Context: an optimization exercise on an open-source flow, tuned for small area, a short achievable clock period and few clock cycles per item. The choices shown serve that exercise and are no tape-out recipe. In this exercise RTL edits were held to simulation tests only and were not proved equivalent to the original. Not every run is shown, and edits may drop behaviour that the tests do not exercise.

### design.v
`timescale 1ns / 1ps
module multip_adder#(
           parameter BITWIDTH = 8,
           parameter IS_BITWIDTH_DOUBLE_SCALE = 1
       )
       (
           input wire signed [BITWIDTH - 1: 0] in_a,
           input wire signed [BITWIDTH - 1: 0] in_b,
           input wire signed [BITWIDTH * (IS_BITWIDTH_DOUBLE_SCALE + 1) - 1: 0] in_c,
           output wire signed [BITWIDTH * (IS_BITWIDTH_DOUBLE_SCALE + 1) - 1: 0] product
       );
assign product = in_c + (in_a * in_b);
endmodule
`timescale 1ns / 1ps
module pe_bit#(
           parameter BITWIDTH = 8,
           parameter IS_BITWIDTH_DOUBLE_SCALE = 1
       )(
           input wire clk,
           input wire rst_n,
           input wire en,
           input wire clr,  
           input wire signed [BITWIDTH - 1: 0] in_a,
           input wire signed [BITWIDTH - 1: 0] in_b,
           output reg signed [BITWIDTH - 1: 0] out_a_delay,  
           output reg signed [BITWIDTH - 1: 0] out_b_delay,  
           output wire signed [BITWIDTH * (IS_BITWIDTH_DOUBLE_SCALE + 1) - 1: 0] result  
       );
reg signed [BITWIDTH * (IS_BITWIDTH_DOUBLE_SCALE + 1) - 1: 0] product_acc;
wire signed [BITWIDTH * (IS_BITWIDTH_DOUBLE_SCALE + 1) - 1: 0] product;
assign result = product_acc;
multip_adder #(
                 .BITWIDTH ( BITWIDTH ),
                 .IS_BITWIDTH_DOUBLE_SCALE(IS_BITWIDTH_DOUBLE_SCALE)
                 )
             u_multip_adder(
                 .in_a ( in_a ),
                 .in_b ( in_b ),
                 .in_c ( product_acc ),
                 .product ( product )
             );
always @(posedge clk or negedge rst_n) begin
    if (!rst_n) begin
        product_acc <= {(BITWIDTH * (IS_BITWIDTH_DOUBLE_SCALE + 1)){1'b0}};
        out_a_delay <= {BITWIDTH{1'b0}};
        out_b_delay <= {BITWIDTH{1'b0}};
    end
    else begin
        if (clr) begin
            product_acc <= {(BITWIDTH * (IS_BITWIDTH_DOUBLE_SCALE + 1)){1'b0}};
            out_a_delay <= {BITWIDTH{1'b0}};
            out_b_delay <= {BITWIDTH{1'b0}};
        end
        else if (en) begin
            product_acc <= product;
            out_a_delay <= in_a;
            out_b_delay <= in_b;
        end
        else begin
            product_acc <= product_acc;
            out_a_delay <= out_a_delay;
            out_b_delay <= out_b_delay;
        end
    end
end
endmodule
`timescale 1ns / 1ps 
module pe_row#(
           parameter BITWIDTH = 8,
           parameter IS_BITWIDTH_DOUBLE_SCALE = 1,
           parameter Y_COL = 3
       )(
           input wire clk,
           input wire rst_n,
           input wire en,
           input wire clr,
           input wire signed [BITWIDTH - 1: 0] in_row,  
           input wire signed [Y_COL * BITWIDTH - 1: 0] in_col,  
           output wire signed [Y_COL * BITWIDTH - 1: 0] out_col,  
           output wire signed [Y_COL * BITWIDTH * (IS_BITWIDTH_DOUBLE_SCALE + 1) - 1: 0] row_result  
       );
wire signed [BITWIDTH - 1: 0] PulsedArray_ROW [0: Y_COL - 1];  
genvar i;
generate
    for (i = 0;i < Y_COL;i = i + 1) begin
        if (i == 0) begin  
            pe_bit #(
                       .BITWIDTH ( BITWIDTH ),
                       .IS_BITWIDTH_DOUBLE_SCALE(IS_BITWIDTH_DOUBLE_SCALE)
                       )
                   u_PE_top(
                       .clk ( clk ),
                       .rst_n ( rst_n ),
                       .en ( en ),
                       .clr ( clr ),
                       .in_a ( in_row ),   
                       .in_b ( in_col[Y_COL * BITWIDTH - 1 -: BITWIDTH] ),   
                       .out_a_delay ( PulsedArray_ROW[i] ),   
                       .out_b_delay ( out_col[(Y_COL * BITWIDTH - 1) -: BITWIDTH] ),   
                       .result ( row_result[Y_COL * BITWIDTH * (IS_BITWIDTH_DOUBLE_SCALE + 1) - 1 -: BITWIDTH * (IS_BITWIDTH_DOUBLE_SCALE + 1)] )  
                   );
        end
        else begin  
            pe_bit #(
                       .BITWIDTH ( BITWIDTH ),
                       .IS_BITWIDTH_DOUBLE_SCALE(IS_BITWIDTH_DOUBLE_SCALE)
                       )
                   u_PE_top(
                       .clk ( clk ),
                       .rst_n ( rst_n ),
                       .en ( en ),
                       .clr ( clr ),
                       .in_a ( PulsedArray_ROW[i - 1] ),
                       .in_b ( in_col[((Y_COL * BITWIDTH - 1) - (i * BITWIDTH)) -: BITWIDTH] ),
                       .out_a_delay ( PulsedArray_ROW[i] ),
                       .out_b_delay ( out_col[(Y_COL * BITWIDTH - 1) - (i * BITWIDTH) -: BITWIDTH] ),
                       .result ( row_result[(Y_COL * BITWIDTH * (IS_BITWIDTH_DOUBLE_SCALE + 1)) - 1 - (i * BITWIDTH * (IS_BITWIDTH_DOUBLE_SCALE + 1)) -: BITWIDTH * (IS_BITWIDTH_DOUBLE_SCALE + 1)] )
                   );
        end
    end
endgenerate
endmodule
`timescale 1ns / 1ps
module pe_array#(
           parameter BITWIDTH = 8,
           parameter IS_BITWIDTH_DOUBLE_SCALE = 1,
           parameter X_ROW = 3,
           parameter Y_COL = 3
       )(
           input clk,
           input rst_n,
           input en,
           input clr,
           input wire signed [X_ROW * BITWIDTH - 1: 0] in_row,  
           input wire signed [Y_COL * BITWIDTH - 1: 0] in_col,  
           output wire signed [X_ROW * Y_COL * BITWIDTH * (IS_BITWIDTH_DOUBLE_SCALE + 1) - 1: 0] result  
       );
wire signed [Y_COL * BITWIDTH - 1: 0] PulsedArray_COL [0: X_ROW - 1];  
genvar i;
generate
    for (i = 0;i < X_ROW;i = i + 1) begin
        if (i == 0) begin  
            pe_row #(
                       .BITWIDTH ( BITWIDTH ),
                       .IS_BITWIDTH_DOUBLE_SCALE(IS_BITWIDTH_DOUBLE_SCALE),
                       .Y_COL ( Y_COL ))
                   u_pe_row(
                       .clk ( clk ),
                       .rst_n ( rst_n ),
                       .en ( en ),
                       .clr ( clr ),
                       .in_row ( in_row[(X_ROW * BITWIDTH - 1) -: BITWIDTH] ),
                       .in_col ( in_col ),
                       .out_col ( PulsedArray_COL[i] ),
                       .row_result ( result[((X_ROW * Y_COL * BITWIDTH * (IS_BITWIDTH_DOUBLE_SCALE + 1)) - 1) -: (Y_COL * BITWIDTH * (IS_BITWIDTH_DOUBLE_SCALE + 1))] )  
                   );
        end
        else begin  
            pe_row #(
                       .BITWIDTH ( BITWIDTH ),
                       .IS_BITWIDTH_DOUBLE_SCALE(IS_BITWIDTH_DOUBLE_SCALE),
                       .Y_COL ( Y_COL ))
                   u_pe_row(
                       .clk ( clk ),
                       .rst_n ( rst_n ),
                       .en ( en ),
                       .clr ( clr ),
                       .in_row ( in_row[((X_ROW * BITWIDTH - 1) - (i * BITWIDTH)) -: BITWIDTH] ),
                       .in_col ( PulsedArray_COL[i - 1] ),
                       .out_col ( PulsedArray_COL[i] ),
                       .row_result ( result[(((X_ROW * Y_COL * BITWIDTH * (IS_BITWIDTH_DOUBLE_SCALE + 1)) - 1) - (i * Y_COL * BITWIDTH * (IS_BITWIDTH_DOUBLE_SCALE + 1))) -: (Y_COL * BITWIDTH * (IS_BITWIDTH_DOUBLE_SCALE + 1))] )
                   );
        end
    end
endgenerate
endmodule
`timescale 1ns / 1ps
module array_regenerate#(
           parameter BITWIDTH = 8,
           parameter X_ROW = 3,
           parameter XCOL_YROW = 3,
           parameter Y_COL = 3
       )(
           input wire sys_clk,
           input wire sys_rst_n,
           input wire calculate_flag,
           input wire signed [BITWIDTH * X_ROW * XCOL_YROW - 1: 0] X,  
           input wire signed [BITWIDTH * XCOL_YROW * Y_COL - 1: 0] Y,  
           output wire signed [Y_COL * BITWIDTH - 1: 0] in_col,
           output wire signed [X_ROW * BITWIDTH - 1: 0] in_row
       );
reg signed [BITWIDTH - 1: 0] data_buffer_row [0: XCOL_YROW + X_ROW - 2][0: X_ROW - 1];  
reg signed [BITWIDTH - 1: 0] data_buffer_col [0: XCOL_YROW + Y_COL - 2][0: Y_COL - 1];  
genvar r, s;
generate
    for (s = 0;s < X_ROW;s = s + 1) begin
        assign in_row[(X_ROW * BITWIDTH - 1) - (s * BITWIDTH) -: BITWIDTH] = data_buffer_row[0][s];
    end
    for (r = 0;r < XCOL_YROW + X_ROW - 1;r = r + 1) begin
        for (s = 0;s < X_ROW;s = s + 1) begin
            always @(posedge sys_clk or negedge sys_rst_n) begin
                if (!sys_rst_n) begin
                    data_buffer_row[r][s] <= {BITWIDTH{1'b0}};
                end
                else if (calculate_flag) begin
                    if (r < XCOL_YROW + X_ROW - 2) begin
                        data_buffer_row[r][s] <= data_buffer_row[r + 1][s];
                    end
                    else begin
                        data_buffer_row[r][s] <= {BITWIDTH{1'b0}};
                    end
                end
                else begin
                    if ((s <= r) && (s >= r - (XCOL_YROW - 1))) begin
                        data_buffer_row[r][s] <= X[((BITWIDTH * XCOL_YROW * X_ROW - 1) - ((s * BITWIDTH * XCOL_YROW) + ((r - s) * BITWIDTH))) -: BITWIDTH];
                    end
                    else begin
                        data_buffer_row[r][s] <= {BITWIDTH{1'b0}};
                    end
                end
            end
        end
    end
endgenerate
genvar p, q;
generate
    for (q = 0;q < Y_COL;q = q + 1) begin
        assign in_col[(Y_COL * BITWIDTH - 1) - (q * BITWIDTH) -: BITWIDTH] = data_buffer_col[0][q];
    end
    for (p = 0;p < XCOL_YROW + Y_COL - 1;p = p + 1) begin
        for (q = 0;q < Y_COL;q = q + 1) begin
            always @(posedge sys_clk or negedge sys_rst_n) begin
                if (!sys_rst_n) begin
                    data_buffer_col[p][q] <= {BITWIDTH{1'b0}};
                end
                else if (calculate_flag) begin
                    if (p < XCOL_YROW + Y_COL - 2) begin
                        data_buffer_col[p][q] <= data_buffer_col[p + 1][q];
                    end
                    else begin
                        data_buffer_col[p][q] <= {BITWIDTH{1'b0}};
                    end
                end
                else begin
                    if ((q <= p) && (q >= p - (XCOL_YROW - 1))) begin
                        data_buffer_col[p][q] <= Y[((BITWIDTH * Y_COL * XCOL_YROW - 1) - (((p - q) * BITWIDTH * Y_COL) + (q * BITWIDTH))) -: BITWIDTH];
                    end
                    else begin
                        data_buffer_col[p][q] <= {BITWIDTH{1'b0}};
                    end
                end
            end
        end
    end
endgenerate
endmodule
`timescale 1ns / 1ps 
module systolic_array_top#(
           parameter BITWIDTH = 8,
           parameter IS_BITWIDTH_DOUBLE_SCALE = 1,
           parameter X_ROW = 8,
           parameter XCOL_YROW = 8,
           parameter Y_COL = 8
       )(
           input sys_clk,
           input sys_rst_n,
           input start,
           output reg done,
           input signed [BITWIDTH * X_ROW * XCOL_YROW - 1: 0] X,   
           input signed [BITWIDTH * XCOL_YROW * Y_COL - 1: 0] Y,   
           output signed [BITWIDTH * (IS_BITWIDTH_DOUBLE_SCALE + 1) * X_ROW * Y_COL - 1: 0] Z  
       );
localparam IDLE = 2'b01;
localparam BUSY = 2'b10;
reg [1: 0] current_state;
reg [1: 0] next_state;
reg cal_en;
wire cal_clr;
wire signed [Y_COL * BITWIDTH - 1: 0] in_col;
wire signed [X_ROW * BITWIDTH - 1: 0] in_row;
pe_array #(
             .BITWIDTH ( BITWIDTH ),
             .IS_BITWIDTH_DOUBLE_SCALE(IS_BITWIDTH_DOUBLE_SCALE),
             .X_ROW ( X_ROW ),
             .Y_COL ( Y_COL )
         )
         u_pe_array(
             .clk ( sys_clk ),
             .rst_n ( sys_rst_n ),
             .en ( cal_en ),
             .clr ( cal_clr ),
             .in_row ( in_row ),
             .in_col ( in_col ),
             .result ( Z )
         );
reg calculate_flag;
array_regenerate #(
                     .BITWIDTH ( BITWIDTH ),
                     .X_ROW ( X_ROW ),
                     .XCOL_YROW ( XCOL_YROW ),
                     .Y_COL ( Y_COL )
                 )
                 u_array_regenerate(
                     .sys_clk ( sys_clk ),
                     .sys_rst_n ( sys_rst_n ),
                     .calculate_flag ( calculate_flag ),
                     .X ( X ),
                     .Y ( Y ),
                     .in_col ( in_col ),
                     .in_row ( in_row )
                 );
wire start_pos_sig;
assign start_pos_sig = start & (current_state == IDLE);
assign cal_clr = start_pos_sig;  
reg [31: 0] cal_cnt;
always @(posedge sys_clk or negedge sys_rst_n) begin
    if (!sys_rst_n) begin
        cal_cnt <= 32'b0;
    end
    else begin
        if (cal_cnt > XCOL_YROW + X_ROW + Y_COL - 4) begin
            cal_cnt <= 32'b0;
        end
        else if (current_state == BUSY) begin
            cal_cnt <= cal_cnt + 1'd1;
        end
        else begin
            cal_cnt <= 32'b0;
        end
    end
end
always @(posedge sys_clk or negedge sys_rst_n) begin
    if (!sys_rst_n) begin
        current_state <= IDLE;
    end
    else begin
        current_state <= next_state;
    end
end
always @( * ) begin
    case (current_state)
        IDLE: begin
            if (start_pos_sig) begin  
                next_state = BUSY;
            end
            else begin
                next_state = IDLE;
            end
        end
        BUSY: begin
            if (cal_cnt > XCOL_YROW + X_ROW + Y_COL - 4) begin  
                next_state = IDLE;
            end
            else begin
                next_state = BUSY;
            end
        end
        default: begin
            next_state = IDLE;
        end
    endcase
end
always @(posedge sys_clk or negedge sys_rst_n) begin
    if (!sys_rst_n) begin
        calculate_flag <= 1'b0;
        cal_en <= 1'b0;
        done <= 1'b1;
    end
    else begin
        case (next_state)
            IDLE: begin
                calculate_flag <= 1'b0;
                cal_en <= 1'b0;
                done <= 1'b1;
            end
            BUSY: begin
                calculate_flag <= 1'b1;
                cal_en <= 1'b1;
                done <= 1'b0;
            end
            default: begin
                calculate_flag <= 1'b0;
                cal_en <= 1'b0;
                done <= 1'b1;
            end
        endcase
    end
end
endmodule
### run.sh
#!/bin/bash
# synth_recipe.tcl (not shown) runs the flow's synth.tcl, then flattens the netlist and writes it again
# the make line also repeats each setting of config.mk as NAME=value (left out here)
make -C /OpenROAD-flow-scripts/flow DESIGN_CONFIG=/design/flow/config.mk WORK_HOME=/design/flow/orfs CLKGATE_MAP_FILE= SYNTH_SCRIPT=/design/flow/synth_recipe.tcl finish
### config.mk
export PLATFORM = sky130hd
export DESIGN_NAME = systolic_array_top
export DESIGN_NICKNAME = systolic_array_top
export VERILOG_FILES = /design/flow/design.v
export SDC_FILE = /design/flow/constraint.sdc
export NUM_CORES = 4
export LEC_CHECK = 0
export CAP_MARGIN = 20
export CORE_MARGIN = 2
export CORE_UTILIZATION = 40
export SLEW_MARGIN = 20
### constraint.sdc
create_clock -name core_clock -period 10.0 [get_ports {sys_clk}]
set_input_delay 2.0000 -clock core_clock [delete_from_list [all_inputs] [get_ports {sys_clk}]]
set_output_delay 2.0000 -clock core_clock [all_outputs]
set_load 0.01 [all_outputs]
Figure 1. M1 wires (run 1).
Supply wires on this layer in gray.
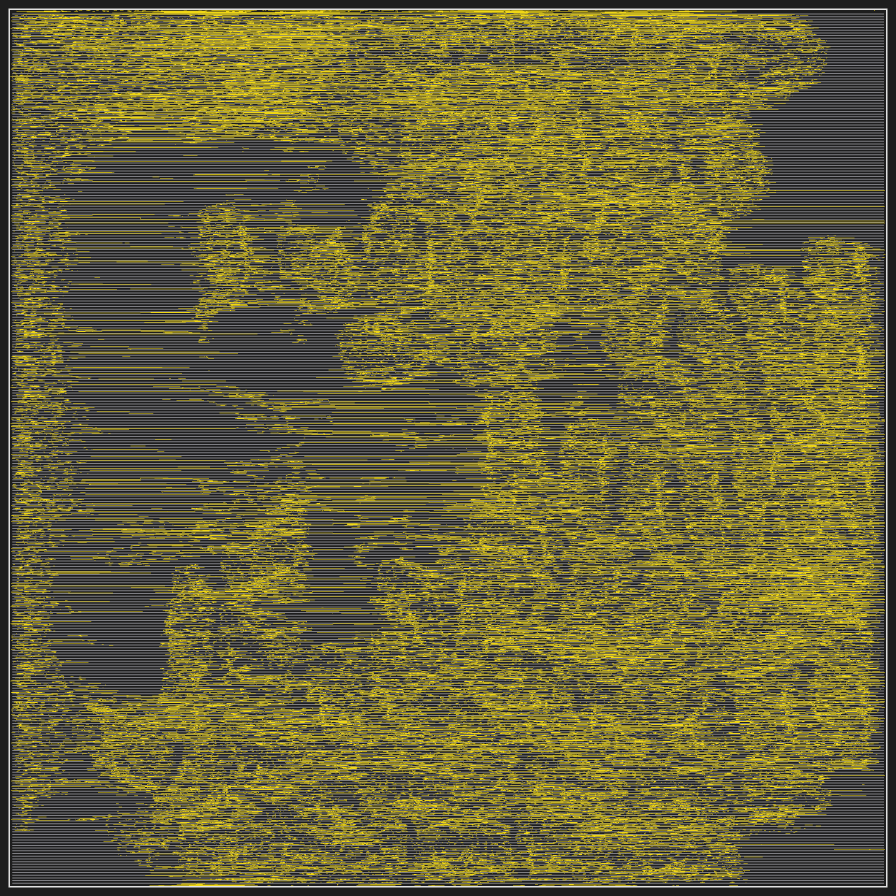
34,436 nets have wire on it. The wires run mostly horizontal. The longest straight run is 515 µm. The layer carries 397 mm of wire.
total detailed-routing wirelength: 1017 mm
GR Layer Usage met1: 0.3256

Figure 2. Met2 routing (run 1).
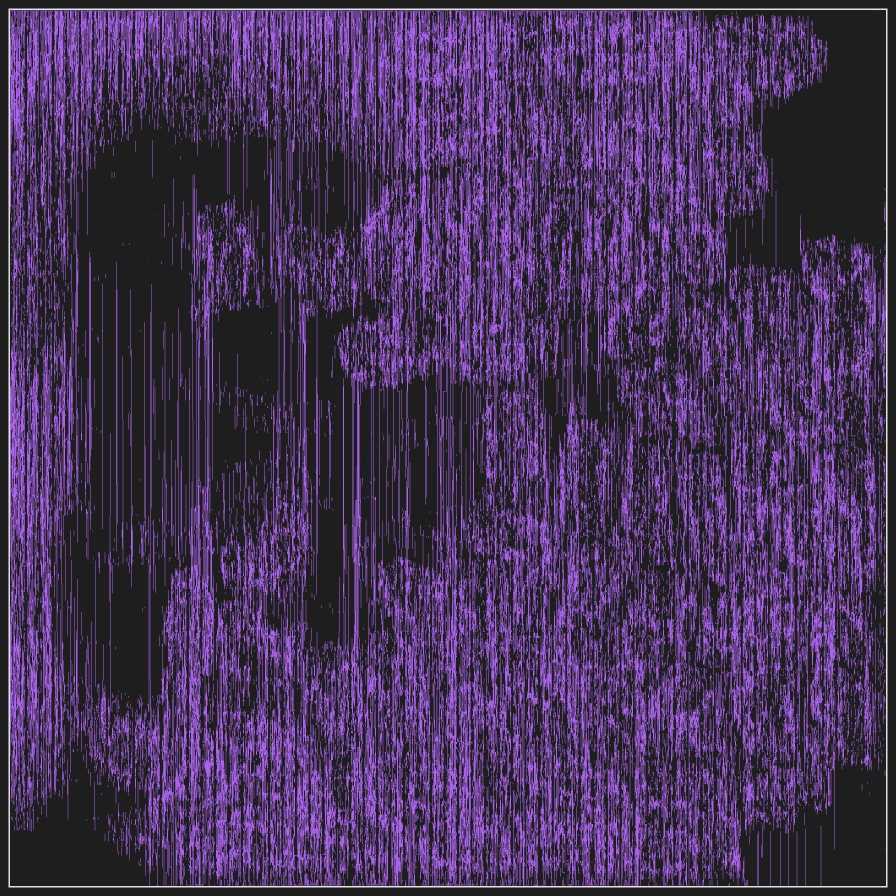
The layer holds 46% of the routed length. The longest straight run is 434 µm.
routed vias: 205,872
met2 usage in global routing: 0.4246

Figure 3. Signal wires on met3 (run 1).
The bar under the picture is 200 µm long.
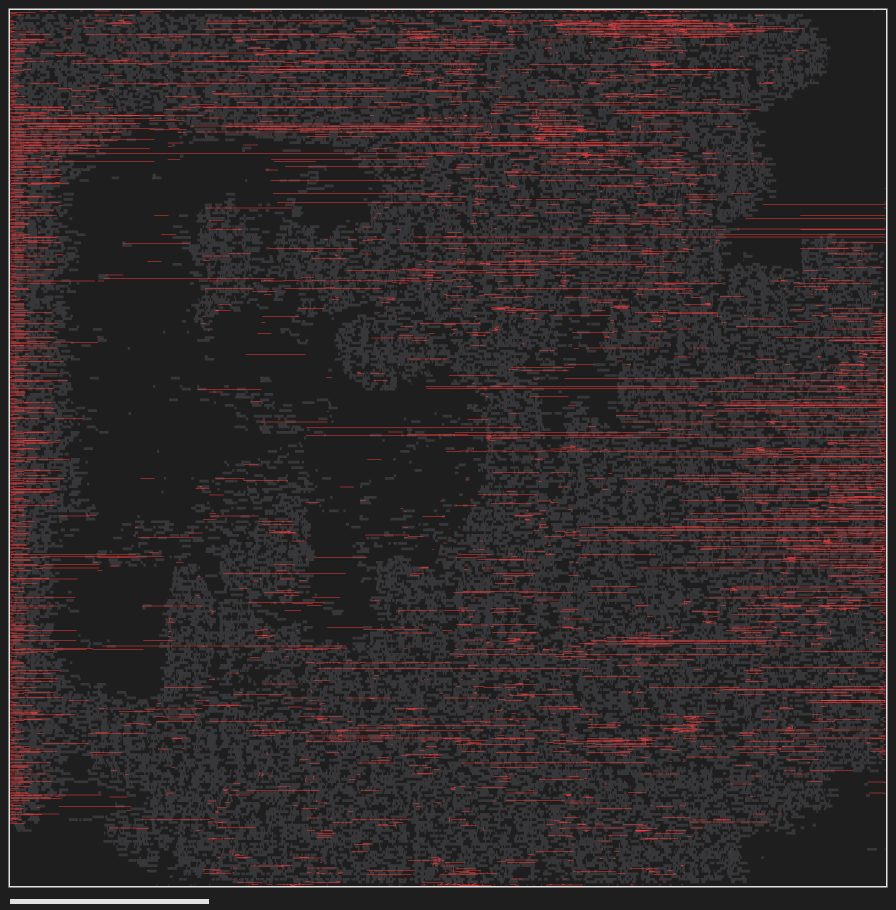
2,369 nets have wire on it. The layer carries 69.3 mm of wire.

Figure 4. The metal 4 layer (run 1).
The bar under the picture is 200 µm long. Supply wires on this layer in gray.
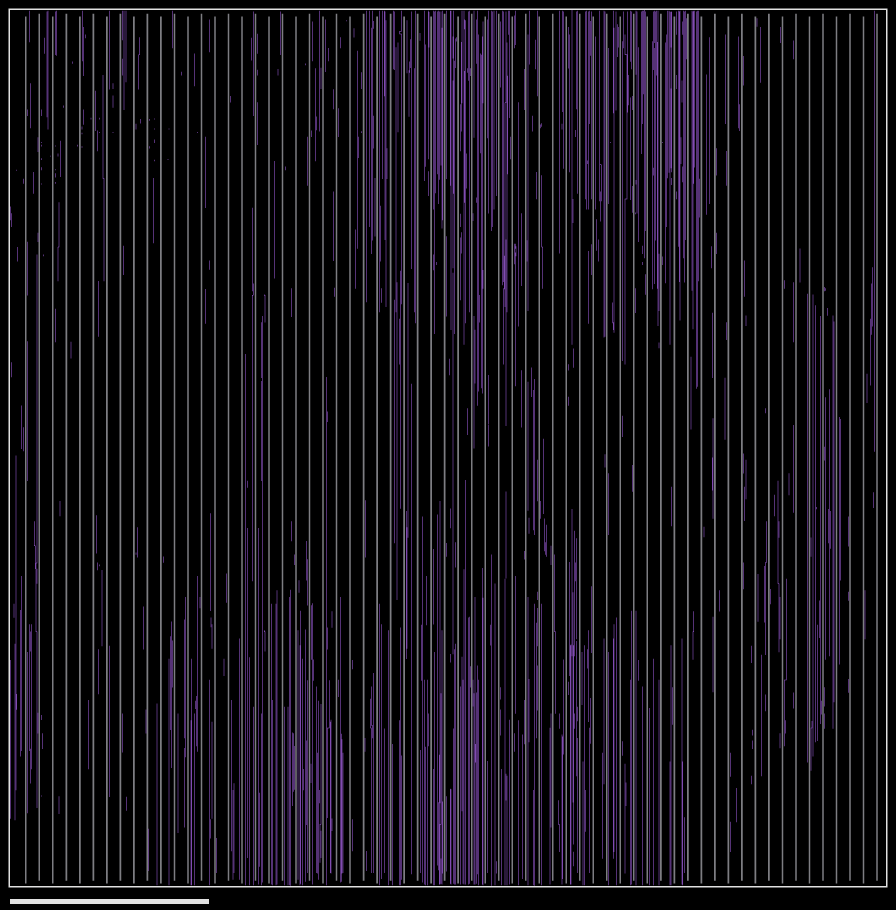
The layer holds 7.7% of the routed length. The longest straight run is 569 µm. 521 nets have wire on it. The layer carries 78.5 mm of wire.

==> run 1: per-layer routing <==
layer / global-route usage / part of all wire / up-vias / wire length (µm)
met1: 0.3256 / 0.39 / 107264 / 397300
met5: 0 / 0.00067 / - / 681
li1: - / - / 91506 / -
met4: 0.1593 / 0.077 / 104 / 78500
met2: 0.4246 / 0.46 / 5404 / 471100
met3: 0.06123 / 0.068 / 1594 / 69330
==> run 1: worst max-delay path: stages, from the launching register on <==
cell     delay [ns]
dfrtp_1        0.99
and2_1         0.64
inv_1          0.12
fa_1           0.50
inv_1          0.05
fa_1           0.48
fa_1           0.58
fa_1           0.43
fa_1           0.44
ha_1           0.32
o21a_1         0.13
o21ai_0        0.33
a31oi_1        0.24
or2_2          0.32
a32o_1         0.24
==> run 1: path summary, 6_finish.rpt <==
| kind | startpoint | endpoint | cells after the start |
|---|---|---|---|
| setup / recovery | flip-flop | flip-flop | 14 |
| hold / removal | u_array_regenerate.data_buffer_row[23][1] | u_array_regenerate.data_buffer_row[15][1] | 1 |
| setup reg to reg | flip-flop | flip-flop | 14 |
| hold reg to reg | u_array_regenerate.data_buffer_row[23][1] | u_array_regenerate.data_buffer_row[15][1] | 1 |
| max in group asynchronous | sys_rst_n | u_array_regenerate.data_buffer_row[69][1] | 3 |
| min in group asynchronous | sys_rst_n | async pin | 1 |
==> run 1: stage by stage <==
step | instance area (µm²) | hold WS (ns)
final | 351900 | 0.4378
after global routing | 351800 | 0.4483
after CTS | 351700 | 0.4237
after detailed placement | 336600 | 0.4393
after global placement | 336600 | 0.4362
after floorplan | 306900 | 0.4337
==> run 1: Yosys cell counts (410+ instances only) <==
library cell and instances:
inv_1 4738, fa_1 4544, dfrtp_1 3426, and2_1 2498, ha_1 2372, nand2_1 2202
clkbuf_1 1336, a22o_1 1271, mux2_2 960, o21ai_0 901, xnor2_1 891, nor2b_1 576
nor2_1 410
==> run 1: cell families (layout without fill, tap and decap cells) <==
kind of cell,count (synthesis),after routing,synth area share
adders and majority gates,6916,6916,0.3932
and+or+nand+nor,6245,6245,0.1054
buffers and inverters,6154,7745,0.07556
AOI/OAI and AO/OA,3462,3462,0.07989
DFF,3428,3428,0.2796
xor gates and xnor gates,1088,1088,0.03106
muxes,960,960,0.03523
other,1,139,0.00001222
==> run 1: cell type report <==
class                      count  share of cell area
multi-input combinational  18698              0.5625
sequential                  3428              0.2438
timing repair buffer        2222             0.06353
inverter                    4738             0.05053
tap                        10174             0.03617
clock buffer                 576             0.03430
clock inverter               209            0.008404
antenna                      112           0.0007964
==> flow_metrics.tcl, run 1 <==
set metrics [dict create \
    cts_max_level 5 \
    ys.flop_type "dfrtp_1" \
    drt_iter0_markers 12324 \
    fill_cells 70615 \
    tightest_slew_ns 1.203 \
    antenna_found_initial 173 \
    grt_usage 0.2643 \
    ff2ff_setup_slack_ns 4.05 \
    synth_top_area_frac 0.2965 \
    initial_utilization 0.4014 \
    cts_buffer_depth 4 \
    slew_violations 0 \
    finClkSkew_ns 0.09692 \
    synth_cell_types 58 \
    clock_latency_ns 1.12 \
    relSlewSlack 0.1958 \
    synth.avg_cell_area_um2 10.86 \
    layout.area.seq_um2 85790 \
    setup_tns_ns 0 \
    postLayoutSetupSlackWorst_ns 4.052 \
    grt_pass1_wl_mm 1516 \
    setup_violations 0 \
    outcome "timing/DRC/antenna clean" \
    fp.dieH_um 879.8 \
    netlist_instances 28254 \
    final_common_cell "inv_1" \
    synth-edff-count 0 \
    crit_path_max_fanout 10 \
    criticalPathCategory "reg -> reg" \
    wl_per_cell_um 25.32 \
    drive_gt1_frac 0.06408 \
    worstPathRequired_ns 10.91 \
    path_clk_slew_ns 0.06 \
    io_pins 2052 \
    ys_async_sr_fraction 1.000 \
    holdCritPathClass "reg -> reg" \
    grt_pass1_vias 223630 \
    cts_tree "built" \
    final_nets 37461 \
    dp.cells 39260 \
    place_hpwl_mm 833.1 \
    clockRootBuffer "clkbuf_16" \
    cts_sinks 3428 \
    syn2layout_area_growth_pct 14.71 \
    crit_arrival_ns 6.86 \
    cts_resized 0 \
    crit_path_end_kind "flip-flop" \
    port_buffers 2051 \
]
Testbench counts for the RTL of run 1, summed over its fixed seeds: cycles 36,800, items 1,600.
--- run 2 (changed files replaced; the others as in run 1) ---
==> design.v <==
`timescale 1ns / 1ps
module systolic_array_top (
    input sys_clk,
    input sys_rst_n,
    input start,
    output done,
    input [511:0] X,
    input [511:0] Y,
    output [1023:0] Z
);
reg [3:0] cnt;
reg first;
assign done = (cnt == 4'd0);
wire accept = start & done;
always @(posedge sys_clk or negedge sys_rst_n) begin
    if (!sys_rst_n) begin
        cnt <= 4'd0;
        first <= 1'b0;
    end else begin
        first <= accept;
        if (accept) cnt <= 4'd1;
        else if (cnt == 4'd8) cnt <= 4'd0;
        else if (cnt != 4'd0) cnt <= cnt + 4'd1;
    end
end
wire load = accept | (cnt != 4'd0 && cnt != 4'd8);
wire [2:0] k = cnt[2:0];
reg [7:0] opx [0:7];
reg [7:0] opy [0:7];
genvar s, q;
generate
    for (s = 0; s < 8; s = s + 1) begin : g_op
        wire [63:0] xr = X[512 - 64 * s - 1 -: 64];
        wire [7:0] xs = xr[63 - 8 * k -: 8];
        wire [63:0] yr;
        for (q = 0; q < 8; q = q + 1) begin : g_yr
            assign yr[63 - 8 * q -: 8] = Y[8 * (64 - 8 * q - s) - 1 -: 8];
        end
        wire [7:0] ys = yr[63 - 8 * k -: 8];
        always @(posedge sys_clk) begin
            opx[s] <= load ? xs : 8'd0;
            opy[s] <= ys;
        end
    end
    for (s = 0; s < 8; s = s + 1) begin : g_row
        for (q = 0; q < 8; q = q + 1) begin : g_col
            mac_pe u_pe (
                .clk(sys_clk),
                .first(first),
                .x(opx[s]),
                .y(opy[q]),
                .acc(Z[16 * (64 - 8 * s - q) - 1 -: 16])
            );
        end
    end
endgenerate
endmodule
module mac_pe (
    input wire clk,
    input wire first,
    input wire [7:0] x,
    input wire [7:0] y,
    output reg [15:0] acc
);
wire [15:0] a = first ? 16'h0000 : acc;
wire p0_0 = x[0] & y[0];
wire p0_1 = x[0] & y[1];
wire p0_2 = x[0] & y[2];
wire p0_3 = x[0] & y[3];
wire p0_4 = x[0] & y[4];
wire p0_5 = x[0] & y[5];
wire p0_6 = x[0] & y[6];
wire p0_7 = ~(x[0] & y[7]);
wire p1_0 = x[1] & y[0];
wire p1_1 = x[1] & y[1];
wire p1_2 = x[1] & y[2];
wire p1_3 = x[1] & y[3];
wire p1_4 = x[1] & y[4];
wire p1_5 = x[1] & y[5];
wire p1_6 = x[1] & y[6];
wire p1_7 = ~(x[1] & y[7]);
wire p2_0 = x[2] & y[0];
wire p2_1 = x[2] & y[1];
wire p2_2 = x[2] & y[2];
wire p2_3 = x[2] & y[3];
wire p2_4 = x[2] & y[4];
wire p2_5 = x[2] & y[5];
wire p2_6 = x[2] & y[6];
wire p2_7 = ~(x[2] & y[7]);
wire p3_0 = x[3] & y[0];
wire p3_1 = x[3] & y[1];
wire p3_2 = x[3] & y[2];
wire p3_3 = x[3] & y[3];
wire p3_4 = x[3] & y[4];
wire p3_5 = x[3] & y[5];
wire p3_6 = x[3] & y[6];
wire p3_7 = ~(x[3] & y[7]);
wire p4_0 = x[4] & y[0];
wire p4_1 = x[4] & y[1];
wire p4_2 = x[4] & y[2];
wire p4_3 = x[4] & y[3];
wire p4_4 = x[4] & y[4];
wire p4_5 = x[4] & y[5];
wire p4_6 = x[4] & y[6];
wire p4_7 = ~(x[4] & y[7]);
wire p5_0 = x[5] & y[0];
wire p5_1 = x[5] & y[1];
wire p5_2 = x[5] & y[2];
wire p5_3 = x[5] & y[3];
wire p5_4 = x[5] & y[4];
wire p5_5 = x[5] & y[5];
wire p5_6 = x[5] & y[6];
wire p5_7 = ~(x[5] & y[7]);
wire p6_0 = x[6] & y[0];
wire p6_1 = x[6] & y[1];
wire p6_2 = x[6] & y[2];
wire p6_3 = x[6] & y[3];
wire p6_4 = x[6] & y[4];
wire p6_5 = x[6] & y[5];
wire p6_6 = x[6] & y[6];
wire p6_7 = ~(x[6] & y[7]);
wire p7_0 = ~(x[7] & y[0]);
wire p7_1 = ~(x[7] & y[1]);
wire p7_2 = ~(x[7] & y[2]);
wire p7_3 = ~(x[7] & y[3]);
wire p7_4 = ~(x[7] & y[4]);
wire p7_5 = ~(x[7] & y[5]);
wire p7_6 = ~(x[7] & y[6]);
wire p7_7 = x[7] & y[7];
wire t0, t1, t2, t3, t4, t5, t6, t7, t8, t9, t10, t11, t12, t13, t14, t15, t16, t17, t18, t19, t20, t21, t22, t23, t24, t25, t26, t27, t28, t29, t30, t31, t32, t33, t34, t35, t36, t37, t38, t39, t40, t41, t42, t43, t44, t45, t46, t47, t48, t49, t50, t51, t52, t53, t54, t55, t56, t57, t58, t59, t60, t61, t62, t63, t64, t65, t66, t67, t68, t69, t70, t71, t72, t73, t74, t75, t76, t77, t78, t79, t80, t81, t82, t83, t84, t85, t86, t87, t88, t89, t90, t91, t92, t93, t94, t95, t96, t97, t98, t99, t100, t101, t102, t103, t104, t105, t106, t107, t108, t109, t110, t111, t112, t113;
assign t0 = p0_5 ^ p1_4;
assign t1 = p0_5 & p1_4;
assign t2 = p0_6 ^ p1_5 ^ p2_4;
assign t3 = (p0_6 & p1_5) | (p0_6 & p2_4) | (p1_5 & p2_4);
assign t4 = p3_3 ^ p4_2;
assign t5 = p3_3 & p4_2;
assign t6 = p0_7 ^ p1_6 ^ p2_5;
assign t7 = (p0_7 & p1_6) | (p0_7 & p2_5) | (p1_6 & p2_5);
assign t8 = p3_4 ^ p4_3 ^ p5_2;
assign t9 = (p3_4 & p4_3) | (p3_4 & p5_2) | (p4_3 & p5_2);
assign t10 = p6_1 ^ p7_0;
assign t11 = p6_1 & p7_0;
assign t12 = p1_7 ^ p2_6 ^ p3_5;
assign t13 = (p1_7 & p2_6) | (p1_7 & p3_5) | (p2_6 & p3_5);
assign t14 = p4_4 ^ p5_3 ^ p6_2;
assign t15 = (p4_4 & p5_3) | (p4_4 & p6_2) | (p5_3 & p6_2);
assign t16 = p7_1 ^ a[8] ^ 1'b1;
assign t17 = (p7_1 & a[8]) | (p7_1 & 1'b1) | (a[8] & 1'b1);
assign t18 = p2_7 ^ p3_6 ^ p4_5;
assign t19 = (p2_7 & p3_6) | (p2_7 & p4_5) | (p3_6 & p4_5);
assign t20 = p5_4 ^ p6_3 ^ p7_2;
assign t21 = (p5_4 & p6_3) | (p5_4 & p7_2) | (p6_3 & p7_2);
assign t22 = p3_7 ^ p4_6 ^ p5_5;
assign t23 = (p3_7 & p4_6) | (p3_7 & p5_5) | (p4_6 & p5_5);
assign t24 = p0_3 ^ p1_2;
assign t25 = p0_3 & p1_2;
assign t26 = p0_4 ^ p1_3 ^ p2_2;
assign t27 = (p0_4 & p1_3) | (p0_4 & p2_2) | (p1_3 & p2_2);
assign t28 = p3_1 ^ p4_0;
assign t29 = p3_1 & p4_0;
assign t30 = t0 ^ p2_3 ^ p3_2;
assign t31 = (t0 & p2_3) | (t0 & p3_2) | (p2_3 & p3_2);
assign t32 = p4_1 ^ p5_0 ^ a[5];
assign t33 = (p4_1 & p5_0) | (p4_1 & a[5]) | (p5_0 & a[5]);
assign t34 = t2 ^ t4 ^ p5_1;
assign t35 = (t2 & t4) | (t2 & p5_1) | (t4 & p5_1);
assign t36 = p6_0 ^ a[6] ^ t1;
assign t37 = (p6_0 & a[6]) | (p6_0 & t1) | (a[6] & t1);
assign t38 = t6 ^ t8 ^ t10;
assign t39 = (t6 & t8) | (t6 & t10) | (t8 & t10);
assign t40 = a[7] ^ t3 ^ t5;
assign t41 = (a[7] & t3) | (a[7] & t5) | (t3 & t5);
assign t42 = t12 ^ t14 ^ t16;
assign t43 = (t12 & t14) | (t12 & t16) | (t14 & t16);
assign t44 = t7 ^ t9 ^ t11;
assign t45 = (t7 & t9) | (t7 & t11) | (t9 & t11);
assign t46 = t18 ^ t20 ^ a[9];
assign t47 = (t18 & t20) | (t18 & a[9]) | (t20 & a[9]);
assign t48 = t13 ^ t15 ^ t17;
assign t49 = (t13 & t15) | (t13 & t17) | (t15 & t17);
assign t50 = t22 ^ p6_4 ^ p7_3;
assign t51 = (t22 & p6_4) | (t22 & p7_3) | (p6_4 & p7_3);
assign t52 = a[10] ^ t19 ^ t21;
assign t53 = (a[10] & t19) | (a[10] & t21) | (t19 & t21);
assign t54 = p4_7 ^ p5_6 ^ p6_5;
assign t55 = (p4_7 & p5_6) | (p4_7 & p6_5) | (p5_6 & p6_5);
assign t56 = p7_4 ^ a[11] ^ t23;
assign t57 = (p7_4 & a[11]) | (p7_4 & t23) | (a[11] & t23);
assign t58 = p5_7 ^ p6_6 ^ p7_5;
assign t59 = (p5_7 & p6_6) | (p5_7 & p7_5) | (p6_6 & p7_5);
assign t60 = p0_2 ^ p1_1;
assign t61 = p0_2 & p1_1;
assign t62 = t24 ^ p2_1 ^ p3_0;
assign t63 = (t24 & p2_1) | (t24 & p3_0) | (p2_1 & p3_0);
assign t64 = t26 ^ t28 ^ a[4];
assign t65 = (t26 & t28) | (t26 & a[4]) | (t28 & a[4]);
assign t66 = t30 ^ t32 ^ t27;
assign t67 = (t30 & t32) | (t30 & t27) | (t32 & t27);
assign t68 = t34 ^ t36 ^ t31;
assign t69 = (t34 & t36) | (t34 & t31) | (t36 & t31);
assign t70 = t38 ^ t40 ^ t35;
assign t71 = (t38 & t40) | (t38 & t35) | (t40 & t35);
assign t72 = t42 ^ t44 ^ t39;
assign t73 = (t42 & t44) | (t42 & t39) | (t44 & t39);
assign t74 = t46 ^ t48 ^ t43;
assign t75 = (t46 & t48) | (t46 & t43) | (t48 & t43);
assign t76 = t50 ^ t52 ^ t47;
assign t77 = (t50 & t52) | (t50 & t47) | (t52 & t47);
assign t78 = t54 ^ t56 ^ t51;
assign t79 = (t54 & t56) | (t54 & t51) | (t56 & t51);
assign t80 = t58 ^ a[12] ^ t55;
assign t81 = (t58 & a[12]) | (t58 & t55) | (a[12] & t55);
assign t82 = p6_7 ^ p7_6 ^ a[13];
assign t83 = (p6_7 & p7_6) | (p6_7 & a[13]) | (p7_6 & a[13]);
assign t84 = p0_1 ^ p1_0;
assign t85 = p0_1 & p1_0;
assign t86 = t60 ^ p2_0 ^ a[2];
assign t87 = (t60 & p2_0) | (t60 & a[2]) | (p2_0 & a[2]);
assign t88 = t62 ^ a[3] ^ t61;
assign t89 = (t62 & a[3]) | (t62 & t61) | (a[3] & t61);
assign t90 = t64 ^ t25 ^ t63;
assign t91 = (t64 & t25) | (t64 & t63) | (t25 & t63);
assign t92 = t66 ^ t29 ^ t65;
assign t93 = (t66 & t29) | (t66 & t65) | (t29 & t65);
assign t94 = t68 ^ t33 ^ t67;
assign t95 = (t68 & t33) | (t68 & t67) | (t33 & t67);
assign t96 = t70 ^ t37 ^ t69;
assign t97 = (t70 & t37) | (t70 & t69) | (t37 & t69);
assign t98 = t72 ^ t41 ^ t71;
assign t99 = (t72 & t41) | (t72 & t71) | (t41 & t71);
assign t100 = t74 ^ t45 ^ t73;
assign t101 = (t74 & t45) | (t74 & t73) | (t45 & t73);
assign t102 = t76 ^ t49 ^ t75;
assign t103 = (t76 & t49) | (t76 & t75) | (t49 & t75);
assign t104 = t78 ^ t53 ^ t77;
assign t105 = (t78 & t53) | (t78 & t77) | (t53 & t77);
assign t106 = t80 ^ t57 ^ t79;
assign t107 = (t80 & t57) | (t80 & t79) | (t57 & t79);
assign t108 = t82 ^ t59 ^ t81;
assign t109 = (t82 & t59) | (t82 & t81) | (t59 & t81);
assign t110 = p7_7 ^ a[14] ^ t83;
assign t111 = (p7_7 & a[14]) | (p7_7 & t83) | (a[14] & t83);
assign t112 = a[15] ^ 1'b1;
assign t113 = a[15] & 1'b1;
wire [15:0] ra = {t112, t110, t108, t106, t104, t102, t100, t98, t96, t94, t92, t90, t88, t86, t84, p0_0};
wire [15:0] rb = {t111, t109, t107, t105, t103, t101, t99, t97, t95, t93, t91, t89, t87, t85, a[1], a[0]};
always @(posedge clk) acc <= ra + rb;
endmodule
Figure 5. Met2 routing (run 2).
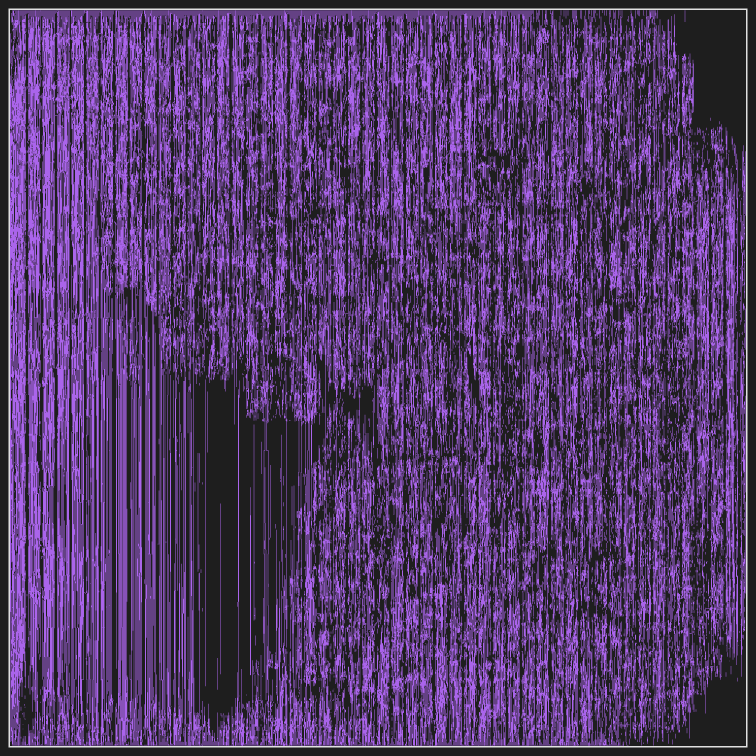
The layer holds 46% of the routed length. 24,311 nets have wire on it. The longest straight run is 538 µm. The layer carries 398 mm of wire.

Figure 6. M1 wires (run 2).
Supply wires on this layer in gray.
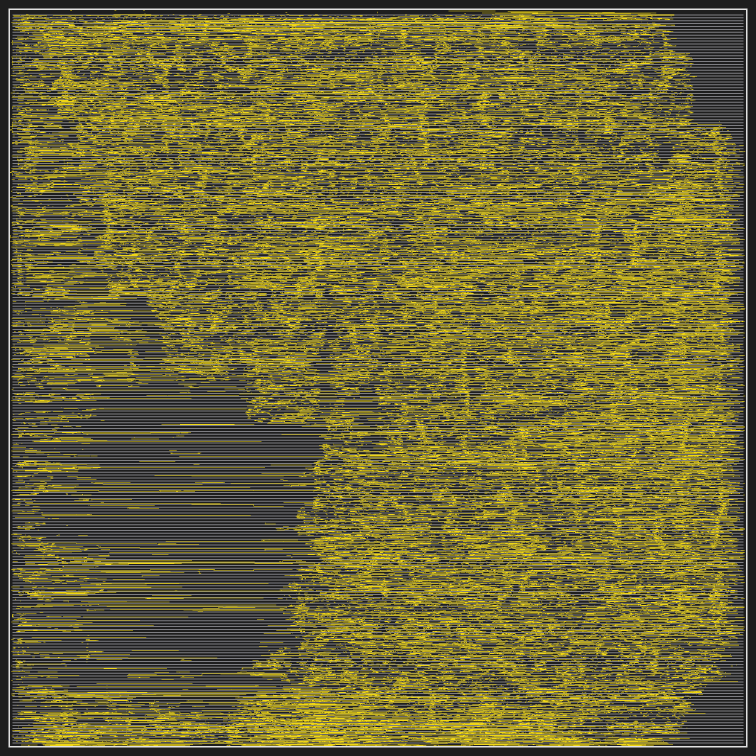
26,010 nets have wire on it. The layer holds 34% of the routed length.

Figure 7. Signal wires on met3 (run 2).
The bar under the picture is 200 µm long.
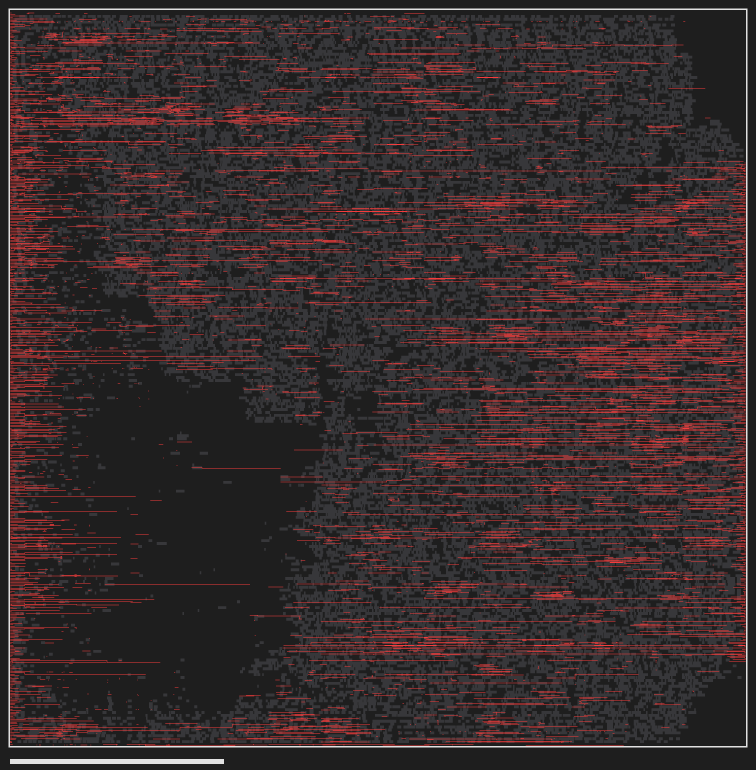
The wires run mostly horizontal. The longest straight run is 417 µm. 2,377 nets have wire on it.
total detailed-routing wirelength: 866.7 mm
routed vias: 156,984
met3 GRT Util: 0.09213

==> flow_metrics.tcl, run 2 <==
set metrics [dict create \
    slew_violations 13 \
    cts_sinks 1157 \
    holdCritPathClass "reg -> reg" \
    crit_path_max_fanout 41 \
    wl_per_cell_um 29.13 \
    grt_usage 0.3630 \
    setup_tns_ns 0 \
    final_nets 28379 \
    cts_tree "built" \
    fp.dieH_um 687.3 \
    tightest_slew_ns 1.652 \
    crit_chain "buf_4 > nand2_1 > fa_1 > inv_1 > fa_1 > inv_1 > fa_1 > inv_1 > fa_1 > ha_1 > a21o_1 > or3_1 > o211ai_2 > a21oi_2 > o31ai_4 > or4b_1 > o311ai_1" \
    dp.cells 28738 \
    grt_pass1_vias 159536 \
    crit_top_cell "fa_1" \
    postLayoutSetupSlackWorst_ns 4.259 \
    relSlewSlack -0.1017 \
    crit_path_end_kind "flip-flop" \
    grt_pass1_wl_mm 1205 \
    drt_iter0_markers 12401 \
    path_buf_inv 4 \
    cts_resized 0 \
    fill_cells 45168 \
    io_pins 2052 \
    antenna_found_initial 316 \
    synth.avg_cell_area_um2 8.703 \
    place_hpwl_mm 698.6 \
    netlist_instances 21459 \
    maxCapViolCount 1 \
    path_clk_slew_ns 0.07 \
    cts_buffer_depth 4 \
    finClkSkew_ns 0.09012 \
    synthTopCellsByCount "inv_1, fa_1, nand2_1" \
    so_faults "max-capacitance violations, max-slew violations" \
    criticalPathCategory "reg -> reg" \
    crit_family "adder cells" \
    max_stage_delay_ns 0.83 \
    clockRootBuffer "clkbuf_16" \
    outcome "failed layout checks" \
    cts_max_level 4 \
    port_buffers 2051 \
]
Testbench counts for the RTL of run 2, summed over its fixed seeds: cycles 14,400, items 1,600.
-- run 2: cell types whose count changed after synthesis, moves of 835 or more --
| cell | previous run | this run |
|---|---|---|
| dfrtp_1 | 3426 | 5 |
| fa_1 | 4544 | 3136 |
| a22o_1 | 1271 | 0 |
| dfxtp_1 | 0 | 1152 |
| ha_1 | 2372 | 1474 |
| mux2_2 | 960 | 125 |
-- run 2: layer usage --
| metal | global-route usage | wire length, µm | share of wire | up-vias |
|---|---|---|---|---|
| li1 | - | - | - | 68884 |
| met1 | 0.3956 | 298200 | 0.34 | 79489 |
| met2 | 0.5751 | 398100 | 0.46 | 6608 |
| met3 | 0.09213 | 75160 | 0.087 | 1901 |
| met4 | 0.3470 | 94660 | 0.11 | 102 |
| met5 | 0 | 706 | 0.00081 | - |
-- run 2: cell type report --
cell class	count	area [µm²]	area share
diodes	699	1749	0.007923
clock buffers	255	5271	0.02388
clock inverters	63	774.5	0.003508
inverters	4252	15960	0.07229
multi-input cells	14871	143200	0.6488
flip-flops and latches	1157	23540	0.1066
well taps	6174	7725	0.03499
repair buffers	2284	22520	0.1020
-- run 2: cell families (layout without fill, tap and decap cells) --
| kind of cell | after synthesis | count (layout) | share of synthesized area |
|---|---|---|---|
| AOI/OAI and AO/OA | 2370 | 2370 | 0.08205 |
| xor gates and xnor gates | 847 | 847 | 0.03972 |
| adders and majority gates | 4610 | 4610 | 0.4349 |
| buffers and inverters | 5431 | 6854 | 0.1094 |
| DFF | 1157 | 1157 | 0.1242 |
| muxes | 288 | 288 | 0.02489 |
| other | 0 | 699 | 0 |
| and+or+nand+nor | 6756 | 6756 | 0.1849 |
-- run 2: through the flow --
stage / utilization / cell area, µm²
final: 0.4756 / 220800
after global placement: 0.4587 / 212900
after detailed placement: 0.4588 / 213000
after global routing: 0.4751 / 220600
after floorplan: - / 186700
after CTS: 0.4719 / 219000
-- run 2: worst paths after layout --
path	start	to	slack, ns	cells past startpoint
worst max-delay path	opy[2][4]	g_row[6].g_col[2].u_pe.acc[13]	4.26	17
min in group asynchronous	sys_rst_n	cnt[3]	1.64	1
worst max register to register	opy[2][4]	g_row[6].g_col[2].u_pe.acc[13]	4.26	17
worst min-delay path	cnt[3]	cnt[0]	0.57	1
max in group asynchronous	sys_rst_n	first	7.64	1
worst min register to register	cnt[3]	cnt[0]	0.57	1
==> run 3: changes to the inputs <==
--- a/config.mk
+++ b/config.mk
@@ -7,5 +7,6 @@
 export LEC_CHECK = 0
-export CAP_MARGIN = 20
+export CAP_MARGIN = 35
 export CORE_MARGIN = 2
 export CORE_UTILIZATION = 40
-export SLEW_MARGIN = 20
+export SETUP_SLACK_MARGIN = 4.0
+export SLEW_MARGIN = 35
Figure 8. Cell outlines without signal wires (run 3).
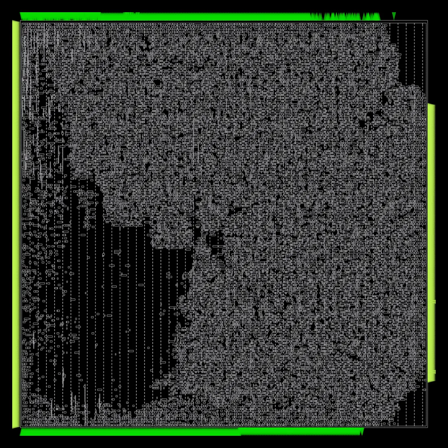
row count: 250
Taps Inserted: 6,174
final cell count without fillers: 29,879

Figure 9. The metal 4 layer (run 3).
The bar under the picture is 200 µm long. Supply wires on this layer in gray.
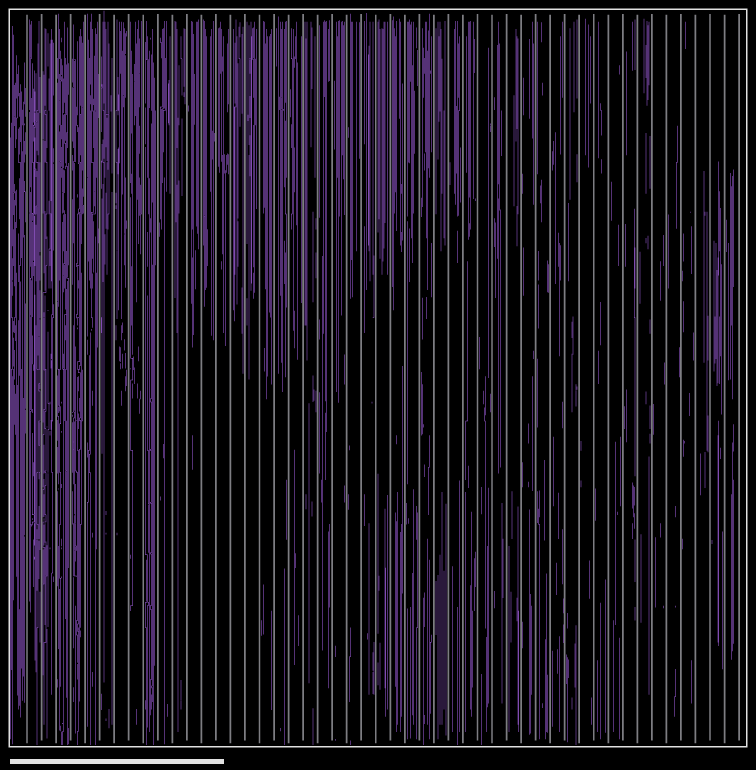
The layer holds 11% of the routed length. The wires run mostly vertical. The longest straight run is 637 µm. The layer carries 95.2 mm of wire. 669 nets have wire on it.

Figure 10. Met2 routing (run 3).
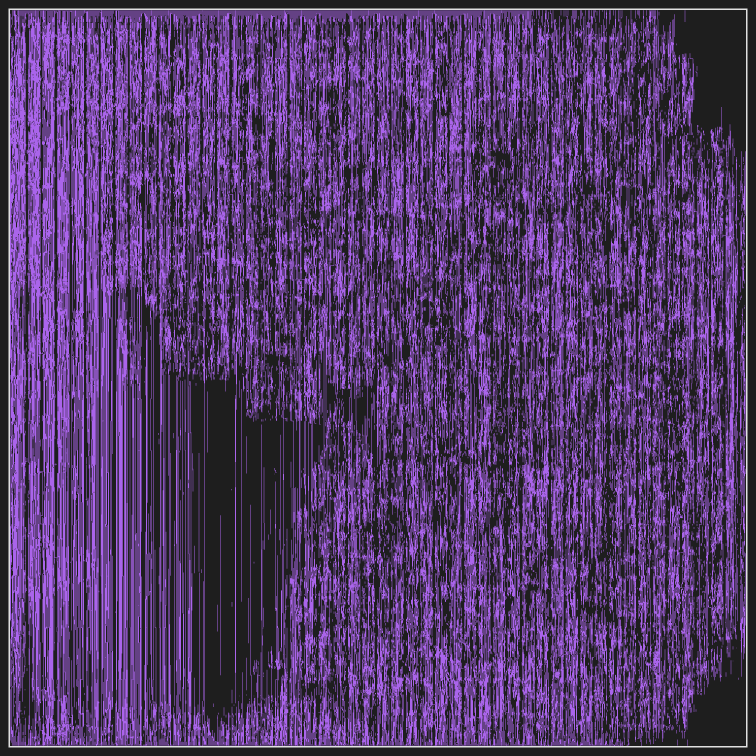
total detailed-routing wirelength: 867.1 mm
routed vias: 157,529
met2 usage in global routing: 0.5734

==> flow_metrics.tcl, run 3 <==
set metrics [dict create \
    antenna_found_initial 315 \
    yosysMostFrequentCell "inv_1" \
    ff2ff_setup_slack_ns 4.27 \
    met1_usage 0.3988 \
    hold_path_startpoint "cnt[3]" \
    crit_path_end_kind "flip-flop" \
    design_area_um2 221300 \
    crit_chain "buf_4 > nand2_1 > fa_1 > inv_1 > fa_1 > inv_1 > fa_1 > inv_1 > fa_1 > ha_1 > a21o_1 > or3_1 > o211ai_2 > a21oi_2 > o31ai_4 > or4b_1 > o311ai_1" \
    drt_iter0_markers 12269 \
    worstRegToRegCells 17 \
    synth_cell_types 91 \
    slew_violations 0 \
    synth-edff-count 0 \
    worstPathRequired_ns 10.84 \
    criticalPathCategory "reg -> reg" \
    r2r_end "g_row[6].g_col[2].u_pe.acc[13]" \
    synth.avg_cell_area_um2 8.703 \
    setup_violations 0 \
    grt_pass1_wl_mm 1204 \
    finClkSkew_ns 0.1212 \
    grt.busiest_layer "met2" \
    outcome "timing/DRC/antenna clean" \
    cts_resized 0 \
    synth_top_area_frac 0.3362 \
    io_pins 2052 \
    clockRootBuffer "clkbuf_16" \
    synth_xor_xnor_area_share 0.03972 \
    initial_utilization 0.4023 \
    syn2layout_area_growth_pct 18.48 \
    yosys.area_share.simple 0.1849 \
    min_delay_path_depth 1 \
    cp_slowest_cell "dfxtp_4" \
    synth_compound_area_frac 0.08205 \
    ys.flop_type "dfxtp_1" \
    drive_gt1_frac 0.04350 \
    cts_buffer_depth 4 \
    synth_top_family_by_area "adder cells" \
    port_buffers 2051 \
    max_stage_delay_ns 0.82 \
    final_nets 28386 \
    fp.dieH_um 687.3 \
    crit_top_cell "fa_1" \
    clock_latency_ns 0.99 \
    cts_max_level 4 \
    final_common_cell "inv_1" \
    maxCapViolCount 0 \
    ys_async_sr_fraction 0.004322 \
]
[run 3: cell counts after synthesis]
No cell type changed its count.
[run 3: kinds of logic after synthesis]
| family | count (synthesis) |
|---|---|
| buffers and inverters | 5431 |
| adders and majority gates | 4610 |
| muxes | 288 |
| and+or+nand+nor | 6756 |
| xor gates and xnor gates | 847 |
| AOI/OAI and AO/OA | 2370 |
| DFF | 1157 |
[run 3: layer usage]
layer	up-vias	routed length, µm	part of all wire
met1	79675	299400	0.35
met3	1992	72680	0.084
met4	78	95190	0.11
li1	69039	-	-
met2	6745	399300	0.46
met5	-	473	0.00055
[run 3: worst max-delay path by stage]
stage	slack, ns	depth (start not counted)	to
after detailed placement	4.36	18	g_row[4].g_col[0].u_pe.acc[14]
final	4.27	17	g_row[6].g_col[2].u_pe.acc[13]
after CTS	4.32	17	g_row[6].g_col[2].u_pe.acc[13]
after floorplan	4.95	21	g_row[2].g_col[3].u_pe.acc[13]
after global placement	4.36	9	opx[1][3]
after global routing	4.06	17	g_row[6].g_col[2].u_pe.acc[13]
[run 3: critical path, delay by kind of cell, from the launching register on]
family                     cells  cell delay, ns
adders and majority gates      5            2.29
buffers and inverters          4            0.65
AOI/OAI and AO/OA              5            0.79
DFF                            1            0.82
and+or+nand+nor                3            0.95
[run 3: cell type report]
class	instances	area, µm²
diodes	811	2029
clock buffers	269	5400
clock inverters	57	711.9
fillers	45056	242900
inverters	4252	15960
multi-input cells	14871	143300
flip-flops and latches	1157	23540
well taps	6174	7725
repair buffers	2288	22590
--- run 4 (changed files replaced; the others as in run 3) ---
==> design.v <==
`timescale 1ns / 1ps
module systolic_array_top (
    input sys_clk,
    input sys_rst_n,
    input start,
    output done,
    input [511:0] X,
    input [511:0] Y,
    output [1023:0] Z
);
reg [1:0] cnt [0:15];
wire busy = cnt[0] != 2'd0;
assign done = ~busy;
genvar s, q, j, i;
generate
    for (i = 0; i < 16; i = i + 1) begin : g_cnt
        always @(posedge sys_clk or negedge sys_rst_n) begin
            if (!sys_rst_n) cnt[i] <= 2'd0;
            else if (cnt[i] != 2'd0) cnt[i] <= cnt[i] + 2'd1;
            else if (start) cnt[i] <= 2'd1;
        end
    end
endgenerate
reg [15:0] zs [0:63];
reg [15:0] zc [0:63];
generate
    for (s = 0; s < 8; s = s + 1) begin : g_row
        for (j = 0; j < 2; j = j + 1) begin : g_x
            wire [7:0] x0 = X[8 * (64 - 8 * s - j) - 1 -: 8];
            wire [7:0] x1 = X[8 * (64 - 8 * s - j - 2) - 1 -: 8];
            wire [7:0] x2 = X[8 * (64 - 8 * s - j - 4) - 1 -: 8];
            wire [7:0] x3 = X[8 * (64 - 8 * s - j - 6) - 1 -: 8];
            wire [1:0] h = cnt[s];
            wire [7:0] xo = h[1] ? (h[0] ? x3 : x2) : (h[0] ? x1 : x0);
        end
    end
    for (q = 0; q < 8; q = q + 1) begin : g_col
        for (j = 0; j < 2; j = j + 1) begin : g_y
            wire [1:0] h = cnt[8 + q];
            wire [3:0] onev [0:3];
            wire [3:0] twov [0:3];
            wire [3:0] negv [0:3];
            for (i = 0; i < 4; i = i + 1) begin : g_h
                wire [7:0] ya = Y[8 * (64 - 8 * (2 * i + j) - q) - 1 -: 8];
                assign onev[i] = {ya[6] ^ ya[5], ya[4] ^ ya[3], ya[2] ^ ya[1], ya[0]};
                assign twov[i] = {(ya[7] & ~ya[6] & ~ya[5]) | (~ya[7] & ya[6] & ya[5]),
                                  (ya[5] & ~ya[4] & ~ya[3]) | (~ya[5] & ya[4] & ya[3]),
                                  (ya[3] & ~ya[2] & ~ya[1]) | (~ya[3] & ya[2] & ya[1]),
                                  ya[1] & ~ya[0]};
                assign negv[i] = {ya[7], ya[5], ya[3], ya[1]};
            end
            wire [3:0] one = onev[h];
            wire [3:0] two = twov[h];
            wire [3:0] neg = negv[h];
        end
    end
    for (s = 0; s < 8; s = s + 1) begin : g_pe_row
        for (q = 0; q < 8; q = q + 1) begin : g_pe
            wire [15:0] so, co;
            wire [7:0] x0 = g_row[s].g_x[0].xo;
            wire [3:0] one0 = g_col[q].g_y[0].one;
            wire [3:0] two0 = g_col[q].g_y[0].two;
            wire [3:0] neg0 = g_col[q].g_y[0].neg;
            wire [7:0] x1 = g_row[s].g_x[1].xo;
            wire [3:0] one1 = g_col[q].g_y[1].one;
            wire [3:0] two1 = g_col[q].g_y[1].two;
            wire [3:0] neg1 = g_col[q].g_y[1].neg;
            wire bs = cnt[s] != 2'd0;
            wire [15:0] sa = bs ? zs[8 * s + q] : 16'd0;
            wire [15:0] ca = bs ? zc[8 * s + q] : 16'd0;
            wire [8:0] x0a = {x0[7], x0};
            wire [8:0] x0b = {x0, 1'b0};
            wire b0_0_0 = ((x0a[0] & one0[0]) | (x0b[0] & two0[0])) ^ neg0[0];
            wire b0_0_1 = ((x0a[1] & one0[0]) | (x0b[1] & two0[0])) ^ neg0[0];
            wire b0_0_2 = ((x0a[2] & one0[0]) | (x0b[2] & two0[0])) ^ neg0[0];
            wire b0_0_3 = ((x0a[3] & one0[0]) | (x0b[3] & two0[0])) ^ neg0[0];
            wire b0_0_4 = ((x0a[4] & one0[0]) | (x0b[4] & two0[0])) ^ neg0[0];
            wire b0_0_5 = ((x0a[5] & one0[0]) | (x0b[5] & two0[0])) ^ neg0[0];
            wire b0_0_6 = ((x0a[6] & one0[0]) | (x0b[6] & two0[0])) ^ neg0[0];
            wire b0_0_7 = ((x0a[7] & one0[0]) | (x0b[7] & two0[0])) ^ neg0[0];
            wire b0_0_8 = ~(((x0a[8] & one0[0]) | (x0b[8] & two0[0])) ^ neg0[0]);
            wire b0_1_0 = ((x0a[0] & one0[1]) | (x0b[0] & two0[1])) ^ neg0[1];
            wire b0_1_1 = ((x0a[1] & one0[1]) | (x0b[1] & two0[1])) ^ neg0[1];
            wire b0_1_2 = ((x0a[2] & one0[1]) | (x0b[2] & two0[1])) ^ neg0[1];
            wire b0_1_3 = ((x0a[3] & one0[1]) | (x0b[3] & two0[1])) ^ neg0[1];
            wire b0_1_4 = ((x0a[4] & one0[1]) | (x0b[4] & two0[1])) ^ neg0[1];
            wire b0_1_5 = ((x0a[5] & one0[1]) | (x0b[5] & two0[1])) ^ neg0[1];
            wire b0_1_6 = ((x0a[6] & one0[1]) | (x0b[6] & two0[1])) ^ neg0[1];
            wire b0_1_7 = ((x0a[7] & one0[1]) | (x0b[7] & two0[1])) ^ neg0[1];
            wire b0_1_8 = ~(((x0a[8] & one0[1]) | (x0b[8] & two0[1])) ^ neg0[1]);
            wire b0_2_0 = ((x0a[0] & one0[2]) | (x0b[0] & two0[2])) ^ neg0[2];
            wire b0_2_1 = ((x0a[1] & one0[2]) | (x0b[1] & two0[2])) ^ neg0[2];
            wire b0_2_2 = ((x0a[2] & one0[2]) | (x0b[2] & two0[2])) ^ neg0[2];
            wire b0_2_3 = ((x0a[3] & one0[2]) | (x0b[3] & two0[2])) ^ neg0[2];
            wire b0_2_4 = ((x0a[4] & one0[2]) | (x0b[4] & two0[2])) ^ neg0[2];
            wire b0_2_5 = ((x0a[5] & one0[2]) | (x0b[5] & two0[2])) ^ neg0[2];
            wire b0_2_6 = ((x0a[6] & one0[2]) | (x0b[6] & two0[2])) ^ neg0[2];
            wire b0_2_7 = ((x0a[7] & one0[2]) | (x0b[7] & two0[2])) ^ neg0[2];
            wire b0_2_8 = ~(((x0a[8] & one0[2]) | (x0b[8] & two0[2])) ^ neg0[2]);
            wire b0_3_0 = ((x0a[0] & one0[3]) | (x0b[0] & two0[3])) ^ neg0[3];
            wire b0_3_1 = ((x0a[1] & one0[3]) | (x0b[1] & two0[3])) ^ neg0[3];
            wire b0_3_2 = ((x0a[2] & one0[3]) | (x0b[2] & two0[3])) ^ neg0[3];
            wire b0_3_3 = ((x0a[3] & one0[3]) | (x0b[3] & two0[3])) ^ neg0[3];
            wire b0_3_4 = ((x0a[4] & one0[3]) | (x0b[4] & two0[3])) ^ neg0[3];
            wire b0_3_5 = ((x0a[5] & one0[3]) | (x0b[5] & two0[3])) ^ neg0[3];
            wire b0_3_6 = ((x0a[6] & one0[3]) | (x0b[6] & two0[3])) ^ neg0[3];
            wire b0_3_7 = ((x0a[7] & one0[3]) | (x0b[7] & two0[3])) ^ neg0[3];
            wire b0_3_8 = ~(((x0a[8] & one0[3]) | (x0b[8] & two0[3])) ^ neg0[3]);
            wire [8:0] x1a = {x1[7], x1};
            wire [8:0] x1b = {x1, 1'b0};
            wire b1_0_0 = ((x1a[0] & one1[0]) | (x1b[0] & two1[0])) ^ neg1[0];
            wire b1_0_1 = ((x1a[1] & one1[0]) | (x1b[1] & two1[0])) ^ neg1[0];
            wire b1_0_2 = ((x1a[2] & one1[0]) | (x1b[2] & two1[0])) ^ neg1[0];
            wire b1_0_3 = ((x1a[3] & one1[0]) | (x1b[3] & two1[0])) ^ neg1[0];
            wire b1_0_4 = ((x1a[4] & one1[0]) | (x1b[4] & two1[0])) ^ neg1[0];
            wire b1_0_5 = ((x1a[5] & one1[0]) | (x1b[5] & two1[0])) ^ neg1[0];
            wire b1_0_6 = ((x1a[6] & one1[0]) | (x1b[6] & two1[0])) ^ neg1[0];
            wire b1_0_7 = ((x1a[7] & one1[0]) | (x1b[7] & two1[0])) ^ neg1[0];
            wire b1_0_8 = ~(((x1a[8] & one1[0]) | (x1b[8] & two1[0])) ^ neg1[0]);
            wire b1_1_0 = ((x1a[0] & one1[1]) | (x1b[0] & two1[1])) ^ neg1[1];
            wire b1_1_1 = ((x1a[1] & one1[1]) | (x1b[1] & two1[1])) ^ neg1[1];
            wire b1_1_2 = ((x1a[2] & one1[1]) | (x1b[2] & two1[1])) ^ neg1[1];
            wire b1_1_3 = ((x1a[3] & one1[1]) | (x1b[3] & two1[1])) ^ neg1[1];
            wire b1_1_4 = ((x1a[4] & one1[1]) | (x1b[4] & two1[1])) ^ neg1[1];
            wire b1_1_5 = ((x1a[5] & one1[1]) | (x1b[5] & two1[1])) ^ neg1[1];
            wire b1_1_6 = ((x1a[6] & one1[1]) | (x1b[6] & two1[1])) ^ neg1[1];
            wire b1_1_7 = ((x1a[7] & one1[1]) | (x1b[7] & two1[1])) ^ neg1[1];
            wire b1_1_8 = ~(((x1a[8] & one1[1]) | (x1b[8] & two1[1])) ^ neg1[1]);
            wire b1_2_0 = ((x1a[0] & one1[2]) | (x1b[0] & two1[2])) ^ neg1[2];
            wire b1_2_1 = ((x1a[1] & one1[2]) | (x1b[1] & two1[2])) ^ neg1[2];
            wire b1_2_2 = ((x1a[2] & one1[2]) | (x1b[2] & two1[2])) ^ neg1[2];
            wire b1_2_3 = ((x1a[3] & one1[2]) | (x1b[3] & two1[2])) ^ neg1[2];
            wire b1_2_4 = ((x1a[4] & one1[2]) | (x1b[4] & two1[2])) ^ neg1[2];
            wire b1_2_5 = ((x1a[5] & one1[2]) | (x1b[5] & two1[2])) ^ neg1[2];
            wire b1_2_6 = ((x1a[6] & one1[2]) | (x1b[6] & two1[2])) ^ neg1[2];
            wire b1_2_7 = ((x1a[7] & one1[2]) | (x1b[7] & two1[2])) ^ neg1[2];
            wire b1_2_8 = ~(((x1a[8] & one1[2]) | (x1b[8] & two1[2])) ^ neg1[2]);
            wire b1_3_0 = ((x1a[0] & one1[3]) | (x1b[0] & two1[3])) ^ neg1[3];
            wire b1_3_1 = ((x1a[1] & one1[3]) | (x1b[1] & two1[3])) ^ neg1[3];
            wire b1_3_2 = ((x1a[2] & one1[3]) | (x1b[2] & two1[3])) ^ neg1[3];
            wire b1_3_3 = ((x1a[3] & one1[3]) | (x1b[3] & two1[3])) ^ neg1[3];
            wire b1_3_4 = ((x1a[4] & one1[3]) | (x1b[4] & two1[3])) ^ neg1[3];
            wire b1_3_5 = ((x1a[5] & one1[3]) | (x1b[5] & two1[3])) ^ neg1[3];
            wire b1_3_6 = ((x1a[6] & one1[3]) | (x1b[6] & two1[3])) ^ neg1[3];
            wire b1_3_7 = ((x1a[7] & one1[3]) | (x1b[7] & two1[3])) ^ neg1[3];
            wire b1_3_8 = ~(((x1a[8] & one1[3]) | (x1b[8] & two1[3])) ^ neg1[3]);
            wire t0, t1, t2, t3, t4, t5, t6, t7, t8, t9, t10, t11, t12, t13, t14, t15, t16, t17, t18, t19, t20, t21, t22, t23, t24, t25, t26, t27, t28, t29, t30, t31, t32, t33, t34, t35, t36, t37, t38, t39, t40, t41, t42, t43, t44, t45, t46, t47, t48, t49, t50, t51, t52, t53, t54, t55, t56, t57, t58, t59, t60, t61, t62, t63, t64, t65, t66, t67, t68, t69, t70, t71, t72, t73, t74, t75, t76, t77, t78, t79, t80, t81, t82, t83, t84, t85, t86, t87, t88, t89, t90, t91, t92, t93, t94, t95, t96, t97, t98, t99, t100, t101, t102, t103, t104, t105, t106, t107, t108, t109, t110, t111, t112, t113, t114, t115, t116, t117, t118, t119, t120, t121, t122, t123, t124, t125, t126, t127, t128, t129, t130, t131, t132, t133, t134, t135, t136, t137, t138, t139, t140, t141, t142, t143, t144, t145, t146, t147, t148, t149, t150, t151, t152, t153, t154, t155, t156, t157, t158, t159, t160, t161, t162, t163, t164, t165, t166, t167, t168, t169, t170, t171, t172, t173, t174, t175, t176, t177, t178, t179, t180, t181, t182, t183, t184, t185, t186, t187, t188, t189;
            ha_cell u_ha0 (.a(b0_0_4), .b(b0_1_2), .s(t0), .co(t1));
            fa_cell u_fa1 (.a(b0_0_6), .b(b0_1_4), .c(b0_2_2), .s(t2), .co(t3));
            ha_cell u_ha2 (.a(b0_3_0), .b(neg0[3]), .s(t4), .co(t5));
            fa_cell u_fa3 (.a(b0_0_7), .b(b0_1_5), .c(b0_2_3), .s(t6), .co(t7));
            ha_cell u_ha4 (.a(b0_3_1), .b(b1_0_7), .s(t8), .co(t9));
            fa_cell u_fa5 (.a(b0_0_8), .b(b0_1_6), .c(b0_2_4), .s(t10), .co(t11));
            ha_cell u_ha6 (.a(b0_3_2), .b(b1_0_8), .s(t12), .co(t13));
            fa_cell u_fa7 (.a(b0_1_7), .b(b0_2_5), .c(b0_3_3), .s(t14), .co(t15));
            ha_cell u_ha8 (.a(b0_1_8), .b(b0_2_6), .s(t16), .co(t17));
            fa_cell u_fa9 (.a(b0_0_2), .b(b0_1_0), .c(neg0[1]), .s(t18), .co(t19));
            ha_cell u_ha10 (.a(b0_0_3), .b(b0_1_1), .s(t20), .co(t21));
            fa_cell u_fa11 (.a(t0), .b(b0_2_0), .c(neg0[2]), .s(t22), .co(t23));
            fa_cell u_fa12 (.a(b1_0_4), .b(b1_1_2), .c(b1_2_0), .s(t24), .co(t25));
            fa_cell u_fa13 (.a(b0_0_5), .b(b0_1_3), .c(b0_2_1), .s(t26), .co(t27));
            fa_cell u_fa14 (.a(b1_0_5), .b(b1_1_3), .c(b1_2_1), .s(t28), .co(t29));
            ha_cell u_ha15 (.a(sa[5]), .b(ca[5]), .s(t30), .co(t31));
            fa_cell u_fa16 (.a(t2), .b(t4), .c(b1_0_6), .s(t32), .co(t33));
            fa_cell u_fa17 (.a(b1_1_4), .b(b1_2_2), .c(b1_3_0), .s(t34), .co(t35));
            fa_cell u_fa18 (.a(neg1[3]), .b(sa[6]), .c(ca[6]), .s(t36), .co(t37));
            fa_cell u_fa19 (.a(t6), .b(t8), .c(b1_1_5), .s(t38), .co(t39));
            fa_cell u_fa20 (.a(b1_2_3), .b(b1_3_1), .c(sa[7]), .s(t40), .co(t41));
            fa_cell u_fa21 (.a(ca[7]), .b(t3), .c(t5), .s(t42), .co(t43));
            fa_cell u_fa22 (.a(t10), .b(t12), .c(b1_1_6), .s(t44), .co(t45));
            fa_cell u_fa23 (.a(b1_2_4), .b(b1_3_2), .c(sa[8]), .s(t46), .co(t47));
            fa_cell u_fa24 (.a(ca[8]), .b(t7), .c(t9), .s(t48), .co(t49));
            fa_cell u_fa25 (.a(t14), .b(b1_1_7), .c(b1_2_5), .s(t50), .co(t51));
            fa_cell u_fa26 (.a(b1_3_3), .b(sa[9]), .c(ca[9]), .s(t52), .co(t53));
            fa_cell u_fa27 (.a(1'b1), .b(t11), .c(t13), .s(t54), .co(t55));
            fa_cell u_fa28 (.a(t16), .b(b0_3_4), .c(b1_1_8), .s(t56), .co(t57));
            fa_cell u_fa29 (.a(b1_2_6), .b(b1_3_4), .c(sa[10]), .s(t58), .co(t59));
            fa_cell u_fa30 (.a(ca[10]), .b(1'b1), .c(t15), .s(t60), .co(t61));
            fa_cell u_fa31 (.a(b0_2_7), .b(b0_3_5), .c(b1_2_7), .s(t62), .co(t63));
            fa_cell u_fa32 (.a(b1_3_5), .b(sa[11]), .c(ca[11]), .s(t64), .co(t65));
            fa_cell u_fa33 (.a(b0_2_8), .b(b0_3_6), .c(b1_2_8), .s(t66), .co(t67));
            ha_cell u_ha34 (.a(b1_3_6), .b(sa[12]), .s(t68), .co(t69));
            fa_cell u_fa35 (.a(b0_0_0), .b(neg0[0]), .c(b1_0_0), .s(t70), .co(t71));
            ha_cell u_ha36 (.a(b0_0_1), .b(b1_0_1), .s(t72), .co(t73));
            fa_cell u_fa37 (.a(t18), .b(b1_0_2), .c(b1_1_0), .s(t74), .co(t75));
            ha_cell u_ha38 (.a(neg1[1]), .b(sa[2]), .s(t76), .co(t77));
            fa_cell u_fa39 (.a(t20), .b(b1_0_3), .c(b1_1_1), .s(t78), .co(t79));
            fa_cell u_fa40 (.a(sa[3]), .b(ca[3]), .c(t19), .s(t80), .co(t81));
            fa_cell u_fa41 (.a(t22), .b(t24), .c(neg1[2]), .s(t82), .co(t83));
            fa_cell u_fa42 (.a(sa[4]), .b(ca[4]), .c(t21), .s(t84), .co(t85));
            fa_cell u_fa43 (.a(t26), .b(t28), .c(t30), .s(t86), .co(t87));
            fa_cell u_fa44 (.a(t1), .b(t23), .c(t25), .s(t88), .co(t89));
            fa_cell u_fa45 (.a(t32), .b(t34), .c(t36), .s(t90), .co(t91));
            fa_cell u_fa46 (.a(t27), .b(t29), .c(t31), .s(t92), .co(t93));
            fa_cell u_fa47 (.a(t38), .b(t40), .c(t42), .s(t94), .co(t95));
            fa_cell u_fa48 (.a(t33), .b(t35), .c(t37), .s(t96), .co(t97));
            fa_cell u_fa49 (.a(t44), .b(t46), .c(t48), .s(t98), .co(t99));
            fa_cell u_fa50 (.a(t39), .b(t41), .c(t43), .s(t100), .co(t101));
            fa_cell u_fa51 (.a(t50), .b(t52), .c(t54), .s(t102), .co(t103));
            fa_cell u_fa52 (.a(t45), .b(t47), .c(t49), .s(t104), .co(t105));
            fa_cell u_fa53 (.a(t56), .b(t58), .c(t60), .s(t106), .co(t107));
            fa_cell u_fa54 (.a(t51), .b(t53), .c(t55), .s(t108), .co(t109));
            fa_cell u_fa55 (.a(t62), .b(t64), .c(t17), .s(t110), .co(t111));
            fa_cell u_fa56 (.a(t57), .b(t59), .c(t61), .s(t112), .co(t113));
            fa_cell u_fa57 (.a(t66), .b(t68), .c(ca[12]), .s(t114), .co(t115));
            fa_cell u_fa58 (.a(1'b1), .b(t63), .c(t65), .s(t116), .co(t117));
            fa_cell u_fa59 (.a(b0_3_7), .b(b1_3_7), .c(sa[13]), .s(t118), .co(t119));
            fa_cell u_fa60 (.a(ca[13]), .b(t67), .c(t69), .s(t120), .co(t121));
            fa_cell u_fa61 (.a(b0_3_8), .b(b1_3_8), .c(sa[14]), .s(t122), .co(t123));
            ha_cell u_ha62 (.a(ca[14]), .b(1'b1), .s(t124), .co(t125));
            ha_cell u_ha63 (.a(t70), .b(neg1[0]), .s(t126), .co(t127));
            fa_cell u_fa64 (.a(t72), .b(sa[1]), .c(ca[1]), .s(t128), .co(t129));
            fa_cell u_fa65 (.a(t74), .b(t76), .c(ca[2]), .s(t130), .co(t131));
            fa_cell u_fa66 (.a(t78), .b(t80), .c(t75), .s(t132), .co(t133));
            fa_cell u_fa67 (.a(t82), .b(t84), .c(t79), .s(t134), .co(t135));
            fa_cell u_fa68 (.a(t86), .b(t88), .c(t83), .s(t136), .co(t137));
            fa_cell u_fa69 (.a(t90), .b(t92), .c(t87), .s(t138), .co(t139));
            fa_cell u_fa70 (.a(t94), .b(t96), .c(t91), .s(t140), .co(t141));
            fa_cell u_fa71 (.a(t98), .b(t100), .c(t95), .s(t142), .co(t143));
            fa_cell u_fa72 (.a(t102), .b(t104), .c(t99), .s(t144), .co(t145));
            fa_cell u_fa73 (.a(t106), .b(t108), .c(t103), .s(t146), .co(t147));
            fa_cell u_fa74 (.a(t110), .b(t112), .c(t107), .s(t148), .co(t149));
            fa_cell u_fa75 (.a(t114), .b(t116), .c(t111), .s(t150), .co(t151));
            fa_cell u_fa76 (.a(t118), .b(t120), .c(t115), .s(t152), .co(t153));
            fa_cell u_fa77 (.a(t122), .b(t124), .c(t119), .s(t154), .co(t155));
            fa_cell u_fa78 (.a(sa[15]), .b(ca[15]), .c(t123), .s(t156), .co(t157));
            ha_cell u_ha79 (.a(t126), .b(sa[0]), .s(t158), .co(t159));
            fa_cell u_fa80 (.a(t128), .b(t71), .c(t127), .s(t160), .co(t161));
            fa_cell u_fa81 (.a(t130), .b(t73), .c(t129), .s(t162), .co(t163));
            fa_cell u_fa82 (.a(t132), .b(t77), .c(t131), .s(t164), .co(t165));
            fa_cell u_fa83 (.a(t134), .b(t81), .c(t133), .s(t166), .co(t167));
            fa_cell u_fa84 (.a(t136), .b(t85), .c(t135), .s(t168), .co(t169));
            fa_cell u_fa85 (.a(t138), .b(t89), .c(t137), .s(t170), .co(t171));
            fa_cell u_fa86 (.a(t140), .b(t93), .c(t139), .s(t172), .co(t173));
            fa_cell u_fa87 (.a(t142), .b(t97), .c(t141), .s(t174), .co(t175));
            fa_cell u_fa88 (.a(t144), .b(t101), .c(t143), .s(t176), .co(t177));
            fa_cell u_fa89 (.a(t146), .b(t105), .c(t145), .s(t178), .co(t179));
            fa_cell u_fa90 (.a(t148), .b(t109), .c(t147), .s(t180), .co(t181));
            fa_cell u_fa91 (.a(t150), .b(t113), .c(t149), .s(t182), .co(t183));
            fa_cell u_fa92 (.a(t152), .b(t117), .c(t151), .s(t184), .co(t185));
            fa_cell u_fa93 (.a(t154), .b(t121), .c(t153), .s(t186), .co(t187));
            fa_cell u_fa94 (.a(t156), .b(t125), .c(t155), .s(t188), .co(t189));
            assign so = {t188, t186, t184, t182, t180, t178, t176, t174, t172, t170, t168, t166, t164, t162, t160, t158};
            assign co = {t187, t185, t183, t181, t179, t177, t175, t173, t171, t169, t167, t165, t163, t161, t159, ca[0]};
            always @(posedge sys_clk) begin
                if (start | bs) begin
                    zs[8 * s + q] <= so;
                    zc[8 * s + q] <= co;
                end
            end
            assign Z[16 * (64 - 8 * s - q) - 1 -: 16] = zs[8 * s + q] + zc[8 * s + q];
        end
    end
endgenerate
endmodule
module fa_cell (input wire a, input wire b, input wire c, output wire s, output wire co);
assign s = a ^ b ^ c;
assign co = (a & b) | (a & c) | (b & c);
endmodule
module ha_cell (input wire a, input wire b, output wire s, output wire co);
assign s = a ^ b;
assign co = a & b;
endmodule
==> config.mk <==
export PLATFORM = sky130hd
export DESIGN_NAME = systolic_array_top
export DESIGN_NICKNAME = systolic_array_top
export VERILOG_FILES = /design/flow/design.v
export SDC_FILE = /design/flow/constraint.sdc
export NUM_CORES = 4
export LEC_CHECK = 0
export CAP_MARGIN = 30
export CORE_MARGIN = 2
export CORE_UTILIZATION = 28
export PLACE_DENSITY = 0.35
export SETUP_SLACK_MARGIN = 3.5
export SLEW_MARGIN = 30
export SYNTH_HIERARCHICAL = 1
export SYNTH_MINIMUM_KEEP_SIZE = 0
Figure 11. The metal 4 layer (run 4).
The bar under the picture is 200 µm long. Supply wires on this layer in gray.
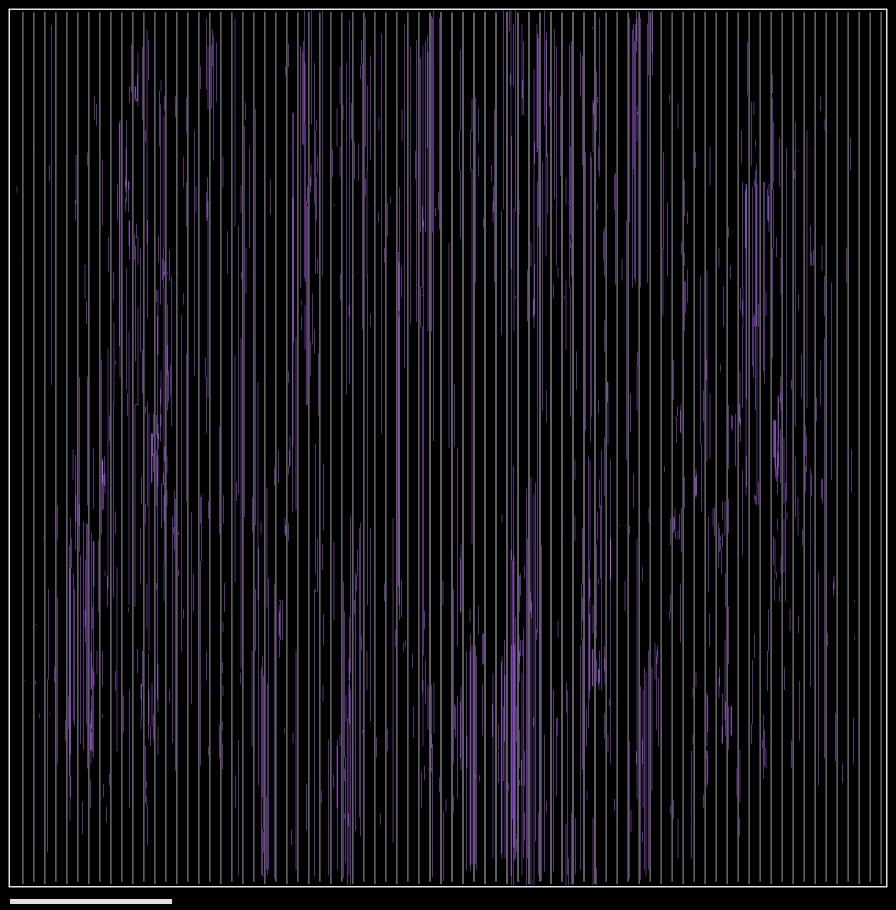
The layer holds 5.1% of the routed length. 527 nets have wire on it. The layer carries 86.6 mm of wire.
routed vias: 246,864
total detailed-routing wirelength: 1702 mm

Figure 12. M1 wires (run 4).
Supply wires on this layer in gray.
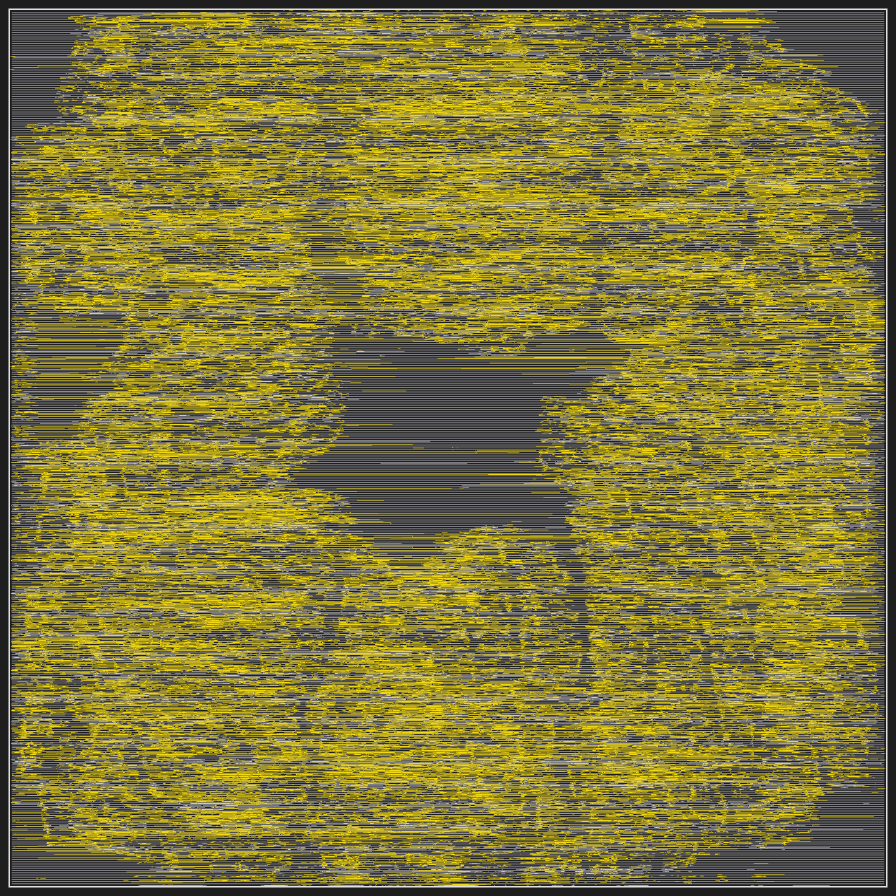
The longest straight run is 329 µm. The layer holds 42% of the routed length. The layer carries 718 mm of wire.
GR Layer Usage met1: 0.3761

Figure 13. Signal wires on met3 (run 4).
The bar under the picture is 200 µm long.
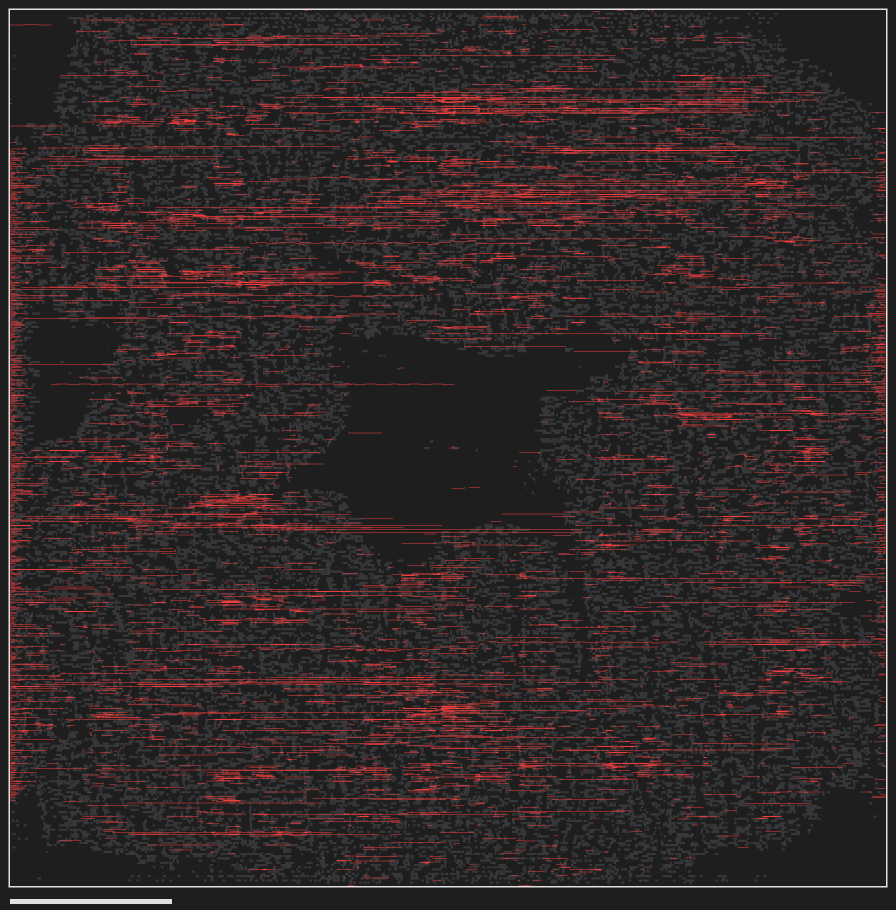
2,790 nets have wire on it. The layer carries 109 mm of wire.

==> flow_metrics.tcl, run 4 <==
set metrics [dict create \
    crit_path_end_kind "flip-flop" \
    yosysMostFrequentCell "fa_1" \
    outcome "timing/DRC/antenna clean" \
    stdcell_count 45341 \
    grt_pass1_vias 268573 \
    slew_violations 0 \
    drive_gt1_frac 0.07712 \
    tightest_slew_ns 1.297 \
    grt_max_degree 109 \
    clock_latency_ns 1.11 \
    crit_start "X[75]" \
    crit_arrival_ns 7.29 \
    min_period_over_period 0.6482 \
    finClkSkew_ns 0.08502 \
    setup_violations 0 \
    startpoint_type "primary input" \
    grt_usage 0.2861 \
    crit_path_max_fanout 25 \
    synth_cell_types 78 \
    holdCritPathClass "reg -> reg" \
    io_pins 2052 \
    clockRootBuffer "clkbuf_16" \
    final_nets 37817 \
    fp.dieH_mm 1.080 \
    wl_per_cell_um 37.53 \
    worstSetupEndpoint "zs[49][6]" \
    ys.flop_type "edfxtp_1" \
    maxCapViolCount 0 \
    criticalPathCategory "in -> reg" \
    syn2layout_area_growth_pct 16.92 \
    port_buffers 2051 \
    final_common_cell "fa_1" \
    postLayoutSetupSlackWorst_ns 3.518 \
    synth_top_area_frac 0.3278 \
    grt_pass1_wl_mm 2324 \
    drt_iter0_markers 23110 \
    place_hpwl_mm 1240 \
    dp.cells 44593 \
    cts_max_level 5 \
    antenna_found_initial 209 \
    rows 395 \
    setup_tns_ns 0 \
    fill_cells 116188 \
    synth-edff-count 1984 \
    timing.rr.start "cnt[14][0]" \
    path_clk_slew_ns 0.06 \
    relSlewSlack 0.1354 \
]
Testbench counts for the RTL of run 4, summed over its fixed seeds: cycles 6,400, items 1,600.
## run 4: cell types whose count changed in the layout (fill, tap and decap cells not counted), sizes merged, moves of 264 or more
| cell | delta |
|---|---|
| a22oi | +3602 |
| and2 | -1942 |
| buf | +691 |
| dfxtp | -1152 |
| diode | -720 |
| edfxtp | +1984 |
| fa | +2176 |
| ha | +302 |
| inv | -4022 |
| nand2 | -1031 |
| nand2b | -264 |
| nor2b | +1314 |
| xnor2 | +4069 |
| xor2 | +677 |
## run 4: cells by family (layout without fill, tap and decap cells)
kind of cell / Yosys count / count (layout) / share of synthesized area
flops: 2016 / 2016 / 0.1861
xor+xnor: 5593 / 5593 / 0.1510
other cells: 1 / 347 / 0.00001156
buf+inv: 2945 / 3817 / 0.04267
simple gates: 4829 / 4829 / 0.07759
fa+ha+maj: 7088 / 7088 / 0.3963
compound gates: 6177 / 6178 / 0.1355
mux: 189 / 189 / 0.01083
## run 4: cell type report
class                   count  area share
inverters                 231    0.002299
repair buffers           2976     0.08117
multi-input cells       24133      0.6778
clock buffers             438     0.02448
clock inverters           172    0.003998
diodes                     91   0.0006004
flip-flops and latches   2016      0.1592
well taps               15284     0.05042
## run 4: worst min path at each step
stage,slack [ns],from,cells past startpoint,endpoint
after CTS,0.54,cnt[12][0],1,cnt[12][0]
final,0.54,cnt[12][0],1,cnt[12][0]
after detailed placement,0.53,cnt[12][0],1,cnt[12][0]
after global routing,0.57,cnt[14][0],1,cnt[14][0]
after floorplan,0.50,cnt[8][0],1,cnt[8][0]
after global placement,0.53,cnt[9][0],1,cnt[9][0]
## run 4: modules after synthesis, one instance, submodules excluded
module / cells inside / cell area (µm²) / times used
systolic_array_top: 22758 / 208900 / 1
ha_cell: 1 / 12.51 / 832
fa_cell: 1 / 20.02 / 5248
## run 4: what timing repair did
action / CTS / global route
pin swaps: 64 / 53
cloned: 0 / 1
setup endpoints to repair: 274 / 504
setup buffers: 16 / 27
gates resized for setup: 457 / 130
## run 4: critical path, cell delays in order
cell	delay, ns
clkdlybuf4s50_1	0.47
mux4_4	0.97
buf_4	0.41
a22oi_1	0.39
xnor2_1	0.18
fa_1	0.48
fa_1	0.53
fa_1	0.52
fa_1	0.53
fa_1	0.48
## run 4: metal layers
layer	vias up	GRT usage	wire, µm
met4	48	0.1191	86590
li1	101201	-	-
met2	9845	0.4672	788000
met1	133859	0.3761	718300
met3	1911	0.04823	108600
met5	-	0	323
## run 4: metrics by stage
step	instance area (µm²)	utilization	hold WS, ns
2_1_floorplan	325400	-	0.4997
3_3_place_gp	364400	0.3152	0.5283
3_5_place_dp	365400	0.3161	0.5335
4_1_cts	378100	0.3271	0.5414
5_1_grt	379200	0.3280	0.5694
6_report	379300	0.3281	0.5437

## Gallery

Cell outlines without signal wires.
(a)
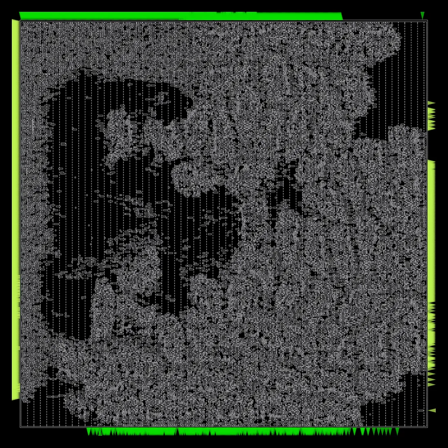
(b)
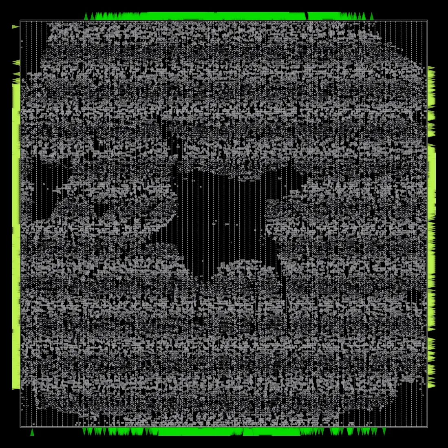
(c)
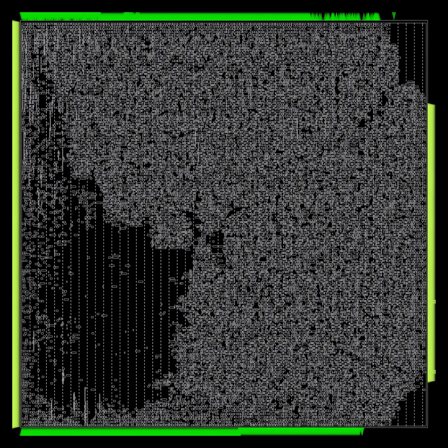
run 4 -> (b)
run 1 -> (a)
run 2 -> (c)
- most sequential cells: (a)
- lowest utilization: (b)

re-timing with driven ports:
How much do the figures lean on ideal ports? The routed layouts below were timed once more, with nothing changed but the port constraints.
Step 1: set_driving_cell puts a clkbuf_16 on sys_clk and a buf_2 on each other input, an assumption about the parent block.
Step 2 adds t to the input delays and takes it off the output delays; t is the mean of the earliest and latest rising clock arrival at the registers after step 1. Input paths then give back, and output paths get back, about the clock's delay inside the block.
a / b / c = no drivers / after step 1 / after step 2; a / b = the first two.
run | t, ns | slack for setup (ns) | slew at the worst register clock pin (ns)
run 1 | 1.214 | 4.052 / 4.052 / 4.052 | 0.07 / 0.07
run 2 | 1.054 | 4.259 / 4.259 / 4.259 | 0.07 / 0.07
run 3 | 1.055 | 4.271 / 4.271 / 4.271 | 0.07 / 0.07
run 4 | 1.244 | 3.518 / 3.404 / 2.312 | 0.07 / 0.07
For run 4, which loses most, drivers alone change the setup slack by -0.114 ns; drivers and shift together by -1.206 ns.
